What follows belongs to an exercise in optimizing a design on an open flow for small area, a short achievable clock period and few clock cycles per item; a production flow would make more cautious choices.
In this exercise RTL edits were held to simulation tests only and were not proved equivalent to the original.
Some runs may be left out. An edit can pass the tests and still lose a function that they never use.

File: design/flow/config.mk
export PLATFORM = sky130hd
export DESIGN_NAME = top_sha
export DESIGN_NICKNAME = top_sha
export VERILOG_FILES = /design/flow/design.v
export SDC_FILE = /design/flow/constraint.sdc
export NUM_CORES = 4
export LEC_CHECK = 0
export CAP_MARGIN = 20
export CORE_MARGIN = 2
export CORE_UTILIZATION = 40
export SLEW_MARGIN = 20
File: design/flow/constraint.sdc
create_clock -name core_clock -period 8.0 [get_ports {clk}]
set_input_delay 1.6000 -clock core_clock [delete_from_list [all_inputs] [get_ports {clk}]]
set_output_delay 1.6000 -clock core_clock [all_outputs]
set_load 0.01 [all_outputs]
File: design/flow/design.v
`timescale 1ns / 1ps
module m_pader_parser(input clk,rst,byte_rdy,byte_stop,input [7:0] data_in,
								output reg overflow_err,flag_0_15,output reg [31:0] padd_out,output reg padding_done,output reg strt_a_h
    );
	 reg [511:0] block_512;  
	 reg [6:0] add_512_block;  
	 reg [63:0] m_size;   
	 reg temp_chk;  
	 reg [6:0] add_out0;
	 reg [6:0] add_out1;
	 reg [6:0] add_out2;
	 reg [6:0] add_out3;
	 reg overflow_err_v,flag_0_15_v,padding_done_v,strt_a_h_v;
	 reg [31:0] padd_out_v;
	 reg [6:0] wr_add;
	 reg [7:0] wr_byte;
	 reg wr_en;
	 integer j;
	 function [7:0] blk_byte;
		input [511:0] blk;
		input [6:0] adr;
		begin
			blk_byte = adr[6] ? 8'd0 : blk[{adr[5:0], 3'b000} +: 8];
		end
	 endfunction
	 always@(posedge clk)
	 begin
	 overflow_err_v = overflow_err;
	 flag_0_15_v = flag_0_15;
	 padd_out_v = padd_out;
	 padding_done_v = padding_done;
	 strt_a_h_v = strt_a_h;
	 if(rst==0)
	 begin
		add_out0=7'd0;
		add_out1=7'd1;
		add_out2=7'd2;
		add_out3=7'd3;
		add_512_block=7'd0;
		m_size=64'd0;
		padding_done_v=1'b0;
		padd_out_v=32'd0;
		overflow_err_v=1'b0;
		temp_chk=1'b0;
		flag_0_15_v=1'b0;
		strt_a_h_v=1'b0;
	 end
	 else
	 begin
	 if(byte_rdy)  
	 begin
	 for (j = 0; j < 64; j = j + 1)
		if (add_512_block == j) block_512[8*j +: 8] = data_in;
	 add_512_block=add_512_block+1;
	 end
	 else  	 
	 begin
		if(byte_stop)
		begin
			if(add_512_block<55)
			begin
				wr_en = 1'b0;
				wr_add = add_512_block;
				wr_byte = 8'b1_000_0000;
				if(temp_chk==0)
				begin
				padding_done_v=1'b0;  
				m_size[63:0]=(add_512_block)*8;  
				wr_en = 1'b1;  
				temp_chk=1'b1;
				end  
				if(add_512_block != 7'd0)
				begin
					if (wr_en)
						for (j = 0; j < 64; j = j + 1)
							if (wr_add == j) block_512[8*j +: 8] = wr_byte;
					add_512_block=add_512_block+1;
					wr_en = 1'b1;
					wr_add = add_512_block;
					wr_byte = 8'd0;
				end
				else
				begin
					overflow_err_v=1'b1;  
					padding_done_v=1'b0;  
				end
				if (wr_en)
					for (j = 0; j < 64; j = j + 1)
						if (wr_add == j) block_512[8*j +: 8] = wr_byte;
			end
			else
			begin
			strt_a_h_v=1'b1; 
			block_512[8*63 +: 8]=m_size[7:0];
			block_512[8*62 +: 8]=m_size[15:8];
			block_512[8*61 +: 8]=m_size[23:16];
			block_512[8*60 +: 8]=m_size[31:24];
			block_512[8*59 +: 8]=m_size[39:32];	 
			block_512[8*58 +: 8]=m_size[47:40];
			block_512[8*57 +: 8]=m_size[55:48];
			block_512[8*56 +: 8]=m_size[63:56];   
			padding_done_v=1'b1;  
			end
		end
		else
		begin
		end
	 end
	 if(add_512_block==55 && byte_stop==0)	 
	 begin
	 overflow_err_v=1'b1;
	 padding_done_v=1'b0;  
	 end
	 else
	 begin
	 overflow_err_v=1'b0;				 
	 end
	 if(padding_done_v==1)		 
	 begin
		if(add_out0==0 || add_out3<64)		 
		begin
			padd_out_v[7:0]=blk_byte(block_512, add_out3);
			padd_out_v[15:8]=blk_byte(block_512, add_out2);		 
			padd_out_v[23:16]=blk_byte(block_512, add_out1);
			padd_out_v[31:24]=blk_byte(block_512, add_out0);
			add_out0=add_out0+7'd4;
			add_out1=add_out1+7'd4;
			add_out2=add_out2+7'd4;		 
			add_out3=add_out3+7'd4;
		end
		else
		begin
			flag_0_15_v=1'b1;
		end
	 end
	 else
	 begin
	 end
	 end
	 overflow_err <= overflow_err_v;
	 flag_0_15 <= flag_0_15_v;
	 padd_out <= padd_out_v;
	 padding_done <= padding_done_v;
	 strt_a_h <= strt_a_h_v;
	 end
endmodule
`timescale 1ns / 1ps
module m_scheduler(input clk,rst,flag_0_15,padding_done,input [31:0] data_in,
							output reg [31:0] mreg_15,output reg [6:0] iteration_out
					);   
		reg temp_case;
		reg [6:0] counter_iteration;
		(*S="TRUE"*) reg [31:0] mreg_0,mreg_1,mreg_2,mreg_3,mreg_4,mreg_5,mreg_6,mreg_7,mreg_8,mreg_9,mreg_10,mreg_11,mreg_12,mreg_13,mreg_14;
		wire [31:0] sigma_0,sigma_1,m_in_mreg15;
		assign sigma_0=({mreg_1[6:0],mreg_1[31:7]} ^ {mreg_1[17:0],mreg_1[31:18]} ^ mreg_1[31:0]>>2'b11);
		assign sigma_1=({mreg_14[16:0],mreg_14[31:17]} ^ {mreg_14[18:0],mreg_14[31:19]} ^ mreg_14[31:0]>>4'b1010);
		assign m_in_mreg15=(mreg_0 + sigma_0 + mreg_9 + sigma_1);
		always@(posedge clk)
		begin
		if(rst==0)
		begin
		temp_case<=1'b0;
		iteration_out<=7'd0;
		counter_iteration<=7'd1;
		mreg_15<=32'd0;
		mreg_14<=32'd0;
		mreg_13<=32'd0;
		mreg_12<=32'd0;
		mreg_11<=32'd0;
		mreg_10<=32'd0;
		mreg_9<=32'd0;
		mreg_8<=32'd0;
		mreg_7<=32'd0;
		mreg_6<=32'd0;
		mreg_5<=32'd0;
		mreg_4<=32'd0;
		mreg_3<=32'd0;
		mreg_2<=32'd0;
		mreg_1<=32'd0;
		mreg_0<=32'd0;
		end
		else
		begin
		if(flag_0_15==0 && counter_iteration<17 && counter_iteration>0)
		begin
		mreg_15<=data_in;
		mreg_14<=mreg_15;
		mreg_13<=mreg_14;
		mreg_12<=mreg_13;
		mreg_11<=mreg_12;
		mreg_10<=mreg_11;
		mreg_9<=mreg_10;
		mreg_8<=mreg_9;
		mreg_7<=mreg_8;
		mreg_6<=mreg_7;
		mreg_5<=mreg_6;
		mreg_4<=mreg_5;
		mreg_3<=mreg_4;
		mreg_2<=mreg_3;
		mreg_1<=mreg_2;
		mreg_0<=mreg_1;
		end
		else				 
		begin
		if(counter_iteration!=64 && counter_iteration>0)
		begin
		mreg_15<=m_in_mreg15;
		mreg_14<=mreg_15;
		mreg_13<=mreg_14;
		mreg_12<=mreg_13;
		mreg_11<=mreg_12;
		mreg_10<=mreg_11;
		mreg_9<=mreg_10;
		mreg_8<=mreg_9;
		mreg_7<=mreg_8;
		mreg_6<=mreg_7;
		mreg_5<=mreg_6;
		mreg_4<=mreg_5;
		mreg_3<=mreg_4;
		mreg_2<=mreg_3;
		mreg_1<=mreg_2;
		mreg_0<=mreg_1;
		end
		end
			if(counter_iteration==0 && padding_done==0)
			begin
			counter_iteration<=7'd0;
			end
			else
			begin
				if(counter_iteration==64 && padding_done==1)
				begin
				counter_iteration<=7'd64;
				iteration_out<=67'd64;
				mreg_15<=mreg_15;
				end
				else
				begin
					if(padding_done==0)
					begin
					counter_iteration<=7'd1;
					end
					else
					begin
					case(temp_case)
					1'b0: temp_case<=1'b1;
					1'b1: begin
							iteration_out<=counter_iteration;
							counter_iteration<=counter_iteration+1;
							end
					endcase
					end
				end
			end
		end
		end
endmodule
`timescale 1ns / 1ps
module interative_processing(clk,rst,w,k,counter_iteration,padding_done,a_out,b_out,c_out,d_out,e_out,f_out,g_out,h_out
	);
	 input clk,rst,padding_done;
	 input [6:0] counter_iteration;
	 input [31:0] w,k;
	 output reg [31:0] a_out,b_out,c_out,d_out,e_out,f_out,g_out,h_out;
	 reg temp_case,temp_if;
	 reg [31:0] a_temp,b_temp,c_temp,d_temp,e_temp,f_temp,g_temp,h_temp;
	 reg [31:0] semation_0,semation_1,ch,maj;
	 reg [31:0] a_out_v,b_out_v,c_out_v,d_out_v,e_out_v,f_out_v,g_out_v,h_out_v;
	 always@(posedge clk)
	 begin
	 a_out_v = a_out;
	 b_out_v = b_out;
	 c_out_v = c_out;
	 d_out_v = d_out;
	 e_out_v = e_out;
	 f_out_v = f_out;
	 g_out_v = g_out;
	 h_out_v = h_out;
	 if(rst==0)
	 begin
			temp_case=1'b0;
			temp_if=1'b0;
			a_out_v=32'h6a09e667;
			b_out_v=32'hbb67ae85;
			c_out_v=32'h3c6ef372;
			d_out_v=32'ha54ff53a;
			e_out_v=32'h510e527f;
			f_out_v=32'h9b05688c;
			g_out_v=32'h1f83d9ab;
			h_out_v=32'h5be0cd19;
	 end
	 else
	 begin
			semation_0=({a_out_v[1:0],a_out_v[31:2]}) ^ ({a_out_v[12:0],a_out_v[31:13]}) ^ ({a_out_v[21:0],a_out_v[31:22]});  
			semation_1=({e_out_v[5:0],e_out_v[31:6]}) ^ ({e_out_v[10:0],e_out_v[31:11]}) ^ ({e_out_v[24:0],e_out_v[31:25]});
			maj=(a_out_v & b_out_v) ^ (a_out_v & c_out_v) ^ (b_out_v & c_out_v);
			ch=(e_out_v & f_out_v) ^ (~e_out_v & g_out_v);
			if(counter_iteration==65)
			begin
			a_out_v=a_out_v;
			b_out_v=b_out_v;
			c_out_v=c_out_v;
			d_out_v=d_out_v;
			e_out_v=e_out_v;
			f_out_v=f_out_v;
			g_out_v=g_out_v;
			h_out_v=h_out_v;
			end
			else
			begin
			if(padding_done==1)
			begin
			case(temp_case)
			1'b0: temp_case=1'b1;
			1'b1: temp_if=1'b1;
			endcase
			end
			if(temp_if==1 && counter_iteration!=64)
			begin
			a_temp= h_out_v + semation_1 + ch + k + w + semation_0 + maj; 	 
			b_temp= a_out_v;
			c_temp= b_out_v;
			d_temp= c_out_v;
			e_temp= d_out_v + h_out_v + semation_1 + ch + k + w;		 
			f_temp= e_out_v;
			g_temp= f_out_v;
	 		h_temp= g_out_v;
			a_out_v=a_temp;
			b_out_v=b_temp;
			c_out_v=c_temp;
			d_out_v=d_temp;  
			e_out_v=e_temp;
			f_out_v=f_temp;
			g_out_v=g_temp;
	 		h_out_v=h_temp;
			end
			end
	 end
	 a_out <= a_out_v;
	 b_out <= b_out_v;
	 c_out <= c_out_v;
	 d_out <= d_out_v;
	 e_out <= e_out_v;
	 f_out <= f_out_v;
	 g_out <= g_out_v;
	 h_out <= h_out_v;
	 end
endmodule
`timescale 1ns / 1ps
module m_digest(clk,rst,counter_iteration,a_in,b_in,c_in,d_in,e_in,f_in,g_in,h_in,m_digest_final,hashing_done
    );
	 output reg [255:0] m_digest_final;
	 input clk,rst;
	 input [6:0] counter_iteration;  
	 (*S="TRUE"*)input [31:0] a_in,b_in,c_in,d_in,e_in,f_in,g_in,h_in;
	 output reg hashing_done;
	 reg temp_delay;
	 reg [31:0] H0 ;
	 reg [31:0] H1 ;
	 reg [31:0] H2 ;
	 reg [31:0] H3 ;
	 reg [31:0] H4 ;
	 reg [31:0] H5 ;
	 reg [31:0] H6 ;
	 reg [31:0] H7 ;
	 reg [31:0] temp_H0;
	 reg [31:0] temp_H1;
	 reg [31:0] temp_H2;
	 reg [31:0] temp_H3;
	 reg [31:0] temp_H4;
	 reg [31:0] temp_H5;
	 reg [31:0] temp_H6;
	 reg [31:0] temp_H7;
	 reg [255:0] m_digest_final_v;
	 reg hashing_done_v;
	 always@(posedge clk)
	 begin
	 m_digest_final_v = m_digest_final;
	 hashing_done_v = hashing_done;
	 if(rst==0)
	 begin
	 temp_delay=1'b0;
	 m_digest_final_v=256'd0;
	 H0=32'h6a09e667;
	 H1=32'hbb67ae85;
	 H2=32'h3c6ef372;
	 H3=32'ha54ff53a;
	 H4=32'h510e527f;
	 H5=32'h9b05688c;
	 H6=32'h1f83d9ab;
	 H7=32'h5be0cd19;
	 temp_H0=32'd0;
	 temp_H1=32'd0;
	 temp_H2=32'd0;
	 temp_H3=32'd0;
	 temp_H4=32'd0;
	 temp_H5=32'd0;
	 temp_H6=32'd0;
	 temp_H7=32'd0;
	 hashing_done_v = 1'b0;
	 m_digest_final_v=256'd0;
	 end
	 else
	 begin
	 if(counter_iteration==7'd64)  
			 begin 
				hashing_done_v = 1'b1;
				temp_H0=H0+a_in;
				if(temp_H0<32'hFFFFFFFF || temp_H0==32'hFFFFFFFF)H0=temp_H0;
				else H0=temp_H0-32'hFFFFFFFF;
				temp_H1=H1+b_in;
				if(temp_H1<32'hFFFFFFFF || temp_H1==32'hFFFFFFFF)H1=temp_H1;
				else H1=temp_H1-32'hFFFFFFFF;
				temp_H2=H2+c_in;
				if(temp_H2<32'hFFFFFFFF || temp_H2==32'hFFFFFFFF)H2=temp_H2;
				else H2=temp_H2-32'hFFFFFFFF;
				temp_H3=H3+d_in;
				if(temp_H3<32'hFFFFFFFF || temp_H3==32'hFFFFFFFF)H3=temp_H3;
				else H3=temp_H3-32'hFFFFFFFF;
				temp_H4=H4+e_in;
				if(temp_H4<32'hFFFFFFFF || temp_H4==32'hFFFFFFFF)H4=temp_H4;
				else H4=temp_H4-32'hFFFFFFFF;
				temp_H5=H5+f_in;
				if(temp_H5<32'hFFFFFFFF || temp_H5==32'hFFFFFFFF)H5=temp_H5;
				else H5=temp_H5-32'hFFFFFFFF;
				temp_H6=H6+g_in;
				if(temp_H6<32'hFFFFFFFF || temp_H6==32'hFFFFFFFF)H6=temp_H6;
				else H6=temp_H6-32'hFFFFFFFF;
				temp_H7=H7+h_in;
				if(temp_H7<32'hFFFFFFFF || temp_H7==32'hFFFFFFFF)H7=temp_H7;
				else H7=temp_H7-32'hFFFFFFFF;
				if(temp_delay==0)
					begin
					temp_delay=temp_delay+1;
					m_digest_final_v={H0,H1,H2,H3,H4,H5,H6,H7};
					end
			 end else begin
      			hashing_done_v = 1'b0;
    		end
	 end
	 m_digest_final <= m_digest_final_v;
	 hashing_done <= hashing_done_v;
	 end
	 endmodule
`timescale 1ns / 1ps
module top_sha(input clk,rst,byte_rdy,byte_stop,input [7:0] data_in,
					output overflow_err,output [255:0] Hash_Digest, output hashing_done
    );
	 reg [31:0] K;
	 reg temp_case;
	 wire flag_0_15,padding_done;
	 wire [6:0] counter_iteration;
	 wire [31:0] data_in_padd,w_data_schdulr;
	 wire [31:0] a_out,b_out,c_out,d_out,e_out,f_out,g_out,h_out;
	 m_pader_parser			m_pad_pars(clk,rst,byte_rdy,byte_stop,data_in,overflow_err,flag_0_15,data_in_padd,padding_done,strt_a_h);
	 m_scheduler 				msg_scheduler(clk,rst,flag_0_15,padding_done,data_in_padd,w_data_schdulr,counter_iteration);
	 interative_processing	iter_processing(clk,rst,w_data_schdulr,K,counter_iteration,padding_done,a_out,b_out,c_out,d_out,e_out,f_out,g_out,h_out);
	 m_digest					m_out_digest(clk,rst,counter_iteration,a_out,b_out,c_out,d_out,e_out,f_out,g_out,h_out,Hash_Digest, hashing_done);
	 reg [31:0] K_v;
	 always@(posedge clk)
	 begin
	 K_v = K;
	 if(rst==0)
	 begin
	 K_v=32'd0;
	 temp_case=1'b0;
	 end
	 else
	 begin
	 if(padding_done==1)
	 begin
	 case(temp_case)
	 1'b0: temp_case=1'b1;
	 1'b1: begin
		 case(counter_iteration)
		 7'd0: K_v = 32'h71374491;
		 7'd1: K_v = 32'hb5c0fbcf;
		 7'd2: K_v = 32'he9b5dba5;
		 7'd3: K_v = 32'h3956c25b;
		 7'd4: K_v = 32'h59f111f1;
		 7'd5: K_v = 32'h923f82a4;
		 7'd6: K_v = 32'hab1c5ed5;
		 7'd7: K_v = 32'hd807aa98;
		 7'd8: K_v = 32'h12835b01;
		 7'd9: K_v = 32'h243185be;
		 7'd10: K_v = 32'h550c7dc3;
		 7'd11: K_v = 32'h72be5d74;
		 7'd12: K_v = 32'h80deb1fe;
		 7'd13: K_v = 32'h9bdc06a7;
		 7'd14: K_v = 32'hc19bf174;
		 7'd15: K_v = 32'he49b69c1;
		 7'd16: K_v = 32'hefbe4786;
		 7'd17: K_v = 32'h0fc19dc6;
		 7'd18: K_v = 32'h240ca1cc;
		 7'd19: K_v = 32'h2de92c6f;
		 7'd20: K_v = 32'h4a7484aa;
		 7'd21: K_v = 32'h5cb0a9dc;
		 7'd22: K_v = 32'h76f988da;
		 7'd23: K_v = 32'h983e5152;
		 7'd24: K_v = 32'ha831c66d;
		 7'd25: K_v = 32'hb00327c8;
		 7'd26: K_v = 32'hbf597fc7;
		 7'd27: K_v = 32'hc6e00bf3;
		 7'd28: K_v = 32'hd5a79147;
		 7'd29: K_v = 32'h06ca6351;
		 7'd30: K_v = 32'h14292967;
		 7'd31: K_v = 32'h27b70a85;
		 7'd32: K_v = 32'h2e1b2138;
		 7'd33: K_v = 32'h4d2c6dfc;
		 7'd34: K_v = 32'h53380d13;
		 7'd35: K_v = 32'h650a7354;
		 7'd36: K_v = 32'h766a0abb;
		 7'd37: K_v = 32'h81c2c92e;
		 7'd38: K_v = 32'h92722c85;
		 7'd39: K_v = 32'ha2bfe8a1;
		 7'd40: K_v = 32'ha81a664b;
		 7'd41: K_v = 32'hc24b8b70;
		 7'd42: K_v = 32'hc76c51a3;
		 7'd43: K_v = 32'hd192e819;
		 7'd44: K_v = 32'hd6990624;
		 7'd45: K_v = 32'hf40e3585;
		 7'd46: K_v = 32'h106aa070;
		 7'd47: K_v = 32'h19a4c116;
		 7'd48: K_v = 32'h1e376c08;
		 7'd49: K_v = 32'h2748774c;
		 7'd50: K_v = 32'h34b0bcb5;
		 7'd51: K_v = 32'h391c0cb3;
		 7'd52: K_v = 32'h4ed8aa4a;
		 7'd53: K_v = 32'h5b9cca4f;
		 7'd54: K_v = 32'h682e6ff3;
		 7'd55: K_v = 32'h748f82ee;
		 7'd56: K_v = 32'h78a5636f;
		 7'd57: K_v = 32'h84c87814;
		 7'd58: K_v = 32'h8cc70208;
		 7'd59: K_v = 32'h90befffa;
		 7'd60: K_v = 32'ha4506ceb;
		 7'd61: K_v = 32'hbef9a3f7;
		 7'd62: K_v = 32'hc67178f2;  
		 default:K_v=32'd0;
		 endcase
		 end
		 endcase			 
	 end
	 else
	 begin
	 K_v=32'h428a2f98;  
	 end
	 end
	 K <= K_v;
	 end
endmodule
File: design/flow/run.sh
#!/bin/bash
# synth_recipe.tcl (not shown) runs the flow's synth.tcl, then flattens the netlist and writes it again
# the make line also repeats each setting of config.mk as NAME=value (left out here)
make -C /OpenROAD-flow-scripts/flow DESIGN_CONFIG=/design/flow/config.mk WORK_HOME=/design/flow/orfs CLKGATE_MAP_FILE= SYNTH_SCRIPT=/design/flow/synth_recipe.tcl finish
run_1/detail.png
Window x 385 to 410, y 120 to 145 um. Cells in grey, sequential cells in the stronger grey; small squares are vias.
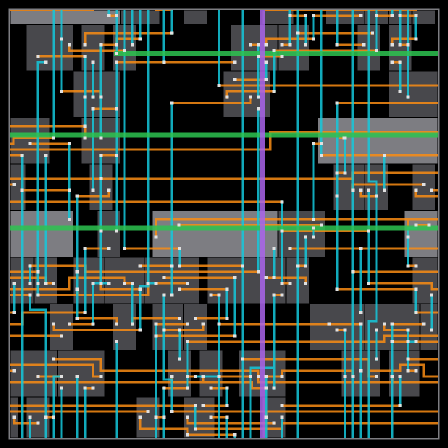
Orange shows metal 1. Cyan shows metal 2. Green shows metal 3. Purple shows metal 4.
47 logic cells have their middle in the window. Most frequent: nand2_1 (14), nor2_1 (5), a21oi_1 (5). Sequential cells in the window: 3. Netlist names of flops here include m_out_digest.H1 (3).

run_1/flops_by_reg.png
Scale: 1 px per um.
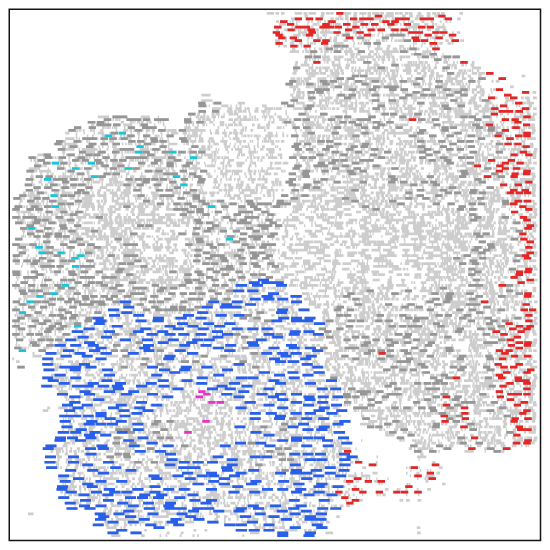
Blue shows m_pad_pars.block_512, placed flops 512. Red shows m_out_digest.m_digest_final, placed flops 256. Magenta shows m_pad_pars.add_512_block, placed flops 7. Cyan shows msg_scheduler.mreg_10, placed flops 32.
Another 1139 sequential cells are not coloured.
register cell area after layout: 0.04408 mm^2
Util after Layout: 0.4479

==> impl_table.tex, run 1 <==
\begin{tabular}{lr}
\hline
Metric & Value \\
\hline
\multicolumn{2}{l}{\textbf{Cells and area}} \\
Number of sequential storage elements & 1946 \\
Max FFs per register & 512 \\
Multi-input gate area & around 0.061 mm\^{}2 \\
Nonclk inv count & around 580 \\
Fraction of standard cell area in multi-input logic & 0.4925 \\
Dominant class by area & multi-input combinational cells \\
Fraction of area in registers & 0.3569 \\
\multicolumn{2}{l}{\textbf{Yosys}} \\
Cell with the most instances after synthesis & sky130\_fd\_sc\_hd\_\_nand2\_1 \\
Syn\_area\_per\_cell & 8.456 um\^{}2 \\
Adder-cell share of the synthesized area & 0.1016 \\
Synth area leader & sky130\_fd\_sc\_hd\_\_dfxtp\_1 \\
Sequential fraction of the synthesis area & 0.3987 \\
Fraction of the mapped netlist area in simple logic gates & 0.1726 \\
\multicolumn{2}{l}{\textbf{Timing}} \\
Least setup slack across all paths after layout & 1.179 ns \\
Final critical-path required period & 6.821 ns \\
Slew Viols, Final & 0 \\
Post-route fraction of the period consumed by the critical path & 0.8527 \\
Setup repair after global routing missed its margin & false \\
\multicolumn{2}{l}{\textbf{Detailed routing}} \\
Iter 0 DRT Violations & 10.11k \\
Routed via count divided by cell count & 5.669 \\
Average detailed-routed wire length per instance & around 23 um \\
Antenna violation net count after detailed routing & 0 \\
Detailed-routing iteration count for the pre-antenna-repair pass & 6 \\
\multicolumn{2}{l}{\textbf{Run status}} \\
Run status & finished clean \\
\multicolumn{2}{l}{\textbf{GRT}} \\
GR Util met3 & 0.04176 \\
Congestion Overflow GR & 0 \\
Number of global-route vias before repair & just under 90k \\
Global-route track usage on met2 & 0.3990 \\
\multicolumn{2}{l}{\textbf{Clock tree}} \\
Number of cells upsized or downsized after cts & 0 \\
Clock slew seen by the registers of the worst setup and hold paths & 0.07 ns \\
Hold\_buf cts & 0 \\
\multicolumn{2}{l}{\textbf{Die}} \\
Number of placement rows & 193 \\
Vertical die dimension & 529.8 um \\
Die width & 529.8 um \\
\multicolumn{2}{l}{\textbf{Placed design}} \\
Count of port buffers added during placement & 269 \\
\multicolumn{2}{l}{\textbf{Flow run}} \\
Max Cap Violations & 0 \\
\hline
\end{tabular}
Testbench counts for the RTL of run 1, summed over its fixed seeds: cycles 47,232, items 384.
run_1/layer_met1.png
Scale: 1 px per um.
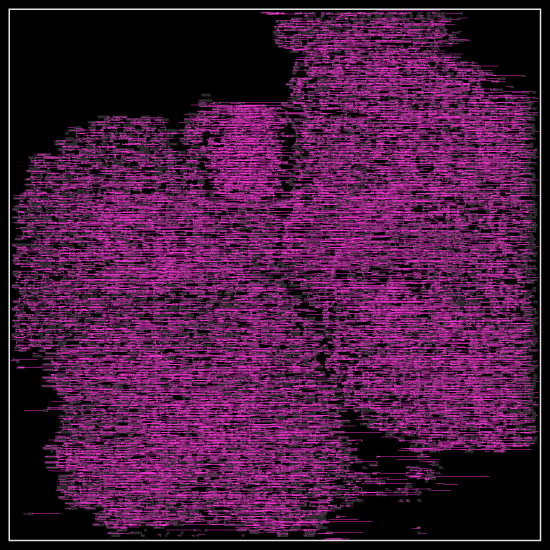
The longest straight run is 181 um. The layer holds 44% of the routed length. The wires run mostly horizontal. The layer carries 167 mm of wire. 12880 nets have wire on it.
vias post-DR: 94.78k
wirelength, routed: 381200 um
met1 usage in global routing: 0.3704

run 1: worst paths after layout:
kind / start / slack, ns / endpoint / cells past startpoint
setup / recovery: iter_processing.a_out[23]$_SDFFE_PN0P_ / 1.18 / iter_processing.a_out[20]$_SDFFE_PN0P_ / 20
hold / removal: msg_scheduler.mreg_6[2]$_SDFFE_PN0P_ / 0.40 / msg_scheduler.mreg_5[2]$_SDFFE_PN0P_ / 2
setup reg to reg: iter_processing.a_out[23]$_SDFFE_PN0P_ / 1.18 / iter_processing.a_out[20]$_SDFFE_PN0P_ / 20
hold reg to reg: msg_scheduler.mreg_6[2]$_SDFFE_PN0P_ / 0.40 / msg_scheduler.mreg_5[2]$_SDFFE_PN0P_ / 2
run 1: cell families after synthesis:
| family | after synthesis |
|---|---|
| xor+xnor | 563 |
| flops | 1946 |
| compound gates | 3426 |
| mux | 407 |
| buf+inv | 1504 |
| fa+ha+maj | 715 |
| simple gates | 4516 |
--- run 2 (changed files replaced; the others as in run 1) ---
==> design/flow/design.v <==
`timescale 1ns / 1ps
module top_sha(input clk,rst,byte_rdy,byte_stop,input [7:0] data_in,
					output overflow_err,output [255:0] Hash_Digest, output hashing_done
    );
	localparam [31:0] IV0 = 32'h6a09e667, IV1 = 32'hbb67ae85,
	                  IV2 = 32'h3c6ef372, IV3 = 32'ha54ff53a,
	                  IV4 = 32'h510e527f, IV5 = 32'h9b05688c,
	                  IV6 = 32'h1f83d9ab, IV7 = 32'h5be0cd19;
	reg [5:0] len;           
	reg       stp;           
	reg [6:0] lcnt;          
	reg       kst;           
	reg       rv;            
	reg       rlast;         
	reg       done_r;
	reg       ovf_r;
	reg [23:0] abuf;         
	reg [31:0] w0,w1,w2,w3,w4,w5,w6,w7,w8,w9,w10,w11,w12,w13,w14,w15;
	reg [31:0] KW;
	reg [31:0] a,b,c,d,e,f,g,h;
	wire [5:0] len_nx = len + 6'd1;
	wire ld_msg = byte_rdy & (len[1:0] == 2'd3);
	wire ld_pad = stp & ~lcnt[6];
	wire ld     = ld_msg | ld_pad;
	reg [31:0] padw;
	always @(*) begin
		case (len[1:0])
			2'd0: padw = 32'h80000000;
			2'd1: padw = {abuf[7:0], 24'h800000};
			2'd2: padw = {abuf[15:0], 16'h8000};
			default: padw = {abuf[23:0], 8'h80};
		endcase
	end
	wire [31:0] s0w = {w1[6:0],w1[31:7]} ^ {w1[17:0],w1[31:18]} ^ (w1 >> 3);
	wire [31:0] s1w = {w14[16:0],w14[31:17]} ^ {w14[18:0],w14[31:19]} ^ (w14 >> 10);
	wire [31:0] wexp = s1w + w9 + s0w + w0;
	reg [31:0] wnew;
	always @(*) begin
		if (!stp)
			wnew = {abuf, data_in};
		else if (lcnt[6:4] != 3'd0)
			wnew = wexp;
		else if (lcnt[3:0] == len[5:2])
			wnew = padw;
		else if (lcnt[3:0] == 4'd15)
			wnew = {23'd0, len, 3'd0};
		else
			wnew = 32'd0;
	end
	reg [31:0] K;
	always @(*) begin
		case (lcnt[5:0])
			6'd1: K = 32'h428a2f98; 6'd2: K = 32'h71374491; 6'd3: K = 32'hb5c0fbcf; 6'd4: K = 32'he9b5dba5;
			6'd5: K = 32'h3956c25b; 6'd6: K = 32'h59f111f1; 6'd7: K = 32'h923f82a4; 6'd8: K = 32'hab1c5ed5;
			6'd9: K = 32'hd807aa98; 6'd10: K = 32'h12835b01; 6'd11: K = 32'h243185be; 6'd12: K = 32'h550c7dc3;
			6'd13: K = 32'h72be5d74; 6'd14: K = 32'h80deb1fe; 6'd15: K = 32'h9bdc06a7; 6'd16: K = 32'hc19bf174;
			6'd17: K = 32'he49b69c1; 6'd18: K = 32'hefbe4786; 6'd19: K = 32'h0fc19dc6; 6'd20: K = 32'h240ca1cc;
			6'd21: K = 32'h2de92c6f; 6'd22: K = 32'h4a7484aa; 6'd23: K = 32'h5cb0a9dc; 6'd24: K = 32'h76f988da;
			6'd25: K = 32'h983e5152; 6'd26: K = 32'ha831c66d; 6'd27: K = 32'hb00327c8; 6'd28: K = 32'hbf597fc7;
			6'd29: K = 32'hc6e00bf3; 6'd30: K = 32'hd5a79147; 6'd31: K = 32'h06ca6351; 6'd32: K = 32'h14292967;
			6'd33: K = 32'h27b70a85; 6'd34: K = 32'h2e1b2138; 6'd35: K = 32'h4d2c6dfc; 6'd36: K = 32'h53380d13;
			6'd37: K = 32'h650a7354; 6'd38: K = 32'h766a0abb; 6'd39: K = 32'h81c2c92e; 6'd40: K = 32'h92722c85;
			6'd41: K = 32'ha2bfe8a1; 6'd42: K = 32'ha81a664b; 6'd43: K = 32'hc24b8b70; 6'd44: K = 32'hc76c51a3;
			6'd45: K = 32'hd192e819; 6'd46: K = 32'hd6990624; 6'd47: K = 32'hf40e3585; 6'd48: K = 32'h106aa070;
			6'd49: K = 32'h19a4c116; 6'd50: K = 32'h1e376c08; 6'd51: K = 32'h2748774c; 6'd52: K = 32'h34b0bcb5;
			6'd53: K = 32'h391c0cb3; 6'd54: K = 32'h4ed8aa4a; 6'd55: K = 32'h5b9cca4f; 6'd56: K = 32'h682e6ff3;
			6'd57: K = 32'h748f82ee; 6'd58: K = 32'h78a5636f; 6'd59: K = 32'h84c87814; 6'd60: K = 32'h8cc70208;
			6'd61: K = 32'h90befffa; 6'd62: K = 32'ha4506ceb; 6'd63: K = 32'hbef9a3f7; default: K = 32'hc67178f2;
		endcase
	end
	wire [31:0] S0 = {a[1:0],a[31:2]} ^ {a[12:0],a[31:13]} ^ {a[21:0],a[31:22]};
	wire [31:0] S1 = {e[5:0],e[31:6]} ^ {e[10:0],e[31:11]} ^ {e[24:0],e[31:25]};
	wire [31:0] MJ = (a & b) | (c & (a | b));
	wire [31:0] CH = (e & f) | (~e & g);
	wire [31:0] a_nx = S0 + MJ + h + KW + S1 + CH;
	wire [31:0] e_nx = d + S1 + CH + h + KW;
	always @(posedge clk) begin
		if (!rst) begin
			len <= 6'd0;
			stp <= 1'b0;
			lcnt <= 7'd0;
			kst <= 1'b0;
			rv <= 1'b0;
			rlast <= 1'b0;
			done_r <= 1'b0;
			ovf_r <= 1'b0;
		end else begin
			if (byte_rdy) begin
				len <= len_nx;
				abuf <= {abuf[15:0], data_in};
			end
			if (byte_stop) stp <= 1'b1;
			ovf_r <= ((byte_rdy ? len_nx : len) == 6'd55) & ~byte_stop;
			if (ld) lcnt <= lcnt + 7'd1;
			kst <= ld;
			rv <= kst;
			if (kst) begin
				KW <= K + w15;
				rlast <= lcnt[6];
			end
			if (rv & rlast) done_r <= 1'b1;
		end
	end
	always @(posedge clk) begin
		if (ld) begin
			w0 <= w1; w1 <= w2; w2 <= w3; w3 <= w4; w4 <= w5; w5 <= w6; w6 <= w7; w7 <= w8;
			w8 <= w9; w9 <= w10; w10 <= w11; w11 <= w12; w12 <= w13; w13 <= w14; w14 <= w15;
			w15 <= wnew;
		end
	end
	always @(posedge clk) begin
		if (!rst) begin
			a <= IV0; b <= IV1; c <= IV2; d <= IV3;
			e <= IV4; f <= IV5; g <= IV6; h <= IV7;
		end else if (rv) begin
			a <= a_nx; b <= a; c <= b; d <= c;
			e <= e_nx; f <= e; g <= f; h <= g;
		end
	end
	assign Hash_Digest = {a + IV0, b + IV1, c + IV2, d + IV3,
	                      e + IV4, f + IV5, g + IV6, h + IV7};
	assign hashing_done = done_r;
	assign overflow_err = ovf_r;
endmodule
run_2/clocks.png
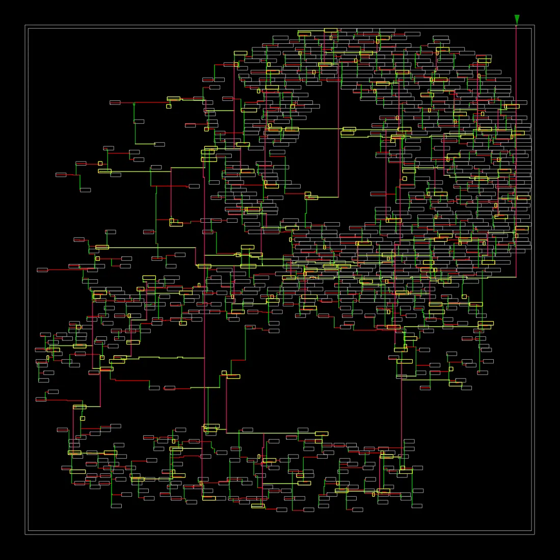
clock latency on the worst-skew pair: 0.75 ns
Max Clock Skew: 0.07937 ns
number of clock buffers in the layout: 118
clock buffers created by TritonCTS: 97

run_2/detail.png
Window x 261 to 286, y 79 to 104 um. Cells in grey, sequential cells in the stronger grey; small squares are vias.
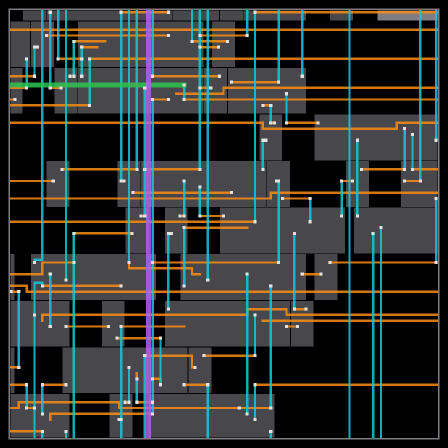
Green shows metal 3. Cyan shows metal 2. Orange shows metal 1. Purple shows metal 4.
Most frequent: inv_1 (17), fa_1 (11), ha_1 (1). 29 logic cells have their middle in the window. Sequential cells in the window: 0.

==> run 2 against run 1 <==
- fmax down 0.18%
- non-clock buffer count down 124
- global-route usage fell by 2.6 points
- critical path type is now flop to primary output
- highest routed layer unchanged
==> impl_table.tex, run 2 <==
\begin{tabular}{lr}
\hline
Metric & Value \\
\hline
\multicolumn{2}{l}{\textbf{Cells and area}} \\
Multi-input gate area & 0.02566 mm\^{}2 (was 0.06083 mm\^{}2) \\
Fraction of standard cell area in multi-input logic & 0.4319 (was 0.4925) \\
Number of sequential storage elements & 875 (was 1946) \\
\multicolumn{2}{l}{\textbf{Timing}} \\
Setup repair after global routing missed its margin & false (unchanged) \\
Final critical-path required period & 6.834 ns (was 6.821 ns) \\
Slew Viols, Final & 0 (unchanged) \\
Least setup slack across all paths after layout & 1.166 ns (was 1.179 ns) \\
Post-route fraction of the period consumed by the critical path & 0.8542 (was 0.8527) \\
\multicolumn{2}{l}{\textbf{Die}} \\
Vertical die dimension & 364.2 um (was 529.8 um) \\
\multicolumn{2}{l}{\textbf{Yosys}} \\
Cell with the most instances after synthesis & sky130\_fd\_sc\_hd\_\_edfxtp\_1 (was sky130\_fd\_sc\_hd\_\_nand2\_1) \\
Fraction of the mapped netlist area in simple logic gates & 0.09433 (was 0.1726) \\
Sequential fraction of the synthesis area & 0.4471 (was 0.3987) \\
Synth area leader & sky130\_fd\_sc\_hd\_\_edfxtp\_1 (was sky130\_fd\_sc\_hd\_\_dfxtp\_1) \\
Syn\_area\_per\_cell & 10.76 um\^{}2 (was 8.456 um\^{}2) \\
\multicolumn{2}{l}{\textbf{Detailed routing}} \\
Average detailed-routed wire length per instance & 23.35 um (was 22.80 um) \\
Iter 0 DRT Violations & 3217 (was 10.11k) \\
Antenna violation net count after detailed routing & 0 (unchanged) \\
\multicolumn{2}{l}{\textbf{Run status}} \\
Run status & finished clean (unchanged) \\
\multicolumn{2}{l}{\textbf{Clock tree}} \\
Hold\_buf cts & 0 (unchanged) \\
Number of cells upsized or downsized after cts & 0 (unchanged) \\
\multicolumn{2}{l}{\textbf{GRT}} \\
Number of global-route vias before repair & 34.64k (was 87.74k) \\
\hline
\end{tabular}
Testbench counts for the RTL of run 2, summed over its fixed seeds: cycles 34,019, items 384.
run_2/io_fan.png
Scale: 1.5 px per um.
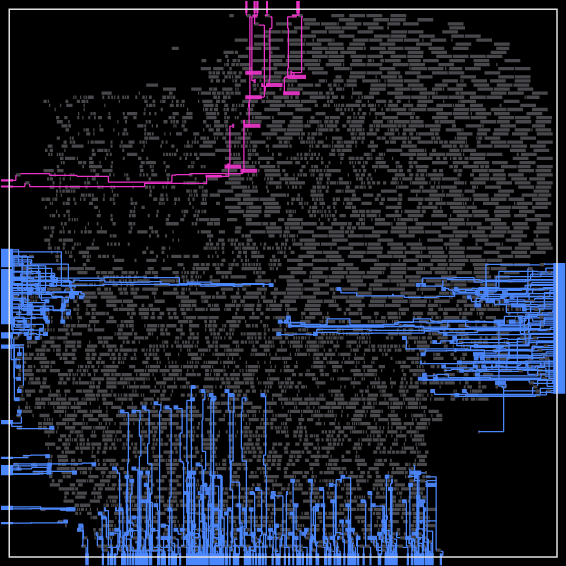
Blue shows Hash_Digest, bits 256, direction output, end cells 256, wire 13200 um. Magenta shows data_in, bits 8, direction input, end cells 16, wire 786 um.
I/O pins: 270
count of port buffers added during placement: 269

## run 2: path summary, 6_finish.rpt
check / start / end / slack, ns / depth (start not counted)
min: w13[18]$_DFFE_PN_ / w12[18]$_DFFE_PN_ / 0.35 / 0
max reg2reg: e[27]$_SDFFE_PN0P_ / e[28]$_SDFFE_PN1P_ / 1.59 / 18
min reg2reg: w13[18]$_DFFE_PN_ / w12[18]$_DFFE_PN_ / 0.35 / 0
max: a[1]$_SDFFE_PN1P_ / Hash_Digest[254] / 1.17 / 13
## run 2: routing by layer
| metal | up-vias | wire length (um) | track usage |
|---|---|---|---|
| li1 | 16800 | - | - |
| met3 | 211 | 11280 | 0.04202 |
| met4 | 8 | 3913 | 0.06352 |
| met2 | 1162 | 70300 | 0.3624 |
| met1 | 18040 | 73650 | 0.3465 |
| met5 | - | 48 | 0 |
==> inputs of run 3 (changes only) <==
--- a/design/flow/design.v
+++ b/design/flow/design.v
@@ -16,3 +16,4 @@
 	reg       ovf_r;
-	reg [23:0] abuf;         
+	reg [31:0] abuf;         
+	reg       wrdy;          
 	reg [31:0] w0,w1,w2,w3,w4,w5,w6,w7,w8,w9,w10,w11,w12,w13,w14,w15;
@@ -21,3 +22,3 @@
 	wire [5:0] len_nx = len + 6'd1;
-	wire ld_msg = byte_rdy & (len[1:0] == 2'd3);
+	wire ld_msg = wrdy;
 	wire ld_pad = stp & ~lcnt[6];
@@ -39,3 +40,3 @@
 		if (!stp)
-			wnew = {abuf, data_in};
+			wnew = abuf;
 		else if (lcnt[6:4] != 3'd0)
@@ -74,4 +75,4 @@
 	wire [31:0] CH = (e & f) | (~e & g);
-	wire [31:0] a_nx = S0 + MJ + h + KW + S1 + CH;
-	wire [31:0] e_nx = d + S1 + CH + h + KW;
+	wire [31:0] a_nx = S0 + MJ + KW + S1 + CH;
+	wire [31:0] e_nx = d + S1 + CH + KW;
 	always @(posedge clk) begin
@@ -86,6 +87,8 @@
 			ovf_r <= 1'b0;
+			wrdy <= 1'b0;
 		end else begin
+			wrdy <= byte_rdy & (len[1:0] == 2'd3);
 			if (byte_rdy) begin
 				len <= len_nx;
-				abuf <= {abuf[15:0], data_in};
+				abuf <= {abuf[23:0], data_in};
 			end
@@ -97,3 +100,3 @@
 			if (kst) begin
-				KW <= K + w15;
+				KW <= K + w15 + (rv ? g : h);
 				rlast <= lcnt[6];
--- a/design/flow/config.mk
+++ b/design/flow/config.mk
@@ -10,2 +10,3 @@
 export CORE_UTILIZATION = 40
+export SETUP_SLACK_MARGIN = 4.0
 export SLEW_MARGIN = 20
run_3/metal_density.png
Scale: 1 px per um. 36 x 36 tiles, from dark purple (low) to yellow (high), scaled to the fullest tile. Values are wire area over tile area, all layers added.
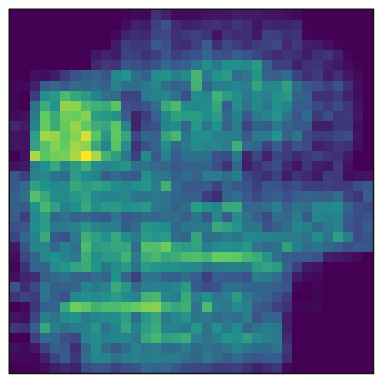
The fullest tile reaches 0.71. 15% of the tiles are nearly empty. The emptiest ninth of the die: south-east. 16% of the tiles are over half the peak.
total routing resource utilization after global routing: 0.2502
vias post-DR: 39.00k
average detailed-routed wire length per instance: 24.33 um

run_3/io_fan.png
Scale: 1.5 px per um.
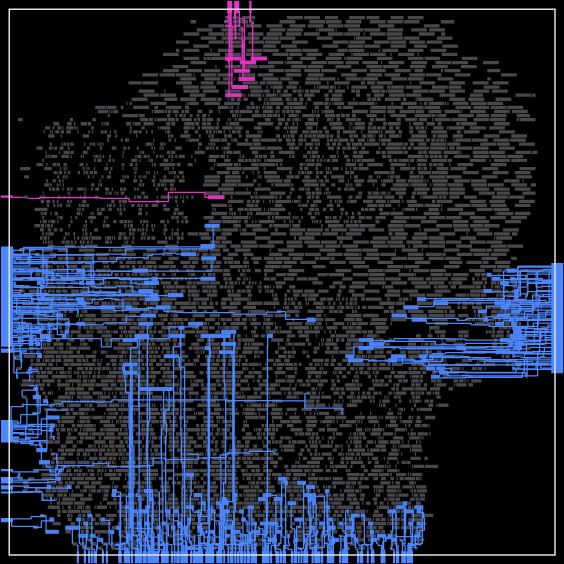
Blue shows Hash_Digest, bits 256, direction output, end cells 256, wire 14300 um. Magenta shows data_in, bits 8, direction input, end cells 8, wire 472 um.

==> run 3 against run 2 <==
- routed wire length up 8.1%
- synthesized cell count shrank 1.5%
- die area shrank 0.76%
- utilization rose by 6.8 points
- critical endpoint is now Hash_Digest[143]
- still clean
- critical path type unchanged
==> impl_table.tex, run 3 <==
\begin{tabular}{lr}
\hline
Metric & Value \\
\hline
\multicolumn{2}{l}{\textbf{Detailed routing}} \\
Uppermost signal routing layer after detailed routing & met5 (unchanged) \\
M1 WL & 78870 um (was 73650 um) \\
Iter 0 DRT Violations & 4007 (was 3217) \\
Met2 wire len & 73710 um (was 70300 um) \\
\multicolumn{2}{l}{\textbf{Timing}} \\
Max Clock Skew & 0.05743 ns (was 0.07937 ns) \\
Post-route fraction of the period consumed by the critical path & 0.6162 (was 0.8542) \\
Final critical-path required period & 4.929 ns (was 6.834 ns) \\
Least setup slack across all paths after layout & 3.071 ns (was 1.166 ns) \\
Slew Viols, Final & 0 (unchanged) \\
\multicolumn{2}{l}{\textbf{Worst setup path}} \\
FF-to-FF path depth & 17 (was 18) \\
Critical register-to-register path endpoint & a[27]\$\_SDFFE\_PN1P\_ (was e[28]\$\_SDFFE\_PN1P\_) \\
\multicolumn{2}{l}{\textbf{GRT}} \\
Congestion Overflow GR & 0 (unchanged) \\
Number of global-route vias before repair & 36.56k (was 34.64k) \\
GR Util met3 & 0.04040 (was 0.04202) \\
Global-route track usage on met2 & 0.3550 (was 0.3624) \\
\multicolumn{2}{l}{\textbf{Clock tree}} \\
Number of cells upsized or downsized after cts & 1474 (was 0) \\
\multicolumn{2}{l}{\textbf{Cells and area}} \\
Util after Layout & 0.5286 (was 0.4601) \\
Multi-input gate area & 0.03051 mm\^{}2 (was 0.02566 mm\^{}2) \\
\multicolumn{2}{l}{\textbf{Yosys}} \\
Adder-cell share of the synthesized area & 0.1390 (was 0.1480) \\
Fraction of the mapped netlist area in simple logic gates & 0.09328 (was 0.09433) \\
Syn\_area\_per\_cell & 10.83 um\^{}2 (was 10.76 um\^{}2) \\
Synth area leader & sky130\_fd\_sc\_hd\_\_edfxtp\_1 (unchanged) \\
Sequential fraction of the synthesis area & 0.4557 (was 0.4471) \\
\multicolumn{2}{l}{\textbf{Placed design}} \\
Count of port buffers added during placement & 269 (unchanged) \\
\multicolumn{2}{l}{\textbf{Min path}} \\
WHS Endpoint & w11[14]\$\_DFFE\_PN\_ (was w12[18]\$\_DFFE\_PN\_) \\
Min-Delay Path Depth & 0 (unchanged) \\
\multicolumn{2}{l}{\textbf{Die}} \\
Vertical die dimension & 362.8 um (was 364.2 um) \\
Number of placement rows & 131 (was 132) \\
I/O pins & 270 (unchanged) \\
\multicolumn{2}{l}{\textbf{Run status}} \\
Run status & finished clean (unchanged) \\
\hline
\end{tabular}
Testbench counts for the RTL of run 3, summed over its fixed seeds: cycles 34,019, items 384.
run_3/layer_met1.png
Scale: 1 px per um.
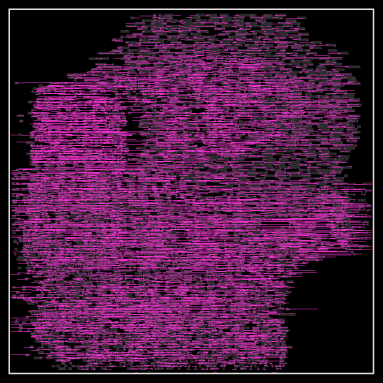
5438 nets have wire on it. The longest straight run is 116 um. The layer carries 78.9 mm of wire.
met1 usage in global routing: 0.3833
wirelength, routed: 172100 um

-- run 3: layout make-up --
class / count / share of cell area
clock inverter: 57 / 0.009324
antenna: 1 / 0.00003708
timing repair buffer: 739 / 0.09352
clock buffer: 121 / 0.03726
tap: 1662 / 0.03081
multi-input combinational: 3173 / 0.4520
inverter: 436 / 0.02490
sequential: 884 / 0.3521
-- run 3: worst reg2reg max path: cells and delay by family, from the launching register on --
family / cells / cell delay [ns]
buffers and inverters: 2 / 0.26
adders and majority gates: 4 / 1.67
and+or+nand+nor: 1 / 0.13
AOI/OAI and AO/OA: 7 / 1.34
xor gates and xnor gates: 3 / 0.66
DFF: 1 / 0.58
-- run 3: worst max-delay path by stage --
stage                            from          endpoint  cells past startpoint
floorplan            stp$_SDFFE_PN0P_      K[5]$_DFF_P_                      9
global placement    e[4]$_SDFFE_PN1P_  Hash_Digest[123]                     10
detailed placement  a[0]$_SDFFE_PN1P_  Hash_Digest[252]                     12
CTS                 e[1]$_SDFFE_PN1P_  Hash_Digest[126]                     13
global route        d[1]$_SDFFE_PN1P_  Hash_Digest[143]                     12
finish              d[1]$_SDFFE_PN1P_  Hash_Digest[143]                     12
==> inputs of run 4 (changes only) <==
--- a/design/flow/config.mk
+++ b/design/flow/config.mk
@@ -10,3 +10,3 @@
 export CORE_UTILIZATION = 40
-export SETUP_SLACK_MARGIN = 4.0
+export SETUP_SLACK_MARGIN = 4.6
 export SLEW_MARGIN = 20
run_4/metal_density.png
Scale: 1 px per um. 36 x 36 tiles, from dark purple (low) to yellow (high), scaled to the fullest tile. Values are wire area over tile area, all layers added.
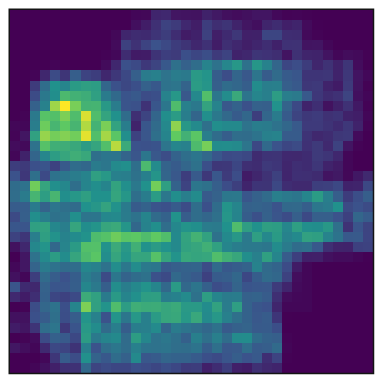
The mean over all tiles is 0.23. The fullest tile reaches 0.81. 18% of the tiles are nearly empty. The densest ninth of the die: west.
total routing resource utilization after global routing: 0.2551
wirelength, routed: 177400 um

run_4/layer_met1.png
Scale: 1 px per um.
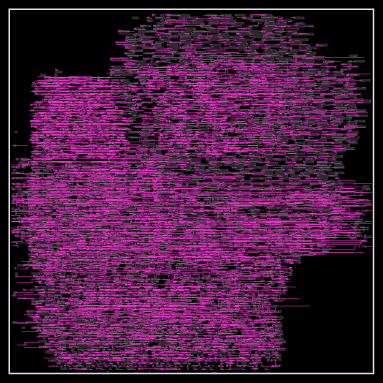
The longest straight run is 158 um. 5540 nets have wire on it.
met1 usage in global routing: 0.3726
vias post-DR: 40.08k

==> run 4 against run 3 <==
- setup slack lost 0.025 ns
- first-iteration DRC count is 7.8% higher
- non-clock buffer count rose by 90
- clock skew fell by 0.0071 ns
- critical endpoint is now Hash_Digest[159]
- critical path type unchanged
- largest cell class unchanged
- via count is 2.8% higher
- register-to-register slack got worse by 0.05 ns
- global-route usage up 0.49 points
- area after synthesis unchanged
- still clean
- hold slack better by 0.012 ns
- synthesized cell count stayed put
==> impl_table.tex, run 4 <==
\begin{tabular}{lr}
\hline
Metric & Value \\
\hline
\multicolumn{2}{l}{\textbf{Detailed routing}} \\
Detailed-routing iteration count for the pre-antenna-repair pass & 8 (unchanged) \\
Routed via count divided by cell count & 5.594 (was 5.513) \\
Iter 0 DRT Violations & 4318 (was 4007) \\
Antenna violation net count after detailed routing & 0 (unchanged) \\
\multicolumn{2}{l}{\textbf{Worst setup path}} \\
Worst setup path end & Hash\_Digest[159] (was Hash\_Digest[143]) \\
FF-to-FF path depth & 20 (was 17) \\
Flop2flop setup slack & 3.20 ns (was 3.25 ns) \\
Critical Path Start & d[2]\$\_SDFFE\_PN0P\_ (was d[1]\$\_SDFFE\_PN1P\_) \\
\multicolumn{2}{l}{\textbf{Die}} \\
Vertical die dimension & 362.8 um (unchanged) \\
\multicolumn{2}{l}{\textbf{Clock tree}} \\
Clock slew seen by the registers of the worst setup and hold paths & 0.06 ns (about the same) \\
\multicolumn{2}{l}{\textbf{Yosys}} \\
Adder-cell share of the synthesized area & 0.1390 (unchanged) \\
Fraction of the mapped netlist area in simple logic gates & 0.09328 (unchanged) \\
Synth area leader & sky130\_fd\_sc\_hd\_\_edfxtp\_1 (unchanged) \\
Syn\_area\_per\_cell & 10.83 um\^{}2 (unchanged) \\
Sequential fraction of the synthesis area & 0.4557 (unchanged) \\
Cell with the most instances after synthesis & sky130\_fd\_sc\_hd\_\_edfxtp\_1 (unchanged) \\
\multicolumn{2}{l}{\textbf{Timing}} \\
Final critical-path required period & 4.954 ns (was 4.929 ns) \\
Post-route fraction of the period consumed by the critical path & 0.6192 (was 0.6162) \\
Least setup slack across all paths after layout & 3.046 ns (was 3.071 ns) \\
Max Clock Skew & 0.05028 ns (was 0.05743 ns) \\
\multicolumn{2}{l}{\textbf{Flow run}} \\
Max Cap Violations & 0 (unchanged) \\
\multicolumn{2}{l}{\textbf{GRT}} \\
Number of global-route vias before repair & 37.53k (was 36.56k) \\
\multicolumn{2}{l}{\textbf{Run status}} \\
Run status & finished clean (unchanged) \\
\multicolumn{2}{l}{\textbf{Min path}} \\
Start point of the worst min-delay path & w10[22]\$\_DFFE\_PN\_ (was w12[14]\$\_DFFE\_PN\_) \\
\hline
\end{tabular}
run_4/placement.png
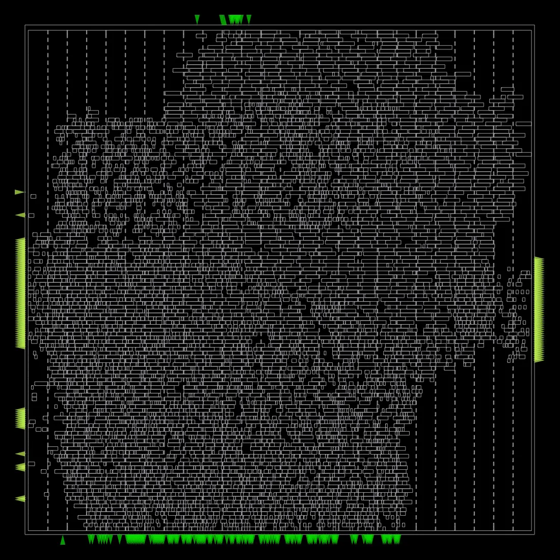
number of placement rows: 131
tap cell instance count: 1662
Cell Count, Final, Fillers Out: 7164
number of inserted filler cells in the final layout: 10.52k
number of sequential storage elements: 884

## run 4: cell counts after synthesis
No cell type changed its count.
## run 4: per-layer routing
layer,GRT usage,vias up,routed length (um)
met1,0.3726,20160,76670
met2,0.3667,1764,76730
li1,-,17790,-
met3,0.06678,347,17740
met5,0,-,77
met4,0.08087,12,6165
## run 4: cell type report
class | count | area, um^2 | area share
clock inverter | 60 | 780.7 | 0.01112
inverter | 436 | 1719 | 0.02449
clock buffer | 115 | 2501 | 0.03563
timing repair buffer | 829 | 7435 | 0.1059
sequential | 884 | 23790 | 0.3389
antenna | 1 | 2.502 | 0.00003565
multi-input combinational | 3177 | 31890 | 0.4543
tap | 1662 | 2079 | 0.02962
## run 4: critical path: cells and delay by family (launching register included)
kind / cells / cell delay (ns)
AOI/OAI and AO/OA: 6 / 1.18
xor gates and xnor gates: 1 / 0.19
adders and majority gates: 1 / 0.16
buffers and inverters: 1 / 0.17
DFF: 1 / 0.38
and+or+nand+nor: 2 / 0.58
--- run 5 (changed files replaced; the others as in run 4) ---
==> design/flow/design.v <==
`timescale 1ns / 1ps
module top_sha(input clk,rst,byte_rdy,byte_stop,input [7:0] data_in,
					output overflow_err,output [255:0] Hash_Digest, output hashing_done
    );
	localparam [31:0] IV0 = 32'h6a09e667, IV1 = 32'hbb67ae85,
	                  IV2 = 32'h3c6ef372, IV3 = 32'ha54ff53a,
	                  IV4 = 32'h510e527f, IV5 = 32'h9b05688c,
	                  IV6 = 32'h1f83d9ab, IV7 = 32'h5be0cd19;
	function [31:0] csa_s;
		input [31:0] x, y, z;
		csa_s = x ^ y ^ z;
	endfunction
	function [31:0] csa_c;
		input [31:0] x, y, z;
		csa_c = {((x & y) | (z & (x | y))), 1'b0} ;
	endfunction
	reg [5:0] len;           
	reg       stp;           
	reg [6:0] lcnt;          
	reg [5:0] kidx;          
	reg       kst;           
	reg       ev;            
	reg       av;            
	reg       elast;         
	reg       alast;         
	reg       done_r;
	reg       ovf_r;
	reg [23:0] abuf;         
	reg [31:0] w0,w1,w2,w3,w4,w5,w6,w7,w8,w9,w10,w11,w12,w13,w14,w15;
	reg [31:0] X;            
	reg [31:0] KW;           
	reg [31:0] DKW;          
	reg [31:0] T1;           
	reg [31:0] a,b,c,d,e,f,g,h;
	wire [5:0] len_nx = len + 6'd1;
	wire ld_msg = byte_rdy & (len[1:0] == 2'd3);
	wire ld_pad = (stp | byte_stop) & ~lcnt[6];
	wire ld     = ld_msg | ld_pad;
	reg [31:0] padw;
	always @(*) begin
		case (len[1:0])
			2'd0: padw = 32'h80000000;
			2'd1: padw = {abuf[7:0], 24'h800000};
			2'd2: padw = {abuf[15:0], 16'h8000};
			default: padw = {abuf[23:0], 8'h80};
		endcase
	end
	wire [31:0] s0w = {w2[6:0],w2[31:7]} ^ {w2[17:0],w2[31:18]} ^ (w2 >> 3);
	wire [31:0] s1w = {w15[16:0],w15[31:17]} ^ {w15[18:0],w15[31:19]} ^ (w15 >> 10);
	wire [31:0] xs1 = csa_s(w10, w1, s0w);
	wire [31:0] xc1 = csa_c(w10, w1, s0w);
	wire [31:0] wexp = csa_s(xs1, xc1, s1w) + csa_c(xs1, xc1, s1w);
	reg [31:0] wnew;
	always @(*) begin
		if (byte_rdy)
			wnew = {abuf, data_in};
		else if (lcnt[6:4] != 3'd0)
			wnew = X;
		else if (lcnt[3:0] == len[5:2])
			wnew = padw;
		else if (lcnt[3:0] == 4'd15)
			wnew = {23'd0, len, 3'd0};
		else
			wnew = 32'd0;
	end
	reg [31:0] K;
	always @(*) begin
		case (kidx)
			6'd0: K = 32'h428a2f98; 6'd1: K = 32'h71374491; 6'd2: K = 32'hb5c0fbcf; 6'd3: K = 32'he9b5dba5;
			6'd4: K = 32'h3956c25b; 6'd5: K = 32'h59f111f1; 6'd6: K = 32'h923f82a4; 6'd7: K = 32'hab1c5ed5;
			6'd8: K = 32'hd807aa98; 6'd9: K = 32'h12835b01; 6'd10: K = 32'h243185be; 6'd11: K = 32'h550c7dc3;
			6'd12: K = 32'h72be5d74; 6'd13: K = 32'h80deb1fe; 6'd14: K = 32'h9bdc06a7; 6'd15: K = 32'hc19bf174;
			6'd16: K = 32'he49b69c1; 6'd17: K = 32'hefbe4786; 6'd18: K = 32'h0fc19dc6; 6'd19: K = 32'h240ca1cc;
			6'd20: K = 32'h2de92c6f; 6'd21: K = 32'h4a7484aa; 6'd22: K = 32'h5cb0a9dc; 6'd23: K = 32'h76f988da;
			6'd24: K = 32'h983e5152; 6'd25: K = 32'ha831c66d; 6'd26: K = 32'hb00327c8; 6'd27: K = 32'hbf597fc7;
			6'd28: K = 32'hc6e00bf3; 6'd29: K = 32'hd5a79147; 6'd30: K = 32'h06ca6351; 6'd31: K = 32'h14292967;
			6'd32: K = 32'h27b70a85; 6'd33: K = 32'h2e1b2138; 6'd34: K = 32'h4d2c6dfc; 6'd35: K = 32'h53380d13;
			6'd36: K = 32'h650a7354; 6'd37: K = 32'h766a0abb; 6'd38: K = 32'h81c2c92e; 6'd39: K = 32'h92722c85;
			6'd40: K = 32'ha2bfe8a1; 6'd41: K = 32'ha81a664b; 6'd42: K = 32'hc24b8b70; 6'd43: K = 32'hc76c51a3;
			6'd44: K = 32'hd192e819; 6'd45: K = 32'hd6990624; 6'd46: K = 32'hf40e3585; 6'd47: K = 32'h106aa070;
			6'd48: K = 32'h19a4c116; 6'd49: K = 32'h1e376c08; 6'd50: K = 32'h2748774c; 6'd51: K = 32'h34b0bcb5;
			6'd52: K = 32'h391c0cb3; 6'd53: K = 32'h4ed8aa4a; 6'd54: K = 32'h5b9cca4f; 6'd55: K = 32'h682e6ff3;
			6'd56: K = 32'h748f82ee; 6'd57: K = 32'h78a5636f; 6'd58: K = 32'h84c87814; 6'd59: K = 32'h8cc70208;
			6'd60: K = 32'h90befffa; 6'd61: K = 32'ha4506ceb; 6'd62: K = 32'hbef9a3f7; 6'd63: K = 32'h307b5f59;
		endcase
	end
	wire [31:0] Kd = K ^ ((kidx == 6'd63) ? 32'h27049428 : 32'd0);
	wire [31:0] hsel = ev ? g : h;
	wire [31:0] dsel = (ev & av) ? b : (ev | av) ? c : d;
	wire [31:0] ks1 = csa_s(K, w15, hsel);
	wire [31:0] kc1 = csa_c(K, w15, hsel);
	wire [31:0] ds1 = csa_s(Kd, w15, hsel);
	wire [31:0] dc1 = csa_c(Kd, w15, hsel);
	wire [31:0] kw_nx = ks1 + kc1;
	wire [31:0] dkw_nx = csa_s(ds1, dc1, dsel) + csa_c(ds1, dc1, dsel);
	wire [31:0] S0 = {a[1:0],a[31:2]} ^ {a[12:0],a[31:13]} ^ {a[21:0],a[31:22]};
	wire [31:0] S1 = {e[5:0],e[31:6]} ^ {e[10:0],e[31:11]} ^ {e[24:0],e[31:25]};
	wire [31:0] MJ = (a & b) | (c & (a | b));
	wire [31:0] CH = (e & f) | (~e & g);
	wire [31:0] e_nx  = csa_s(S1, CH, DKW) + csa_c(S1, CH, DKW);
	wire [31:0] t1_nx = csa_s(S1, CH, KW) + csa_c(S1, CH, KW);
	wire [31:0] a_nx  = csa_s(S0, MJ, T1) + csa_c(S0, MJ, T1);
	always @(posedge clk) begin
		if (!rst) begin
			len <= 6'd0;
			stp <= 1'b0;
			lcnt <= 7'd0;
			kidx <= 6'd0;
			kst <= 1'b0;
			ev <= 1'b0;
			av <= 1'b0;
			elast <= 1'b0;
			alast <= 1'b0;
			done_r <= 1'b0;
			ovf_r <= 1'b0;
		end else begin
			if (byte_rdy) begin
				len <= len_nx;
				abuf <= {abuf[15:0], data_in};
			end
			if (byte_stop) stp <= 1'b1;
			ovf_r <= ((byte_rdy ? len_nx : len) == 6'd55) & ~byte_stop;
			if (ld) lcnt <= lcnt + 7'd1;
			kst <= ld;
			ev <= kst;
			av <= ev;
			if (kst) begin
				kidx <= kidx + 6'd1;
				elast <= (kidx == 6'd63);
			end
			if (ev) alast <= elast;
			if (av & alast) done_r <= 1'b1;
		end
	end
	always @(posedge clk) begin
		if (kst) begin
			KW <= kw_nx;
			DKW <= dkw_nx;
		end
	end
	always @(posedge clk) begin
		if (ld) begin
			w0 <= w1; w1 <= w2; w2 <= w3; w3 <= w4; w4 <= w5; w5 <= w6; w6 <= w7; w7 <= w8;
			w8 <= w9; w9 <= w10; w10 <= w11; w11 <= w12; w12 <= w13; w13 <= w14; w14 <= w15;
			w15 <= wnew;
			X <= wexp;
		end
	end
	always @(posedge clk) begin
		if (!rst) begin
			a <= IV0; b <= IV1; c <= IV2; d <= IV3;
			e <= IV4; f <= IV5; g <= IV6; h <= IV7;
		end else begin
			if (av) begin
				a <= a_nx;
				if (alast) begin
					b <= a + IV1; c <= b + IV2; d <= c + IV3;
				end else begin
					b <= a; c <= b; d <= c;
				end
			end
			if (ev) begin
				e <= e_nx;
				T1 <= t1_nx;
				if (elast) begin
					f <= e + IV5; g <= f + IV6; h <= g + IV7;
				end else begin
					f <= e; g <= f; h <= g;
				end
			end
		end
	end
	assign Hash_Digest = {a, b, c, d, e, f, g, h};
	assign hashing_done = done_r;
	assign overflow_err = ovf_r;
endmodule
==> design/flow/config.mk <==
export PLATFORM = sky130hd
export DESIGN_NAME = top_sha
export DESIGN_NICKNAME = top_sha
export VERILOG_FILES = /design/flow/design.v
export SDC_FILE = /design/flow/constraint.sdc
export NUM_CORES = 4
export LEC_CHECK = 0
export CAP_MARGIN = 20
export CORE_MARGIN = 2
export CORE_UTILIZATION = 40
export SETUP_SLACK_MARGIN = 4.5
export SLEW_MARGIN = 20
run_5/placement.png
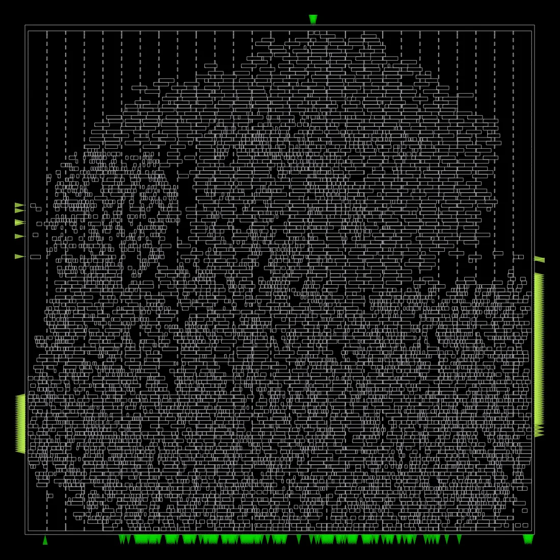
number of inserted filler cells in the final layout: 12.30k
Util after Layout: 0.5099
Cell Count, Final, Fillers Out: 7644

run_5/layer_met1.png
Scale: 1 px per um.
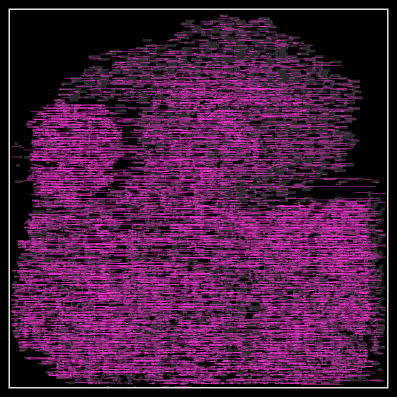
The layer holds 43% of the routed length. The wires run mostly horizontal. The longest straight run is 156 um. The layer carries 87.6 mm of wire. 5850 nets have wire on it.
vias post-DR: 44.28k
met1 usage in global routing: 0.3969
wirelength, routed: 202900 um

==> run 5 against run 4 <==
- still clean
- first-iteration DRC count increased by 16%
- synthesized cell count increased by 12%
- design area increased by 0.12%
- routed wire length increased by 14%
- via count increased by 10%
- clock-buffer cell count increased by 16
- global-route usage increased by 2.2 points
- final cell count increased by 6.7%
- die area increased by 8.0%
- sequential cell count increased by 63
- critical path type is now flop to flop
- largest cell class unchanged
==> impl_table.tex, run 5 <==
\begin{tabular}{lr}
\hline
Metric & Value \\
\hline
\multicolumn{2}{l}{\textbf{Run status}} \\
Run status & finished clean (unchanged) \\
\multicolumn{2}{l}{\textbf{GRT}} \\
Global-route track usage on met2 & 0.4116 (was 0.3667) \\
Total routing resource utilization after global routing & 0.2773 (was 0.2551) \\
Most utilized layer in the global route result & met2 (was met1) \\
GR Util met3 & 0.05620 (was 0.06678) \\
Congestion Overflow GR & 0 (unchanged) \\
\multicolumn{2}{l}{\textbf{Detailed routing}} \\
Total met3 wirelength after detailed routing & 19010 um (was 17740 um) \\
Antenna violation net count after detailed routing & 0 (unchanged) \\
Uppermost signal routing layer after detailed routing & met5 (unchanged) \\
Detailed-routing iteration count for the pre-antenna-repair pass & 6 (was 8) \\
Routed via count divided by cell count & 5.793 (was 5.594) \\
\multicolumn{2}{l}{\textbf{Flow run}} \\
Max Cap Violations & 0 (unchanged) \\
\multicolumn{2}{l}{\textbf{Timing}} \\
Final critical-path required period & 4.564 ns (was 4.954 ns) \\
Post-route fraction of the period consumed by the critical path & 0.5704 (was 0.6192) \\
Setup repair after global routing missed its margin & true (unchanged) \\
\multicolumn{2}{l}{\textbf{Placed design}} \\
Count of port buffers added during placement & 269 (unchanged) \\
\multicolumn{2}{l}{\textbf{Die}} \\
Die width & 377.0 um (was 362.8 um) \\
I/O pins & 270 (unchanged) \\
Vertical die dimension & 377.0 um (was 362.8 um) \\
\multicolumn{2}{l}{\textbf{Min path}} \\
WHS Endpoint & w10[11]\$\_DFFE\_PP\_ (was w9[22]\$\_DFFE\_PN\_) \\
Start point of the worst min-delay path & w11[11]\$\_DFFE\_PP\_ (was w10[22]\$\_DFFE\_PN\_) \\
\multicolumn{2}{l}{\textbf{Yosys}} \\
Cell with the most instances after synthesis & sky130\_fd\_sc\_hd\_\_edfxtp\_1 (unchanged) \\
Sequential fraction of the synthesis area & 0.4542 (was 0.4557) \\
Synth area leader & sky130\_fd\_sc\_hd\_\_edfxtp\_1 (unchanged) \\
\multicolumn{2}{l}{\textbf{Clock tree}} \\
Number of cells upsized or downsized after cts & 690 (was 2028) \\
Clock slew seen by the registers of the worst setup and hold paths & 0.07 ns (was 0.06 ns) \\
Hold\_buf cts & 0 (unchanged) \\
\multicolumn{2}{l}{\textbf{Worst setup path}} \\
Flop2flop setup slack & 3.44 ns (was 3.20 ns) \\
Buffers and inverters on the worst path & 1 (unchanged) \\
Critical register-to-register path endpoint & DKW[31]\$\_DFFE\_PP\_ (was a[31]\$\_SDFFE\_PN0P\_) \\
\hline
\end{tabular}
Testbench counts for the RTL of run 5, summed over its fixed seeds: cycles 34,019, items 384.
run_5/clocks.png
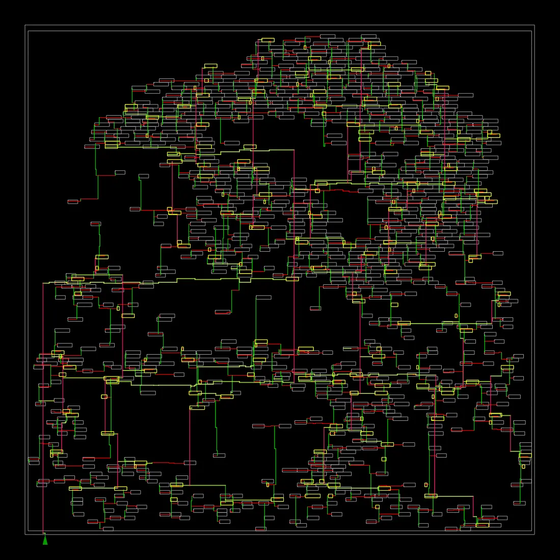
clock buffers created by TritonCTS: 106
Max Clock Skew: 0.08094 ns
number of sequential storage elements: 947
clock sinks: 947

-- run 5: cell types whose count changed after synthesis, sizes merged, moves of 72 or more --
cell | before | now
o21ai | 217 | 405
a21oi | 210 | 336
nand2 | 348 | 459
mux2i | 185 | 90
inv | 434 | 344
clkbuf | 194 | 266
-- run 5: how the worst max path moves through the flow --
stage | to | from | depth (start not counted)
finish | DKW[31]$_DFFE_PP_ | av$_SDFF_PN0_ | 12
global route | X[25]$_DFFE_PP_ | w2[17]$_DFFE_PP_ | 16
CTS | X[31]$_DFFE_PP_ | w2[4]$_DFFE_PP_ | 19
detailed placement | DKW[28]$_DFFE_PP_ | av$_SDFF_PN0_ | 16
global placement | DKW[28]$_DFFE_PP_ | av$_SDFF_PN0_ | 16
floorplan | lcnt[5]$_SDFFE_PN0P_ | byte_stop | 5
-- run 5: final cells by class --
cell class,instances,area [um^2],area share
diodes,3,7.507,0.0001068
flip-flops and latches,947,25700,0.3657
clock inverters,67,747.0,0.01063
clock buffers,131,2828,0.04023
repair buffers,616,6165,0.08771
inverters,346,1346,0.01916
multi-input cells,3740,31250,0.4446
well taps,1794,2245,0.03194
==> inputs of run 6 (changes only) <==
--- a/design/flow/config.mk
+++ b/design/flow/config.mk
@@ -10,3 +10,3 @@
 export CORE_UTILIZATION = 40
-export SETUP_SLACK_MARGIN = 4.5
+export SETUP_SLACK_MARGIN = 5.0
 export SLEW_MARGIN = 20
run_6/placement.png
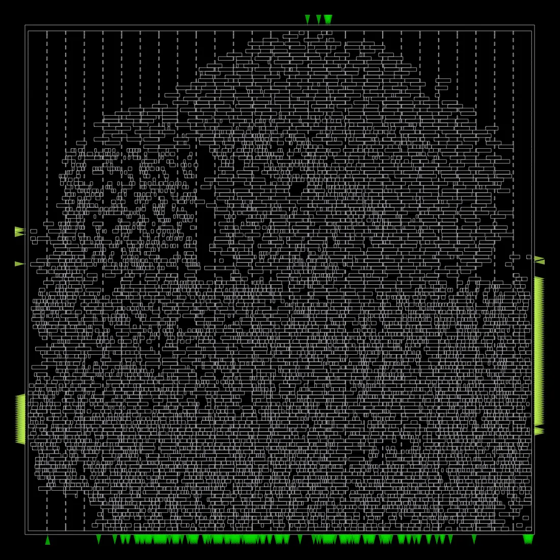
Cell Count, Final, Fillers Out: 8006
core area: 0.1378 mm^2
number of placement rows: 136
Util after Layout: 0.5462
fraction of area in registers: 0.3470

run_6/io_fan.png
Scale: 1.5 px per um.
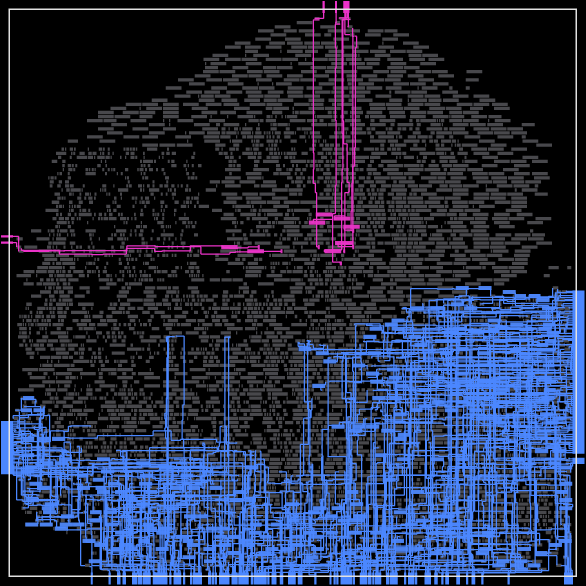
Magenta shows data_in, bits 8, direction input, end cells 16, wire 1450 um. Blue shows Hash_Digest, bits 256, direction output, end cells 256, wire 39.4 mm.

==> run 6 against run 5 <==
- via count is 4.4% higher
- design area increased by 7.1%
- first-iteration DRC count decreased by 2.4%
- sequential cell count is the same
- global-route usage increased by 1.1 points
- die area stayed put
- area after synthesis did not move
- utilization up 3.6 points
- synthesized cell count unchanged
- critical endpoint unchanged
- largest cell class unchanged
- highest routed layer unchanged
==> impl_table.tex, run 6 <==
\begin{tabular}{lr}
\hline
Metric & Value \\
\hline
\multicolumn{2}{l}{\textbf{Run status}} \\
Run status & finished clean (unchanged) \\
\multicolumn{2}{l}{\textbf{Clock tree}} \\
Number of cells upsized or downsized after cts & 2222 (was 690) \\
Clock buffers created by TritonCTS & 106 (unchanged) \\
Hold\_buf cts & 0 (unchanged) \\
Clock slew seen by the registers of the worst setup and hold paths & 0.06 ns (was 0.07 ns) \\
Clock latency on the worst-skew pair & 0.75 ns (was 0.76 ns) \\
\multicolumn{2}{l}{\textbf{Timing}} \\
Least setup slack across all paths after layout & 3.444 ns (was 3.436 ns) \\
Slew Viols, Final & 0 (unchanged) \\
Setup repair after global routing missed its margin & true (unchanged) \\
Max Clock Skew & 0.07777 ns (was 0.08094 ns) \\
Post-route fraction of the period consumed by the critical path & 0.5694 (was 0.5704) \\
Final critical-path required period & 4.556 ns (was 4.564 ns) \\
\multicolumn{2}{l}{\textbf{Detailed routing}} \\
Uppermost signal routing layer after detailed routing & met5 (unchanged) \\
M1 WL & 88450 um (was 87600 um) \\
Iter 0 DRT Violations & 4866 (was 4988) \\
Antenna violation net count after detailed routing & 0 (unchanged) \\
Routed via count divided by cell count & 5.773 (was 5.793) \\
\multicolumn{2}{l}{\textbf{Die}} \\
Vertical die dimension & 377.0 um (unchanged) \\
I/O pins & 270 (unchanged) \\
Die width & 377.0 um (unchanged) \\
\multicolumn{2}{l}{\textbf{Yosys}} \\
Synth area leader & sky130\_fd\_sc\_hd\_\_edfxtp\_1 (unchanged) \\
Syn\_area\_per\_cell & 10.41 um\^{}2 (unchanged) \\
Sequential fraction of the synthesis area & 0.4542 (unchanged) \\
\multicolumn{2}{l}{\textbf{GRT}} \\
Met1 usage in global routing & 0.4020 (was 0.3969) \\
GR Util met3 & 0.06687 (was 0.05620) \\
Number of global-route vias before repair & 43.42k (was 41.73k) \\
\multicolumn{2}{l}{\textbf{Worst setup path}} \\
Dominant delay contributor by cell family on the critical path & compound AO/OA/AOI/OAI gates (unchanged) \\
Buffers and inverters on the worst path & 2 (was 1) \\
\multicolumn{2}{l}{\textbf{Flow run}} \\
Max Cap Violations & 0 (unchanged) \\
\multicolumn{2}{l}{\textbf{Placed design}} \\
Count of port buffers added during placement & 269 (unchanged) \\
\hline
\end{tabular}
run_6/metal_density.png
Scale: 1 px per um. 38 x 38 tiles, from dark purple (low) to yellow (high), scaled to the fullest tile. Values are wire area over tile area, all layers added.
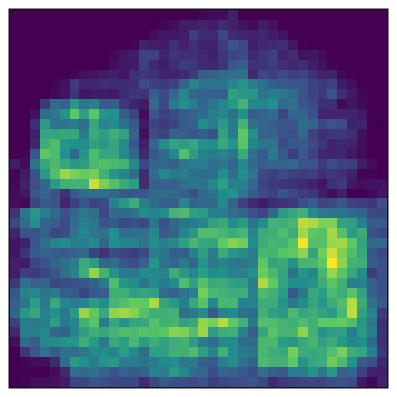
The mean over all tiles is 0.25. 26% of the tiles are over half the peak. 14% of the tiles are nearly empty. The fullest tile reaches 0.77.
average detailed-routed wire length per instance: 26.49 um
wirelength, routed: 212100 um
total routing resource utilization after global routing: 0.2880
vias post-DR: 46.22k

==> run 6: cell count changes in the layout (fill, tap and decap cells not counted), sizes merged, moves of 3 or more <==
cell,delta
buf,+520
clkdlybuf4s50,-235
clkdlybuf4s15,+83
clkbuf,+30
clkinv,-16
dlygate4sd2,-14
bufinv,-3
dlymetal6s2s,-3
==> run 6: final cells by class <==
class | instances | area (um^2)
fillers | 11770 | 62550
clock inverters | 50 | 541.8
well taps | 1794 | 2245
diodes | 1 | 2.502
flip-flops and latches | 947 | 26120
repair buffers | 976 | 9967
inverters | 346 | 1361
multi-input cells | 3742 | 32060
clock buffers | 150 | 2980
==> run 6: final timing paths <==
| path | from | endpoint | slack [ns] | cells after the start |
|---|---|---|---|---|
| min reg2reg | w13[31]$_DFFE_PP_ | w12[31]$_DFFE_PP_ | 0.38 | 0 |
| max reg2reg | kidx[3]$_SDFFE_PN0P_ | DKW[31]$_DFFE_PP_ | 3.44 | 17 |
| max | kidx[3]$_SDFFE_PN0P_ | DKW[31]$_DFFE_PP_ | 3.44 | 17 |
| min | w13[31]$_DFFE_PP_ | w12[31]$_DFFE_PP_ | 0.38 | 0 |
==> inputs of run 7 (changes only) <==
--- a/design/flow/design.v
+++ b/design/flow/design.v
@@ -31,3 +31,2 @@
 	reg [31:0] KW;           
-	reg [31:0] DKW;          
 	reg [31:0] T1;           
@@ -83,14 +82,9 @@
 			6'd56: K = 32'h748f82ee; 6'd57: K = 32'h78a5636f; 6'd58: K = 32'h84c87814; 6'd59: K = 32'h8cc70208;
-			6'd60: K = 32'h90befffa; 6'd61: K = 32'ha4506ceb; 6'd62: K = 32'hbef9a3f7; 6'd63: K = 32'h307b5f59;
+			6'd60: K = 32'h90befffa; 6'd61: K = 32'ha4506ceb; 6'd62: K = 32'hbef9a3f7; 6'd63: K = 32'h177fcb71;
 		endcase
 	end
-	wire [31:0] Kd = K ^ ((kidx == 6'd63) ? 32'h27049428 : 32'd0);
 	wire [31:0] hsel = ev ? g : h;
-	wire [31:0] dsel = (ev & av) ? b : (ev | av) ? c : d;
 	wire [31:0] ks1 = csa_s(K, w15, hsel);
 	wire [31:0] kc1 = csa_c(K, w15, hsel);
-	wire [31:0] ds1 = csa_s(Kd, w15, hsel);
-	wire [31:0] dc1 = csa_c(Kd, w15, hsel);
 	wire [31:0] kw_nx = ks1 + kc1;
-	wire [31:0] dkw_nx = csa_s(ds1, dc1, dsel) + csa_c(ds1, dc1, dsel);
 	wire [31:0] S0 = {a[1:0],a[31:2]} ^ {a[12:0],a[31:13]} ^ {a[21:0],a[31:22]};
@@ -99,4 +93,10 @@
 	wire [31:0] CH = (e & f) | (~e & g);
-	wire [31:0] e_nx  = csa_s(S1, CH, DKW) + csa_c(S1, CH, DKW);
-	wire [31:0] t1_nx = csa_s(S1, CH, KW) + csa_c(S1, CH, KW);
+	wire [31:0] dsel = av ? c : d;
+	wire [31:0] es1 = csa_s(dsel, KW, CH);
+	wire [31:0] ec1 = csa_c(dsel, KW, CH);
+	wire [31:0] e_nx  = csa_s(es1, ec1, S1) + csa_c(es1, ec1, S1);
+	wire [31:0] t1k = elast ? 32'h18fb93e8 : 32'd0;
+	wire [31:0] ts1 = csa_s(t1k, KW, CH);
+	wire [31:0] tc1 = csa_c(t1k, KW, CH);
+	wire [31:0] t1_nx = csa_s(ts1, tc1, S1) + csa_c(ts1, tc1, S1);
 	wire [31:0] a_nx  = csa_s(S0, MJ, T1) + csa_c(S0, MJ, T1);
@@ -135,6 +135,5 @@
 	always @(posedge clk) begin
-		if (kst) begin
-			KW <= kw_nx;
-			DKW <= dkw_nx;
-		end
+		KW <= kw_nx;
+		T1 <= t1_nx;
+		X <= wexp;
 	end
@@ -145,3 +144,2 @@
 			w15 <= wnew;
-			X <= wexp;
 		end
@@ -163,3 +161,2 @@
 				e <= e_nx;
-				T1 <= t1_nx;
 				if (elast) begin
--- a/design/flow/config.mk
+++ b/design/flow/config.mk
@@ -10,3 +10,3 @@
 export CORE_UTILIZATION = 40
-export SETUP_SLACK_MARGIN = 5.0
+export SETUP_SLACK_MARGIN = 4.0
 export SLEW_MARGIN = 20
run_7/clocks.png
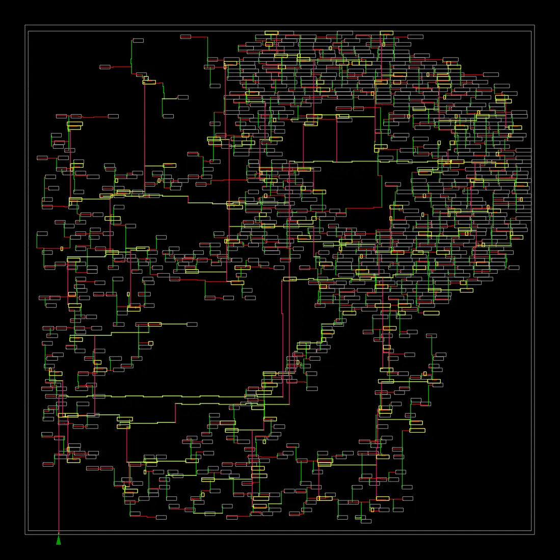
number of clock buffers in the layout: 132
clock latency on the worst-skew pair: 0.77 ns
Max Clock Skew: 0.06992 ns
number of sequential storage elements: 915
clock sinks: 915

run_7/placement.png
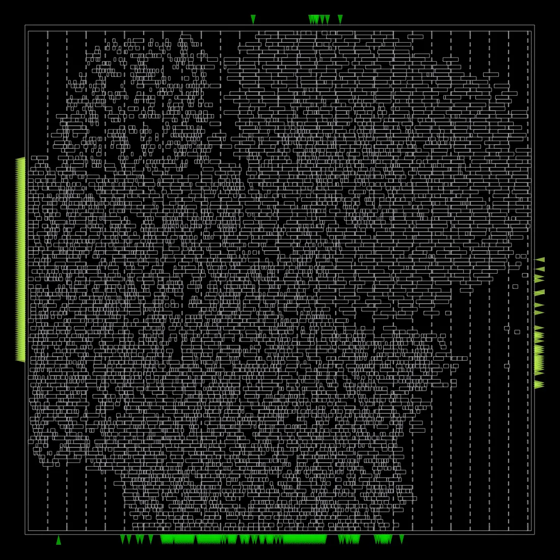
fraction of area in registers: 0.3689
Cell Count, Final, Fillers Out: 7253
core area: 0.1298 mm^2
Util after Layout: 0.4907

==> run 7 against run 6 <==
- synthesized cell count down 4.2%
- global-route usage fell by 3.1 points
- clock skew down 0.0078 ns
- routed wire length down 16%
- critical path depth down 1
- first-iteration DRC count down 7.1%
- clock-buffer cell count shrank 18
- area after synthesis decreased by 5.7%
- largest cell class unchanged
==> impl_table.tex, run 7 <==
\begin{tabular}{lr}
\hline
Metric & Value \\
\hline
\multicolumn{2}{l}{\textbf{Yosys}} \\
Fraction of the mapped netlist area in simple logic gates & 0.09930 (was 0.1007) \\
Adder-cell share of the synthesized area & 0.1381 (was 0.1336) \\
Synth area leader & sky130\_fd\_sc\_hd\_\_edfxtp\_1 (unchanged) \\
Sequential fraction of the synthesis area & 0.4453 (was 0.4542) \\
Number of flops mapped to enable cells by yosys & 504 (was 632) \\
Cell with the most instances after synthesis & sky130\_fd\_sc\_hd\_\_edfxtp\_1 (unchanged) \\
Syn\_area\_per\_cell & 10.25 um\^{}2 (was 10.41 um\^{}2) \\
\multicolumn{2}{l}{\textbf{Cells and area}} \\
Dominant class by area & multi-input combinational cells (unchanged) \\
Register cell area after layout & 0.02350 mm\^{}2 (was 0.02612 mm\^{}2) \\
Buffers excl. clock & 488 (was 976) \\
Nonclk inv count & 466 (was 346) \\
Fraction of standard cell area in multi-input logic & 0.4391 (was 0.4259) \\
Multi-input gate area & 0.02797 mm\^{}2 (was 0.03206 mm\^{}2) \\
Multi-Input Combinational & 3453 (was 3742) \\
Non-clock buffer area fraction after layout & 0.07429 (was 0.1324) \\
Number of inserted filler cells in the final layout & 11.93k (was 11.77k) \\
\multicolumn{2}{l}{\textbf{Min path}} \\
Min-Delay Path Depth & 0 (unchanged) \\
WHS Endpoint & w13[20]\$\_DFFE\_PP\_ (was w12[31]\$\_DFFE\_PP\_) \\
Start point of the worst min-delay path & w14[20]\$\_DFFE\_PP\_ (was w13[31]\$\_DFFE\_PP\_) \\
\multicolumn{2}{l}{\textbf{Placed design}} \\
Count of port buffers added during placement & 269 (unchanged) \\
\multicolumn{2}{l}{\textbf{Timing}} \\
Setup repair after global routing missed its margin & true (unchanged) \\
Post-route fraction of the period consumed by the critical path & 0.5492 (was 0.5694) \\
Least setup slack across all paths after layout & 3.607 ns (was 3.444 ns) \\
\multicolumn{2}{l}{\textbf{Clock tree}} \\
Clock slew seen by the registers of the worst setup and hold paths & 0.06 ns (about the same) \\
Clock buffers created by TritonCTS & 100 (was 106) \\
Number of cells upsized or downsized after cts & 308 (was 2222) \\
\multicolumn{2}{l}{\textbf{Worst setup path}} \\
Slowest cell on crit path & sky130\_fd\_sc\_hd\_\_edfxtp\_1 (was sky130\_fd\_sc\_hd\_\_fa\_1) \\
Critical register-to-register path endpoint & X[17]\$\_DFF\_P\_ (was DKW[31]\$\_DFFE\_PP\_) \\
FF-to-FF path depth & 16 (was 17) \\
Dominant delay contributor by cell family on the critical path & adder cells (was compound AO/OA/AOI/OAI gates) \\
Critical R2R Launch & w2[4]\$\_DFFE\_PP\_ (was kidx[3]\$\_SDFFE\_PN0P\_) \\
Flop2flop setup slack & 3.61 ns (was 3.44 ns) \\
Stages on the worst setup path & 16 (was 17) \\
\multicolumn{2}{l}{\textbf{Die}} \\
Number of placement rows & 132 (was 136) \\
I/O pins & 270 (unchanged) \\
Vertical die dimension & 366.2 um (was 377.0 um) \\
\multicolumn{2}{l}{\textbf{Flow run}} \\
Max Cap Violations & 0 (unchanged) \\
\multicolumn{2}{l}{\textbf{Detailed routing}} \\
Antenna violation net count after detailed routing & 0 (unchanged) \\
Average detailed-routed wire length per instance & 24.54 um (was 26.49 um) \\
Routed via count divided by cell count & 5.575 (was 5.773) \\
Iter 0 DRT Violations & 4520 (was 4866) \\
Detailed-routing iteration count for the pre-antenna-repair pass & 5 (was 7) \\
\multicolumn{2}{l}{\textbf{GRT}} \\
Congestion Overflow GR & 0 (unchanged) \\
Total routing resource utilization after global routing & 0.2566 (was 0.2880) \\
Number of global-route vias before repair & 38.16k (was 43.42k) \\
\multicolumn{2}{l}{\textbf{Run status}} \\
Run status & finished clean (unchanged) \\
\hline
\end{tabular}
Testbench counts for the RTL of run 7, summed over its fixed seeds: cycles 34,019, items 384.
run_7/layer_met1.png
Scale: 1 px per um.
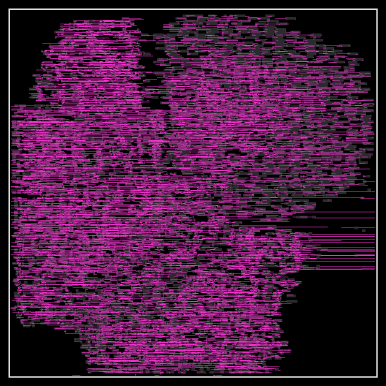
The longest straight run is 162 um. The layer carries 80.4 mm of wire. The wires run mostly horizontal. The layer holds 45% of the routed length.
vias post-DR: 40.43k
wirelength, routed: 178000 um

==> run 7: cell count changes in the layout (fill, tap and decap cells not counted), sizes merged, moves of 60 or more <==
cell,delta
o21ai,-60
nand2,-63
inv,+118
dfxtp,+96
edfxtp,-128
clkdlybuf4s15,-83
buf,-643
a21oi,-60
clkdlybuf4s50,+260
==> run 7: worst max path at each step <==
stage,from,slack (ns),endpoint
CTS,w2[8]$_DFFE_PP_,3.63,X[31]$_DFF_P_
detailed placement,av$_SDFF_PN0_,2.49,e[29]$_SDFFE_PN0P_
finish,w2[4]$_DFFE_PP_,3.61,X[17]$_DFF_P_
global route,w2[8]$_DFFE_PP_,3.46,X[17]$_DFF_P_
global placement,av$_SDFF_PN0_,2.46,e[29]$_SDFFE_PN0P_
floorplan,byte_stop,-2.89,lcnt[5]$_SDFFE_PN0P_
==> run 7: routing by layer <==
layer / vias up / part of all wire / track usage
li1: 18430 / - / -
met1: 19940 / 0.45 / 0.3757
met2: 1729 / 0.44 / 0.3839
met3: 338 / 0.072 / 0.03702
met4: 2 / 0.041 / 0.09489
met5: - / 0.000073 / 0
==> inputs of run 8 (changes only) <==
--- a/design/flow/config.mk
+++ b/design/flow/config.mk
@@ -7,2 +7,3 @@
 export LEC_CHECK = 0
+export ABC_AREA = 1
 export CAP_MARGIN = 20
run_8/metal_density.png
Scale: 1 px per um. 38 x 38 tiles, from dark purple (low) to yellow (high), scaled to the fullest tile. Values are wire area over tile area, all layers added.
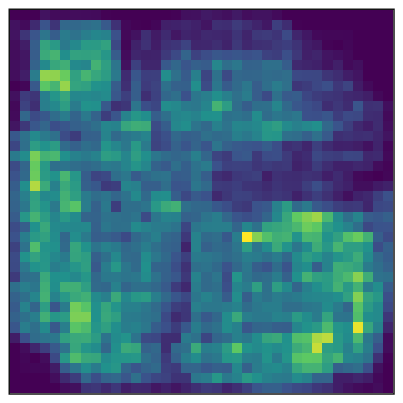
The fullest tile reaches 0.79. 6.4% of the tiles are nearly empty. The emptiest ninth of the die: north-east. 18% of the tiles are over half the peak. The mean over all tiles is 0.26.
wirelength, routed: 228100 um
vias post-DR: 50.58k

run_8/placement.png
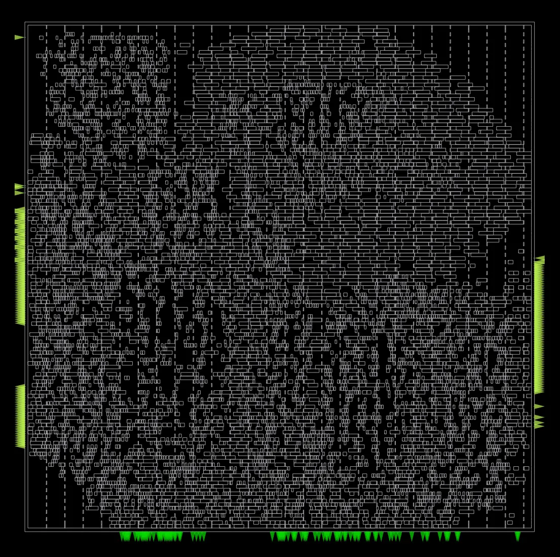
tap cell instance count: 1903
Util after Layout: 0.4622
number of placement rows: 139

==> run 8 against run 7 <==
- the layout now fails its checks (antenna rules)
- utilization fell by 2.8 points
- clock skew fell by 0.029 ns
- hold slack improved by 0.036 ns
- routed wire length rose by 28%
- non-clock buffer count fell by 137
- die area rose by 9.5%
- area after synthesis rose by 9.6%
- fmax rose by 11%
- register-to-register slack improved by 0.44 ns
- critical path type unchanged
==> impl_table.tex, run 8 <==
\begin{tabular}{lr}
\hline
Metric & Value \\
\hline
\multicolumn{2}{l}{\textbf{Run status}} \\
Run status & finished with violations (was finished clean) \\
Blocking Checks & antenna rules \\
\multicolumn{2}{l}{\textbf{GRT}} \\
Met1 usage in global routing & 0.4326 (was 0.3757) \\
Congestion Overflow GR & 0 (unchanged) \\
Most utilized layer in the global route result & met2 (unchanged) \\
GR Util met3 & 0.06038 (was 0.03702) \\
Global-route track usage on met2 & 0.4598 (was 0.3839) \\
\multicolumn{2}{l}{\textbf{Min path}} \\
Min-Delay Path Depth & 0 (unchanged) \\
WHS Endpoint & w13[18]\$\_DFFE\_PP\_ (was w13[20]\$\_DFFE\_PP\_) \\
\multicolumn{2}{l}{\textbf{Detailed routing}} \\
Met2 wire len & 97840 um (was 77530 um) \\
M1 WL & 101100 um (was 80350 um) \\
Average detailed-routed wire length per instance & 24.44 um (was 24.54 um) \\
Iter 0 DRT Violations & 5422 (was 4520) \\
Detailed-routing iteration count for the pre-antenna-repair pass & 6 (was 5) \\
Total met3 wirelength after detailed routing & 20210 um (was 12780 um) \\
Antenna violation net count after detailed routing & 1 (was 0) \\
\multicolumn{2}{l}{\textbf{Worst setup path}} \\
Critical R2R Launch & av\$\_SDFF\_PN0\_ (was w2[4]\$\_DFFE\_PP\_) \\
Dominant delay contributor by cell family on the critical path & adder cells (unchanged) \\
FF-to-FF path depth & 20 (was 16) \\
Buffers and inverters on the worst path & 7 (was 1) \\
Critical Path Start & av\$\_SDFF\_PN0\_ (was w2[4]\$\_DFFE\_PP\_) \\
Flop2flop setup slack & 4.05 ns (was 3.61 ns) \\
Stages on the worst setup path & 20 (was 16) \\
\multicolumn{2}{l}{\textbf{Yosys}} \\
Number of flops mapped to enable cells by yosys & 504 (unchanged) \\
\multicolumn{2}{l}{\textbf{Cells and area}} \\
Count of antenna diodes in the layout & 7 (was 1) \\
Fraction of area in registers & 0.3543 (was 0.3689) \\
Multi-Input Combinational & 4867 (was 3453) \\
Fraction of standard cell area in multi-input logic & 0.4405 (was 0.4391) \\
Register cell area after layout & 0.02344 mm\^{}2 (was 0.02350 mm\^{}2) \\
Non-clock buffer area fraction after layout & 0.05188 (was 0.07429) \\
\multicolumn{2}{l}{\textbf{Die}} \\
Core area & 0.1431 mm\^{}2 (was 0.1298 mm\^{}2) \\
Die width & 383.2 um (was 366.2 um) \\
Vertical die dimension & 383.2 um (was 366.2 um) \\
\multicolumn{2}{l}{\textbf{Clock tree}} \\
Hold\_buf cts & 0 (unchanged) \\
Clock sinks & 915 (unchanged) \\
\multicolumn{2}{l}{\textbf{Timing}} \\
Setup repair after global routing missed its margin & true (unchanged) \\
Final critical-path required period & 3.951 ns (was 4.393 ns) \\
Post-route fraction of the period consumed by the critical path & 0.4938 (was 0.5492) \\
\hline
\end{tabular}
run_8/clocks.png
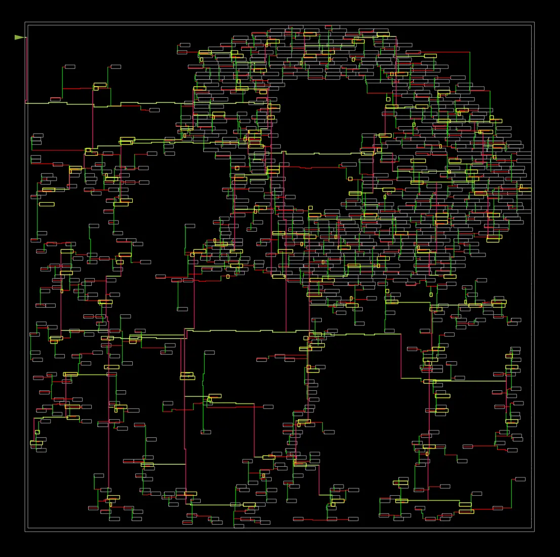
clock latency on the worst-skew pair: 0.76 ns
Max Clock Skew: 0.04109 ns
clock buffers created by TritonCTS: 103

==> run 8: cell count changes after synthesis, moves of 87 or more <==
cell	change
sky130_fd_sc_hd__a211oi_1	-96
sky130_fd_sc_hd__a21o_1	-89
sky130_fd_sc_hd__a21oi_1	+145
sky130_fd_sc_hd__clkbuf_1	-87
sky130_fd_sc_hd__inv_1	+634
sky130_fd_sc_hd__mux2i_1	-88
sky130_fd_sc_hd__nand2_1	+1282
sky130_fd_sc_hd__nand3_1	+462
sky130_fd_sc_hd__nor2_1	+141
sky130_fd_sc_hd__o21ai_0	+111
sky130_fd_sc_hd__xnor2_1	-179
==> run 8: through the flow <==
stage	setup WS, ns	hold slack [ns]
2_1_floorplan	-1.553	0.4003
3_3_place_gp	3.358	0.4001
6_report	4.049	0.3945
5_1_grt	3.870	0.3956
3_5_place_dp	3.346	0.4045
4_1_cts	4.005	0.3923
==> run 8: timing repair <==
item / 4_1_cts / 5_1_grt
gates resized for setup: 34 / 100
hold endpoints to repair: 0 / 0
pin swaps: 0 / 2
buffers inserted: 5 / 14
gates cloned: 0 / 1
endpoints found under the setup margin: 49 / 69
==> inputs of run 9 (changes only) <==
--- a/design/flow/config.mk
+++ b/design/flow/config.mk
@@ -11,3 +11,3 @@
 export CORE_UTILIZATION = 40
-export SETUP_SLACK_MARGIN = 4.0
+export SETUP_SLACK_MARGIN = 4.5
 export SLEW_MARGIN = 20
run_9/clocks.png
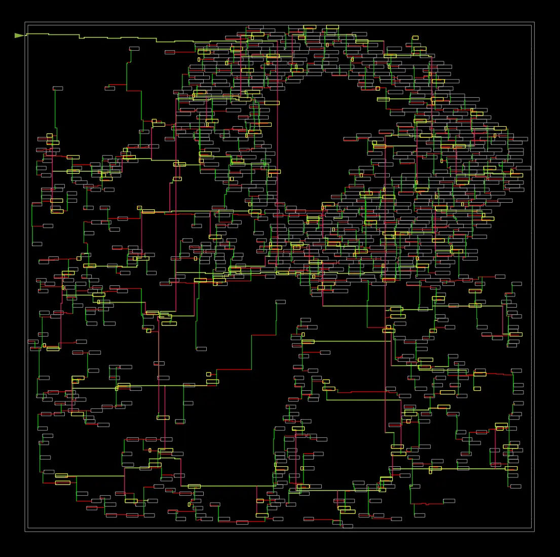
Max Clock Skew: 0.08342 ns
number of clock buffers in the layout: 141
clock latency on the worst-skew pair: 0.77 ns

run_9/layer_met1.png
Scale: 1 px per um.
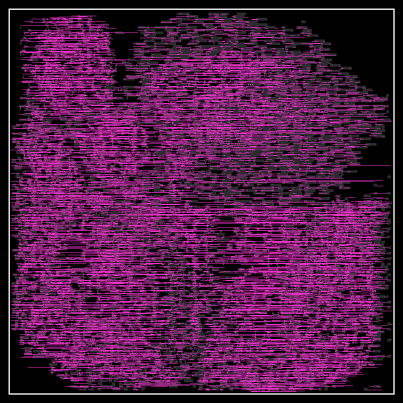
The longest straight run is 179 um. The layer carries 101 mm of wire. The wires run mostly horizontal. 7545 nets have wire on it.
met1 usage in global routing: 0.4336
vias post-DR: 52.00k

==> run 9 against run 8 <==
- now clean on timing, DRC and antenna
- critical path depth decreased by 3
- design area rose by 7.0%
- area after synthesis did not move
- fmax rose by 8.3%
- critical path type unchanged
==> impl_table.tex, run 9 <==
\begin{tabular}{lr}
\hline
Metric & Value \\
\hline
\multicolumn{2}{l}{\textbf{Min path}} \\
Min-Delay Path Depth & 0 (unchanged) \\
\multicolumn{2}{l}{\textbf{Detailed routing}} \\
M1 WL & 101000 um (was 101100 um) \\
Total met3 wirelength after detailed routing & 20010 um (was 20210 um) \\
Antenna violation net count after detailed routing & 0 (was 1) \\
Iter 0 DRT Violations & 5930 (was 5422) \\
Met2 wire len & 101700 um (was 97840 um) \\
\multicolumn{2}{l}{\textbf{Cells and area}} \\
Cell Count, Final, Fillers Out & 9472 (was 9334) \\
\multicolumn{2}{l}{\textbf{Clock tree}} \\
Setup bufs post-CTS & 68 (was 5) \\
Number of cells upsized or downsized after cts & 641 (was 34) \\
Hold\_buf cts & 0 (unchanged) \\
\multicolumn{2}{l}{\textbf{Yosys}} \\
Adder-cell share of the synthesized area & 0.1251 (unchanged) \\
Syn\_area\_per\_cell & 8.065 um\^{}2 (unchanged) \\
Sequential fraction of the synthesis area & 0.4062 (unchanged) \\
Number of flops mapped to enable cells by yosys & 504 (unchanged) \\
Synth area leader & sky130\_fd\_sc\_hd\_\_edfxtp\_1 (unchanged) \\
Fraction of the mapped netlist area in simple logic gates & 0.2109 (unchanged) \\
\multicolumn{2}{l}{\textbf{Run status}} \\
Run status & finished clean (was finished with violations) \\
\multicolumn{2}{l}{\textbf{Die}} \\
I/O pins & 270 (unchanged) \\
Number of placement rows & 139 (unchanged) \\
Die width & 383.2 um (unchanged) \\
Core area & 0.1431 mm\^{}2 (unchanged) \\
\multicolumn{2}{l}{\textbf{Timing}} \\
Post-route fraction of the period consumed by the critical path & 0.4561 (was 0.4938) \\
Slew Viols, Final & 0 (unchanged) \\
\multicolumn{2}{l}{\textbf{GRT}} \\
Global-route track usage on met2 & 0.4700 (was 0.4598) \\
Most utilized layer in the global route result & met2 (unchanged) \\
Number of global-route vias before repair & 49.26k (was 48.11k) \\
GR Util met3 & 0.05245 (was 0.06038) \\
\multicolumn{2}{l}{\textbf{Worst setup path}} \\
Critical register-to-register path endpoint & X[23]\$\_DFF\_P\_ (was e[31]\$\_SDFFE\_PN0P\_) \\
Buffers and inverters on the worst path & 1 (was 7) \\
FF-to-FF path depth & 17 (was 20) \\
\hline
\end{tabular}
run_9/metal_density.png
Scale: 1 px per um. 38 x 38 tiles, from dark purple (low) to yellow (high), scaled to the fullest tile. Values are wire area over tile area, all layers added.
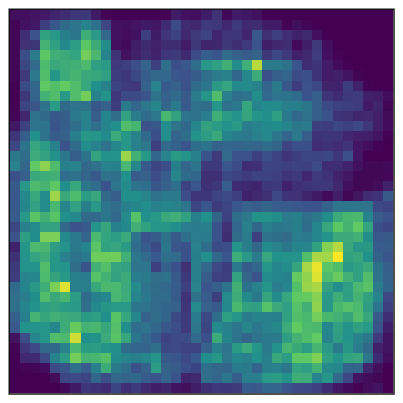
25% of the tiles are over half the peak. 7.3% of the tiles are nearly empty. The emptiest ninth of the die: north-east. The mean over all tiles is 0.26. The fullest tile reaches 0.75.
total routing resource utilization after global routing: 0.3074
average detailed-routed wire length per instance: 24.57 um
wirelength, routed: 232700 um

## run 9: worst max path at each step
stage	to	cells past startpoint	slack, ns	startpoint
2_1_floorplan	w10[0]$_DFFE_PP_	4	-1.55	byte_stop
3_3_place_gp	e[26]$_SDFFE_PN0P_	15	3.02	av$_SDFF_PN0_
3_5_place_dp	e[28]$_SDFFE_PN1P_	14	3.10	av$_SDFF_PN0_
4_1_cts	X[29]$_DFF_P_	16	4.39	w2[19]$_DFFE_PP_
5_1_grt	e[30]$_SDFFE_PN1P_	18	4.25	av$_SDFF_PN0_
6_report	X[23]$_DFF_P_	17	4.35	w2[8]$_DFFE_PP_
## run 9: final cells by class
class | count | area (um^2)
antenna | 1 | 2.502
tap | 1903 | 2381
inverter | 1105 | 4262
clock buffer | 141 | 2884
sequential | 915 | 23680
timing repair buffer | 487 | 4945
multi-input combinational | 4867 | 32040
timing repair inverter | 1 | 8.758
fill | 13800 | 72320
clock inverter | 52 | 609.3
## run 9: cells by family after synthesis
logic type	Yosys count
simple gates	2919
buf+inv	1349
compound gates	1121
flops	915
fa+ha+maj	434
xor+xnor	384
mux	9
==> inputs of run 10 (changes only) <==
--- a/design/flow/config.mk
+++ b/design/flow/config.mk
@@ -11,3 +11,3 @@
 export CORE_UTILIZATION = 40
-export SETUP_SLACK_MARGIN = 4.5
+export SETUP_SLACK_MARGIN = 5.0
 export SLEW_MARGIN = 20
run_10/io_fan.png
Scale: 1.5 px per um.
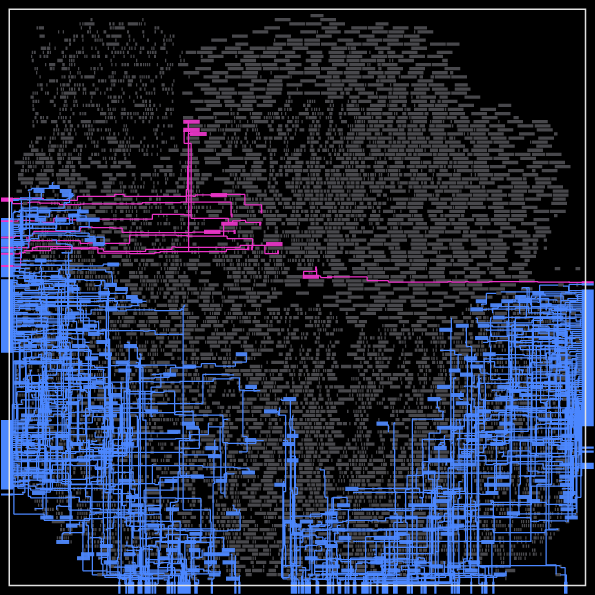
Blue shows Hash_Digest, bits 256, direction output, end cells 256, wire 30.5 mm. Magenta shows data_in, bits 8, direction input, end cells 16, wire 1650 um.

run_10/metal_density.png
Scale: 1 px per um. 38 x 38 tiles, from dark purple (low) to yellow (high), scaled to the fullest tile. Values are wire area over tile area, all layers added.
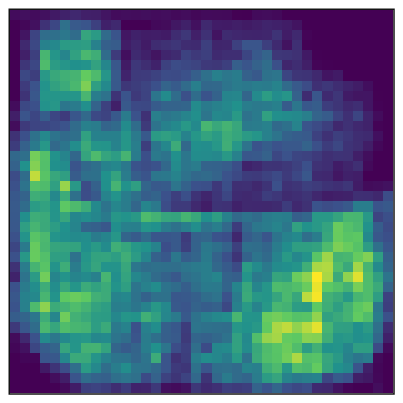
8.0% of the tiles are nearly empty. The densest ninth of the die: south-east. The fullest tile reaches 0.84.
vias post-DR: 54.95k
total routing resource utilization after global routing: 0.3271
wirelength, routed: 248900 um

==> run 10 against run 9 <==
- utilization is 6.1 points higher
- die area unchanged
- synthesized cell count did not move
- critical endpoint is now e[27]$_SDFFE_PN0P_
- largest cell class unchanged
- via count rose by 5.7%
- sequential share of layout area decreased by 3.1 points
- fmax increased by 0.25%
- critical path depth is 1 lower
- routed wire length increased by 6.9%
==> impl_table.tex, run 10 <==
\begin{tabular}{lr}
\hline
Metric & Value \\
\hline
\multicolumn{2}{l}{\textbf{Run status}} \\
Run status & finished clean (unchanged) \\
\multicolumn{2}{l}{\textbf{GRT}} \\
Number of global-route vias before repair & 52.14k (was 49.26k) \\
\multicolumn{2}{l}{\textbf{Cells and area}} \\
Fraction of area in registers & 0.3035 (was 0.3344) \\
Nonclk inv count & 1114 (was 1106) \\
Buffers excl. clock & 889 (was 487) \\
Fraction of area in clock buffers and inverters & 0.04864 (was 0.04933) \\
Multi-Input Combinational & 4867 (unchanged) \\
Number of sequential storage elements & 915 (unchanged) \\
Register cell area after layout & 0.02412 mm\^{}2 (was 0.02368 mm\^{}2) \\
Count of antenna diodes in the layout & 2 (was 1) \\
Non-clock buffer area fraction after layout & 0.1091 (was 0.06983) \\
\multicolumn{2}{l}{\textbf{Yosys}} \\
Synth area leader & sky130\_fd\_sc\_hd\_\_edfxtp\_1 (unchanged) \\
Cell with the most instances after synthesis & sky130\_fd\_sc\_hd\_\_nand2\_1 (unchanged) \\
Adder-cell share of the synthesized area & 0.1251 (unchanged) \\
Fraction of the mapped netlist area in simple logic gates & 0.2109 (unchanged) \\
Syn\_area\_per\_cell & 8.065 um\^{}2 (unchanged) \\
Sequential fraction of the synthesis area & 0.4062 (unchanged) \\
Number of flops mapped to enable cells by yosys & 504 (unchanged) \\
\multicolumn{2}{l}{\textbf{Detailed routing}} \\
Iter 0 DRT Violations & 6036 (was 5930) \\
Antenna violation net count after detailed routing & 0 (unchanged) \\
Detailed-routing iteration count for the pre-antenna-repair pass & 6 (unchanged) \\
Average detailed-routed wire length per instance & 25.16 um (was 24.57 um) \\
\multicolumn{2}{l}{\textbf{Placed design}} \\
Count of port buffers added during placement & 269 (unchanged) \\
\multicolumn{2}{l}{\textbf{Die}} \\
Vertical die dimension & 383.2 um (unchanged) \\
Tap cell instance count & 1903 (unchanged) \\
Core area & 0.1431 mm\^{}2 (unchanged) \\
Number of placement rows & 139 (unchanged) \\
\multicolumn{2}{l}{\textbf{Worst setup path}} \\
Buffers and inverters on the worst path & 4 (was 1) \\
Slowest cell on crit path & sky130\_fd\_sc\_hd\_\_fa\_1 (was sky130\_fd\_sc\_hd\_\_fa\_2) \\
\multicolumn{2}{l}{\textbf{Clock tree}} \\
Clock latency on the worst-skew pair & 0.77 ns (about the same) \\
Clock sinks & 915 (unchanged) \\
Setup bufs post-CTS & 390 (was 68) \\
Clock buffers created by TritonCTS & 105 (was 103) \\
\multicolumn{2}{l}{\textbf{Timing}} \\
Max Clock Skew & 0.05952 ns (was 0.08342 ns) \\
Setup repair after global routing missed its margin & true (unchanged) \\
Final critical-path required period & 3.640 ns (was 3.649 ns) \\
Slew Viols, Final & 0 (unchanged) \\
\hline
\end{tabular}
run_10/detail.png
Window x 275 to 300, y 83 to 108 um. Cells in grey, sequential cells in the stronger grey; small squares are vias.
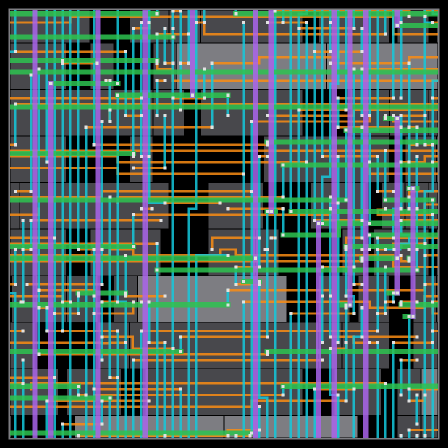
Cyan shows metal 2. Purple shows metal 4. Green shows metal 3. Orange shows metal 1.
Most frequent: nand2_1 (7), a21oi_1 (5). Netlist names of flops here include a (2), d (1). Sequential cells in the window: 3. 46 logic cells have their middle in the window.

[run 10: kinds of logic (layout without fill, tap and decap cells)]
kind of cell	after synthesis	in the layout
flops	915	915
fa+ha+maj	434	434
buf+inv	1349	2203
xor+xnor	384	384
compound gates	1121	1121
other cells	0	2
mux	9	9
simple gates	2919	2919
[run 10: worst paths after layout]
kind	to	slack, ns	depth (start not counted)	from
worst max-delay path	e[27]$_SDFFE_PN0P_	4.36	16	av$_SDFF_PN0_
worst min-delay path	w11[3]$_DFFE_PP_	0.40	0	w12[3]$_DFFE_PP_
worst max register to register	e[27]$_SDFFE_PN0P_	4.36	16	av$_SDFF_PN0_
worst min register to register	w11[3]$_DFFE_PP_	0.40	0	w12[3]$_DFFE_PP_
[run 10: metrics by stage]
stage,TNS [ns],setup WS [ns]
after global placement,0,3.240
final,0,4.360
after CTS,0,4.502
after floorplan,-747.87,-1.553
after detailed placement,0,3.222
after global routing,0,4.262
[run 10: layer usage]
layer | track usage | share of wire | vias to the layer above
met5 | 0 | 0.00015 | -
met4 | 0.1680 | 0.064 | 6
met3 | 0.07024 | 0.10 | 769
met2 | 0.4926 | 0.43 | 2942
met1 | 0.4417 | 0.41 | 26560
li1 | - | - | 24670
==> inputs of run 11 (changes only) <==
--- a/design/flow/design.v
+++ b/design/flow/design.v
@@ -27,4 +27,3 @@
 	reg       ovf_r;
-	reg [23:0] abuf;         
-	reg [31:0] w0,w1,w2,w3,w4,w5,w6,w7,w8,w9,w10,w11,w12,w13,w14,w15;
+	reg [31:0] w1,w2,w3,w4,w5,w6,w7,w8,w9,w10,w11,w12,w13,w14,w15;
 	reg [31:0] X;            
@@ -37,2 +36,4 @@
 	wire ld     = ld_msg | ld_pad;
+	wire sh     = (byte_rdy & (len[1:0] == 2'd0) & (len != 6'd0)) |
+	              (ld_pad & ~((lcnt == {3'd0, len[5:2]}) & (len[1:0] != 2'd0)));
 	reg [31:0] padw;
@@ -41,5 +42,5 @@
 			2'd0: padw = 32'h80000000;
-			2'd1: padw = {abuf[7:0], 24'h800000};
-			2'd2: padw = {abuf[15:0], 16'h8000};
-			default: padw = {abuf[23:0], 8'h80};
+			2'd1: padw = {w15[7:0], 24'h800000};
+			2'd2: padw = {w15[15:0], 16'h8000};
+			default: padw = {w15[23:0], 8'h80};
 		endcase
@@ -54,3 +55,3 @@
 		if (byte_rdy)
-			wnew = {abuf, data_in};
+			wnew = {w15[23:0], data_in};
 		else if (lcnt[6:4] != 3'd0)
@@ -94,9 +95,7 @@
 	wire [31:0] dsel = av ? c : d;
-	wire [31:0] es1 = csa_s(dsel, KW, CH);
-	wire [31:0] ec1 = csa_c(dsel, KW, CH);
-	wire [31:0] e_nx  = csa_s(es1, ec1, S1) + csa_c(es1, ec1, S1);
+	wire [31:0] us = csa_s(KW, CH, S1);
+	wire [31:0] uc = csa_c(KW, CH, S1);
+	wire [31:0] e_nx  = csa_s(us, uc, dsel) + csa_c(us, uc, dsel);
 	wire [31:0] t1k = elast ? 32'h18fb93e8 : 32'd0;
-	wire [31:0] ts1 = csa_s(t1k, KW, CH);
-	wire [31:0] tc1 = csa_c(t1k, KW, CH);
-	wire [31:0] t1_nx = csa_s(ts1, tc1, S1) + csa_c(ts1, tc1, S1);
+	wire [31:0] t1_nx = csa_s(us, uc, t1k) + csa_c(us, uc, t1k);
 	wire [31:0] a_nx  = csa_s(S0, MJ, T1) + csa_c(S0, MJ, T1);
@@ -118,3 +117,2 @@
 				len <= len_nx;
-				abuf <= {abuf[15:0], data_in};
 			end
@@ -140,7 +138,8 @@
 	always @(posedge clk) begin
-		if (ld) begin
-			w0 <= w1; w1 <= w2; w2 <= w3; w3 <= w4; w4 <= w5; w5 <= w6; w6 <= w7; w7 <= w8;
+		if (sh) begin
+			w1 <= w2; w2 <= w3; w3 <= w4; w4 <= w5; w5 <= w6; w6 <= w7; w7 <= w8;
 			w8 <= w9; w9 <= w10; w10 <= w11; w11 <= w12; w12 <= w13; w13 <= w14; w14 <= w15;
+		end
+		if (byte_rdy | ld_pad)
 			w15 <= wnew;
-		end
 	end
--- a/design/flow/config.mk
+++ b/design/flow/config.mk
@@ -11,3 +11,3 @@
 export CORE_UTILIZATION = 40
-export SETUP_SLACK_MARGIN = 5.0
+export SETUP_SLACK_MARGIN = 4.3
 export SLEW_MARGIN = 20
run_11/placement.png
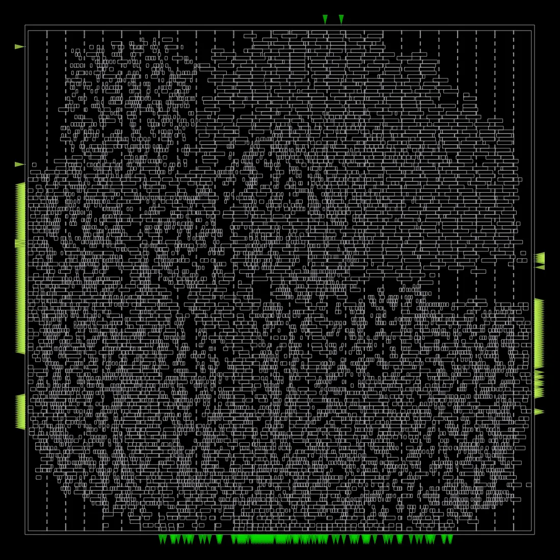
number of placement rows: 136
number of inserted filler cells in the final layout: 13.40k
number of sequential storage elements: 891

run_11/io_fan.png
Scale: 1.5 px per um.
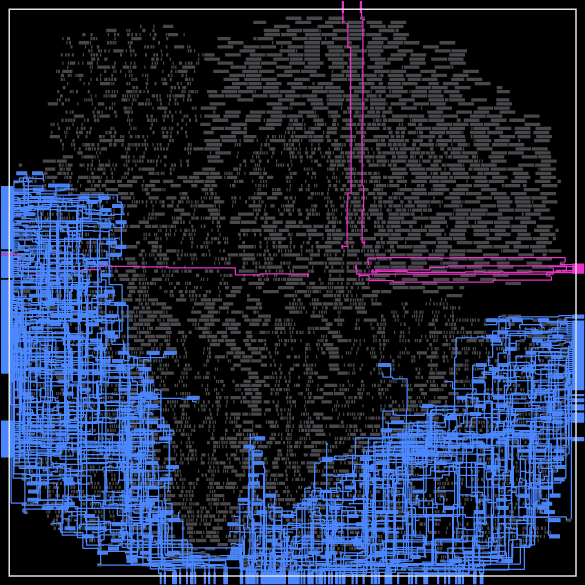
Blue shows Hash_Digest, bits 256, direction output, end cells 256, wire 37.8 mm. Magenta shows data_in, bits 8, direction input, end cells 8, wire 1290 um.

==> run 11 against run 10 <==
- still clean
- sequential cell count shrank 24
- critical path depth shrank 6
- synthesized cell count shrank 3.2%
- die area shrank 3.3%
- hold slack gained 0.0042 ns
- fmax shrank 0.70%
- largest cell class unchanged
==> impl_table.tex, run 11 <==
\begin{tabular}{lr}
\hline
Metric & Value \\
\hline
\multicolumn{2}{l}{\textbf{Die}} \\
Die width & 376.8 um (was 383.2 um) \\
\multicolumn{2}{l}{\textbf{Yosys}} \\
Syn\_area\_per\_cell & 8.050 um\^{}2 (was 8.065 um\^{}2) \\
Adder-cell share of the synthesized area & 0.1178 (was 0.1251) \\
Fraction of the mapped netlist area in simple logic gates & 0.2161 (was 0.2109) \\
\multicolumn{2}{l}{\textbf{Detailed routing}} \\
Antenna violation net count after detailed routing & 0 (unchanged) \\
Detailed-routing iteration count for the pre-antenna-repair pass & 6 (unchanged) \\
Vias post-DR & 50.06k (was 54.95k) \\
\multicolumn{2}{l}{\textbf{GRT}} \\
Total routing resource utilization after global routing & 0.3009 (was 0.3271) \\
Congestion Overflow GR & 0 (unchanged) \\
\multicolumn{2}{l}{\textbf{Timing}} \\
Post-route fraction of the period consumed by the critical path & 0.4581 (was 0.4549) \\
Setup repair after global routing missed its margin & true (unchanged) \\
Least setup slack across all paths after layout & 4.335 ns (was 4.360 ns) \\
Final critical-path required period & 3.665 ns (was 3.640 ns) \\
Slew Viols, Final & 0 (unchanged) \\
\multicolumn{2}{l}{\textbf{Flow run}} \\
Max Cap Violations & 0 (unchanged) \\
\multicolumn{2}{l}{\textbf{Min path}} \\
WHS Endpoint & w12[29]\$\_DFFE\_PP\_ (was w11[3]\$\_DFFE\_PP\_) \\
Min-Delay Path Depth & 0 (unchanged) \\
Start point of the worst min-delay path & w13[29]\$\_DFFE\_PP\_ (was w12[3]\$\_DFFE\_PP\_) \\
\multicolumn{2}{l}{\textbf{Cells and area}} \\
Fraction of area in clock buffers and inverters & 0.05372 (was 0.04864) \\
Util after Layout & 0.4746 (was 0.5553) \\
Register cell area after layout & 0.02288 mm\^{}2 (was 0.02412 mm\^{}2) \\
Buffers excl. clock & 392 (was 889) \\
Non-clock buffer area fraction after layout & 0.05857 (was 0.1091) \\
Multi-input gate area & 0.02912 mm\^{}2 (was 0.03599 mm\^{}2) \\
Fraction of area in registers & 0.3502 (was 0.3035) \\
\multicolumn{2}{l}{\textbf{Worst setup path}} \\
Slowest cell on crit path & sky130\_fd\_sc\_hd\_\_dfxtp\_4 (was sky130\_fd\_sc\_hd\_\_fa\_1) \\
Buffers and inverters on the worst path & 2 (was 4) \\
Flop2flop setup slack & 4.33 ns (was 4.36 ns) \\
\multicolumn{2}{l}{\textbf{Run status}} \\
Run status & finished clean (unchanged) \\
\hline
\end{tabular}
Testbench counts for the RTL of run 11, summed over its fixed seeds: cycles 34,019, items 384.
run_11/clocks.png
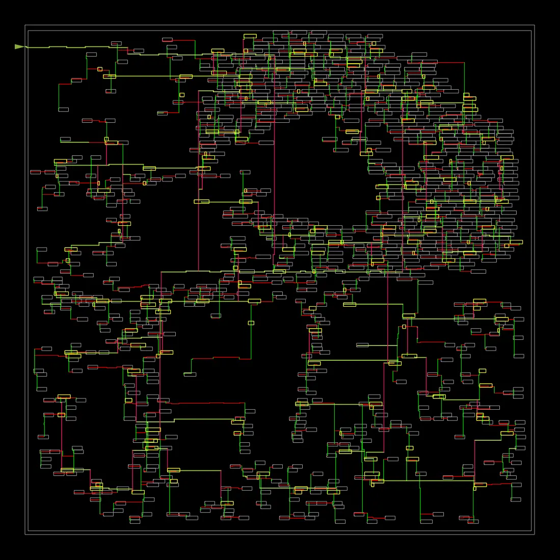
number of clock buffers in the layout: 131
Max Clock Skew: 0.04453 ns
clock latency on the worst-skew pair: 0.76 ns

-- run 11: cell types whose count changed in the layout (fill, tap and decap cells not counted), moves of 73 or more --
cell and change:
sky130_fd_sc_hd__buf_4 -315, sky130_fd_sc_hd__clkdlybuf4s50_1 +258, sky130_fd_sc_hd__nand2_2 -158, sky130_fd_sc_hd__dfxtp_1 +151
sky130_fd_sc_hd__dfxtp_4 -134, sky130_fd_sc_hd__buf_6 -131, sky130_fd_sc_hd__nand2_1 +131, sky130_fd_sc_hd__a21oi_1 +117
sky130_fd_sc_hd__ha_4 -104, sky130_fd_sc_hd__o21ai_0 +102, sky130_fd_sc_hd__ha_1 +98, sky130_fd_sc_hd__buf_2 -96
sky130_fd_sc_hd__clkdlybuf4s15_2 -92, sky130_fd_sc_hd__nor2_1 +73
-- run 11: per-layer routing --
metal / track usage / routed length (um)
met4: 0.1291 / 10090
met3: 0.05260 / 19940
met2: 0.4458 / 92980
met1: 0.4304 / 95270
met5: 0 / 21
-- run 11: repair_timing --
| action | 4_1_cts | 5_1_grt |
|---|---|---|
| resized for setup | 165 | 276 |
| gates cloned | 1 | 4 |
| setup endpoints to repair | 467 | 525 |
| pin swaps | 1 | 35 |
| setup buffers | 17 | 58 |

==> gallery <==
Wires at chosen ports, followed through buffers.
panel A
Scale: 1.5 px per um.
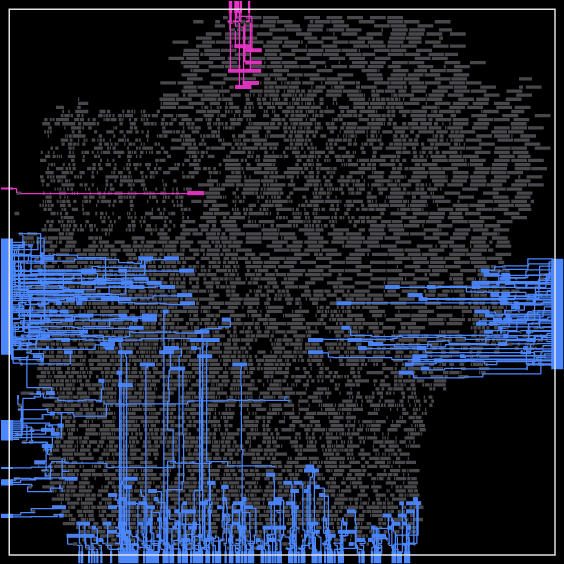
panel B
Scale: 1.5 px per um.
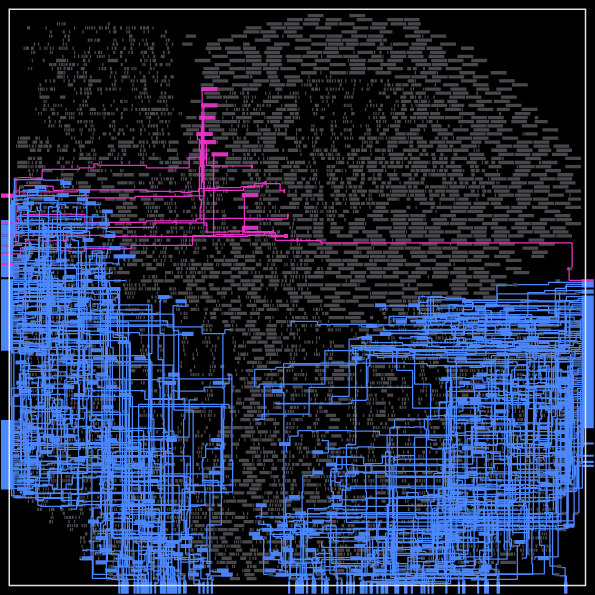
panel C
Scale: 1.5 px per um.
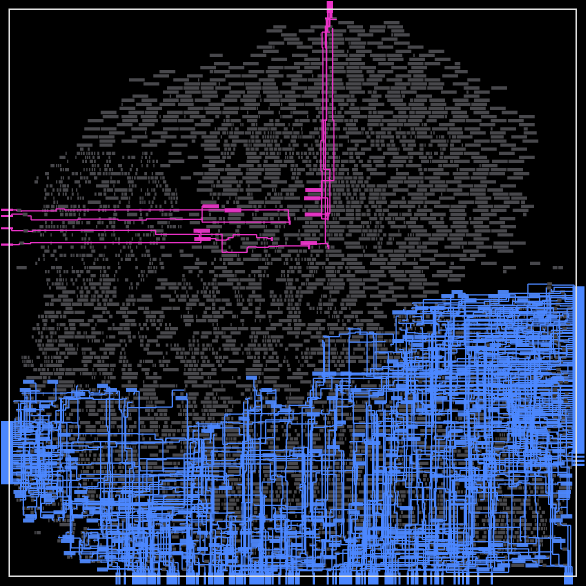
panel D
Scale: 1.5 px per um.
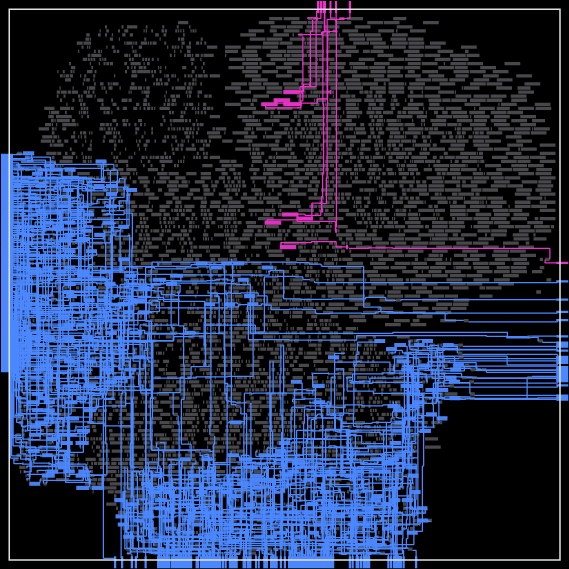
panel E
Scale: 1 px per um.
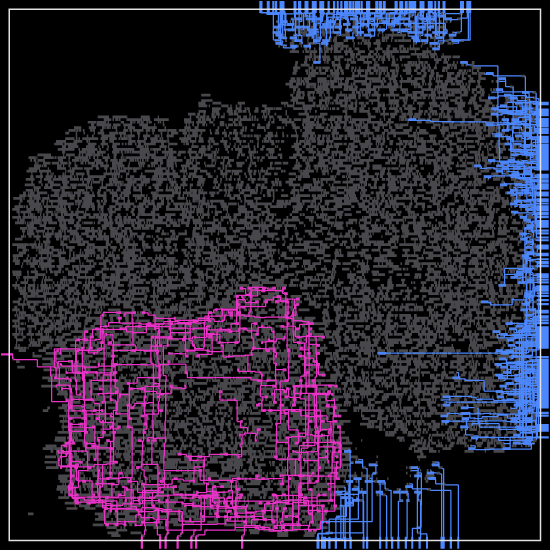
- most cells: panel E
- largest die: panel E
Panel C comes from run 5.
Panel E comes from run 1.
Panel A comes from run 4.
Panel B comes from run 8.
Panel D comes from run 7.


## Gallery

The metal 1 layer.
Scale: 1 px per um.
picture 1
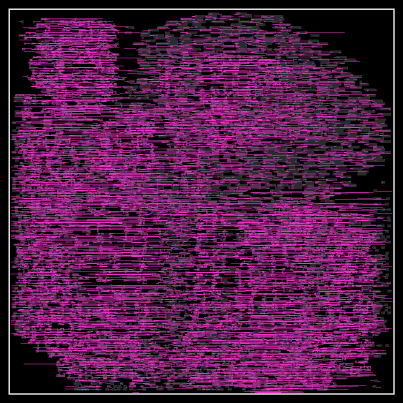
picture 2
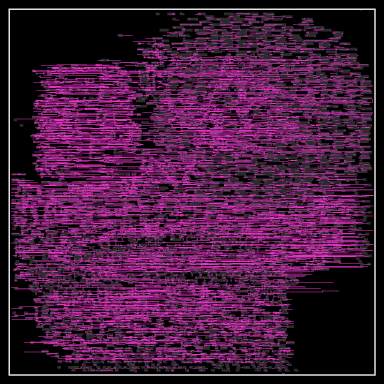
picture 3
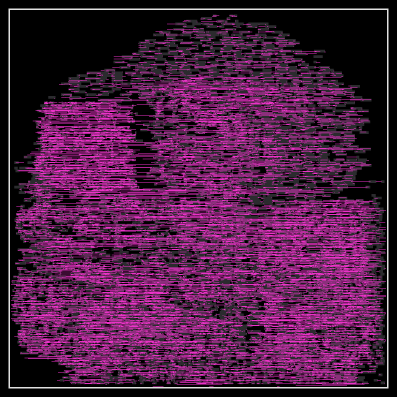
For run 8, see picture 1.
For run 2, see picture 2.
For run 6, see picture 3.

Key to picture 2:
5135 nets have wire on it. The longest straight run is 130 um. The layer carries 73.6 mm of wire. The layer holds 46% of the routed length. The wires run mostly horizontal.

==> what the ideal ports hide <==
The results above use ideal ports. As a check the final layouts listed here were re-extracted and re-timed, cells and wires unchanged.
Step 1 assumes that a clkbuf_16 drives the clock port and a buf_2 every other input.
Step 2 moves the port delays by t, midway between the first and last clock arrival at a register: inputs arrive t later, outputs are due t later. That takes back most of the time a late clock gives input paths.
Slacks: no drivers / after step 1 / after step 2; pairs: no drivers / after step 1.
run | shift t [ns] | slack for setup (ns) | worst setup path after step 2 | pins driven straight from the clock port
run 1 | 0.988 | 1.179 / 1.179 / 1.179 | register to register | 1
run 2 | 0.787 | 1.166 / 1.089 / 1.592 | register to register | 1
run 3 | 0.762 | 3.071 / 2.998 / 3.254 | register to register | 1
run 4 | 0.764 | 3.046 / 2.972 / 3.195 | register to register | 1
run 5 | 0.804 | 3.436 / 3.436 / 3.436 | register to register | 1
run 6 | 0.788 | 3.444 / 3.444 / 3.444 | register to register | 1
run 7 | 0.810 | 3.607 / 3.607 / 3.304 | input to register | 1
run 8 | 0.816 | 4.049 / 4.004 / 3.384 | input to register | 1
run 9 | 0.810 | 4.351 / 4.351 / 3.778 | input to register | 1
run 10 | 0.816 | 4.360 / 4.360 / 4.253 | input to register | 1
run 11 | 0.822 | 4.335 / 4.280 / 3.669 | input to register | 1
The setup slack of run 11, which loses most, moves by -0.055 ns with the drivers and by -0.666 ns with both steps.
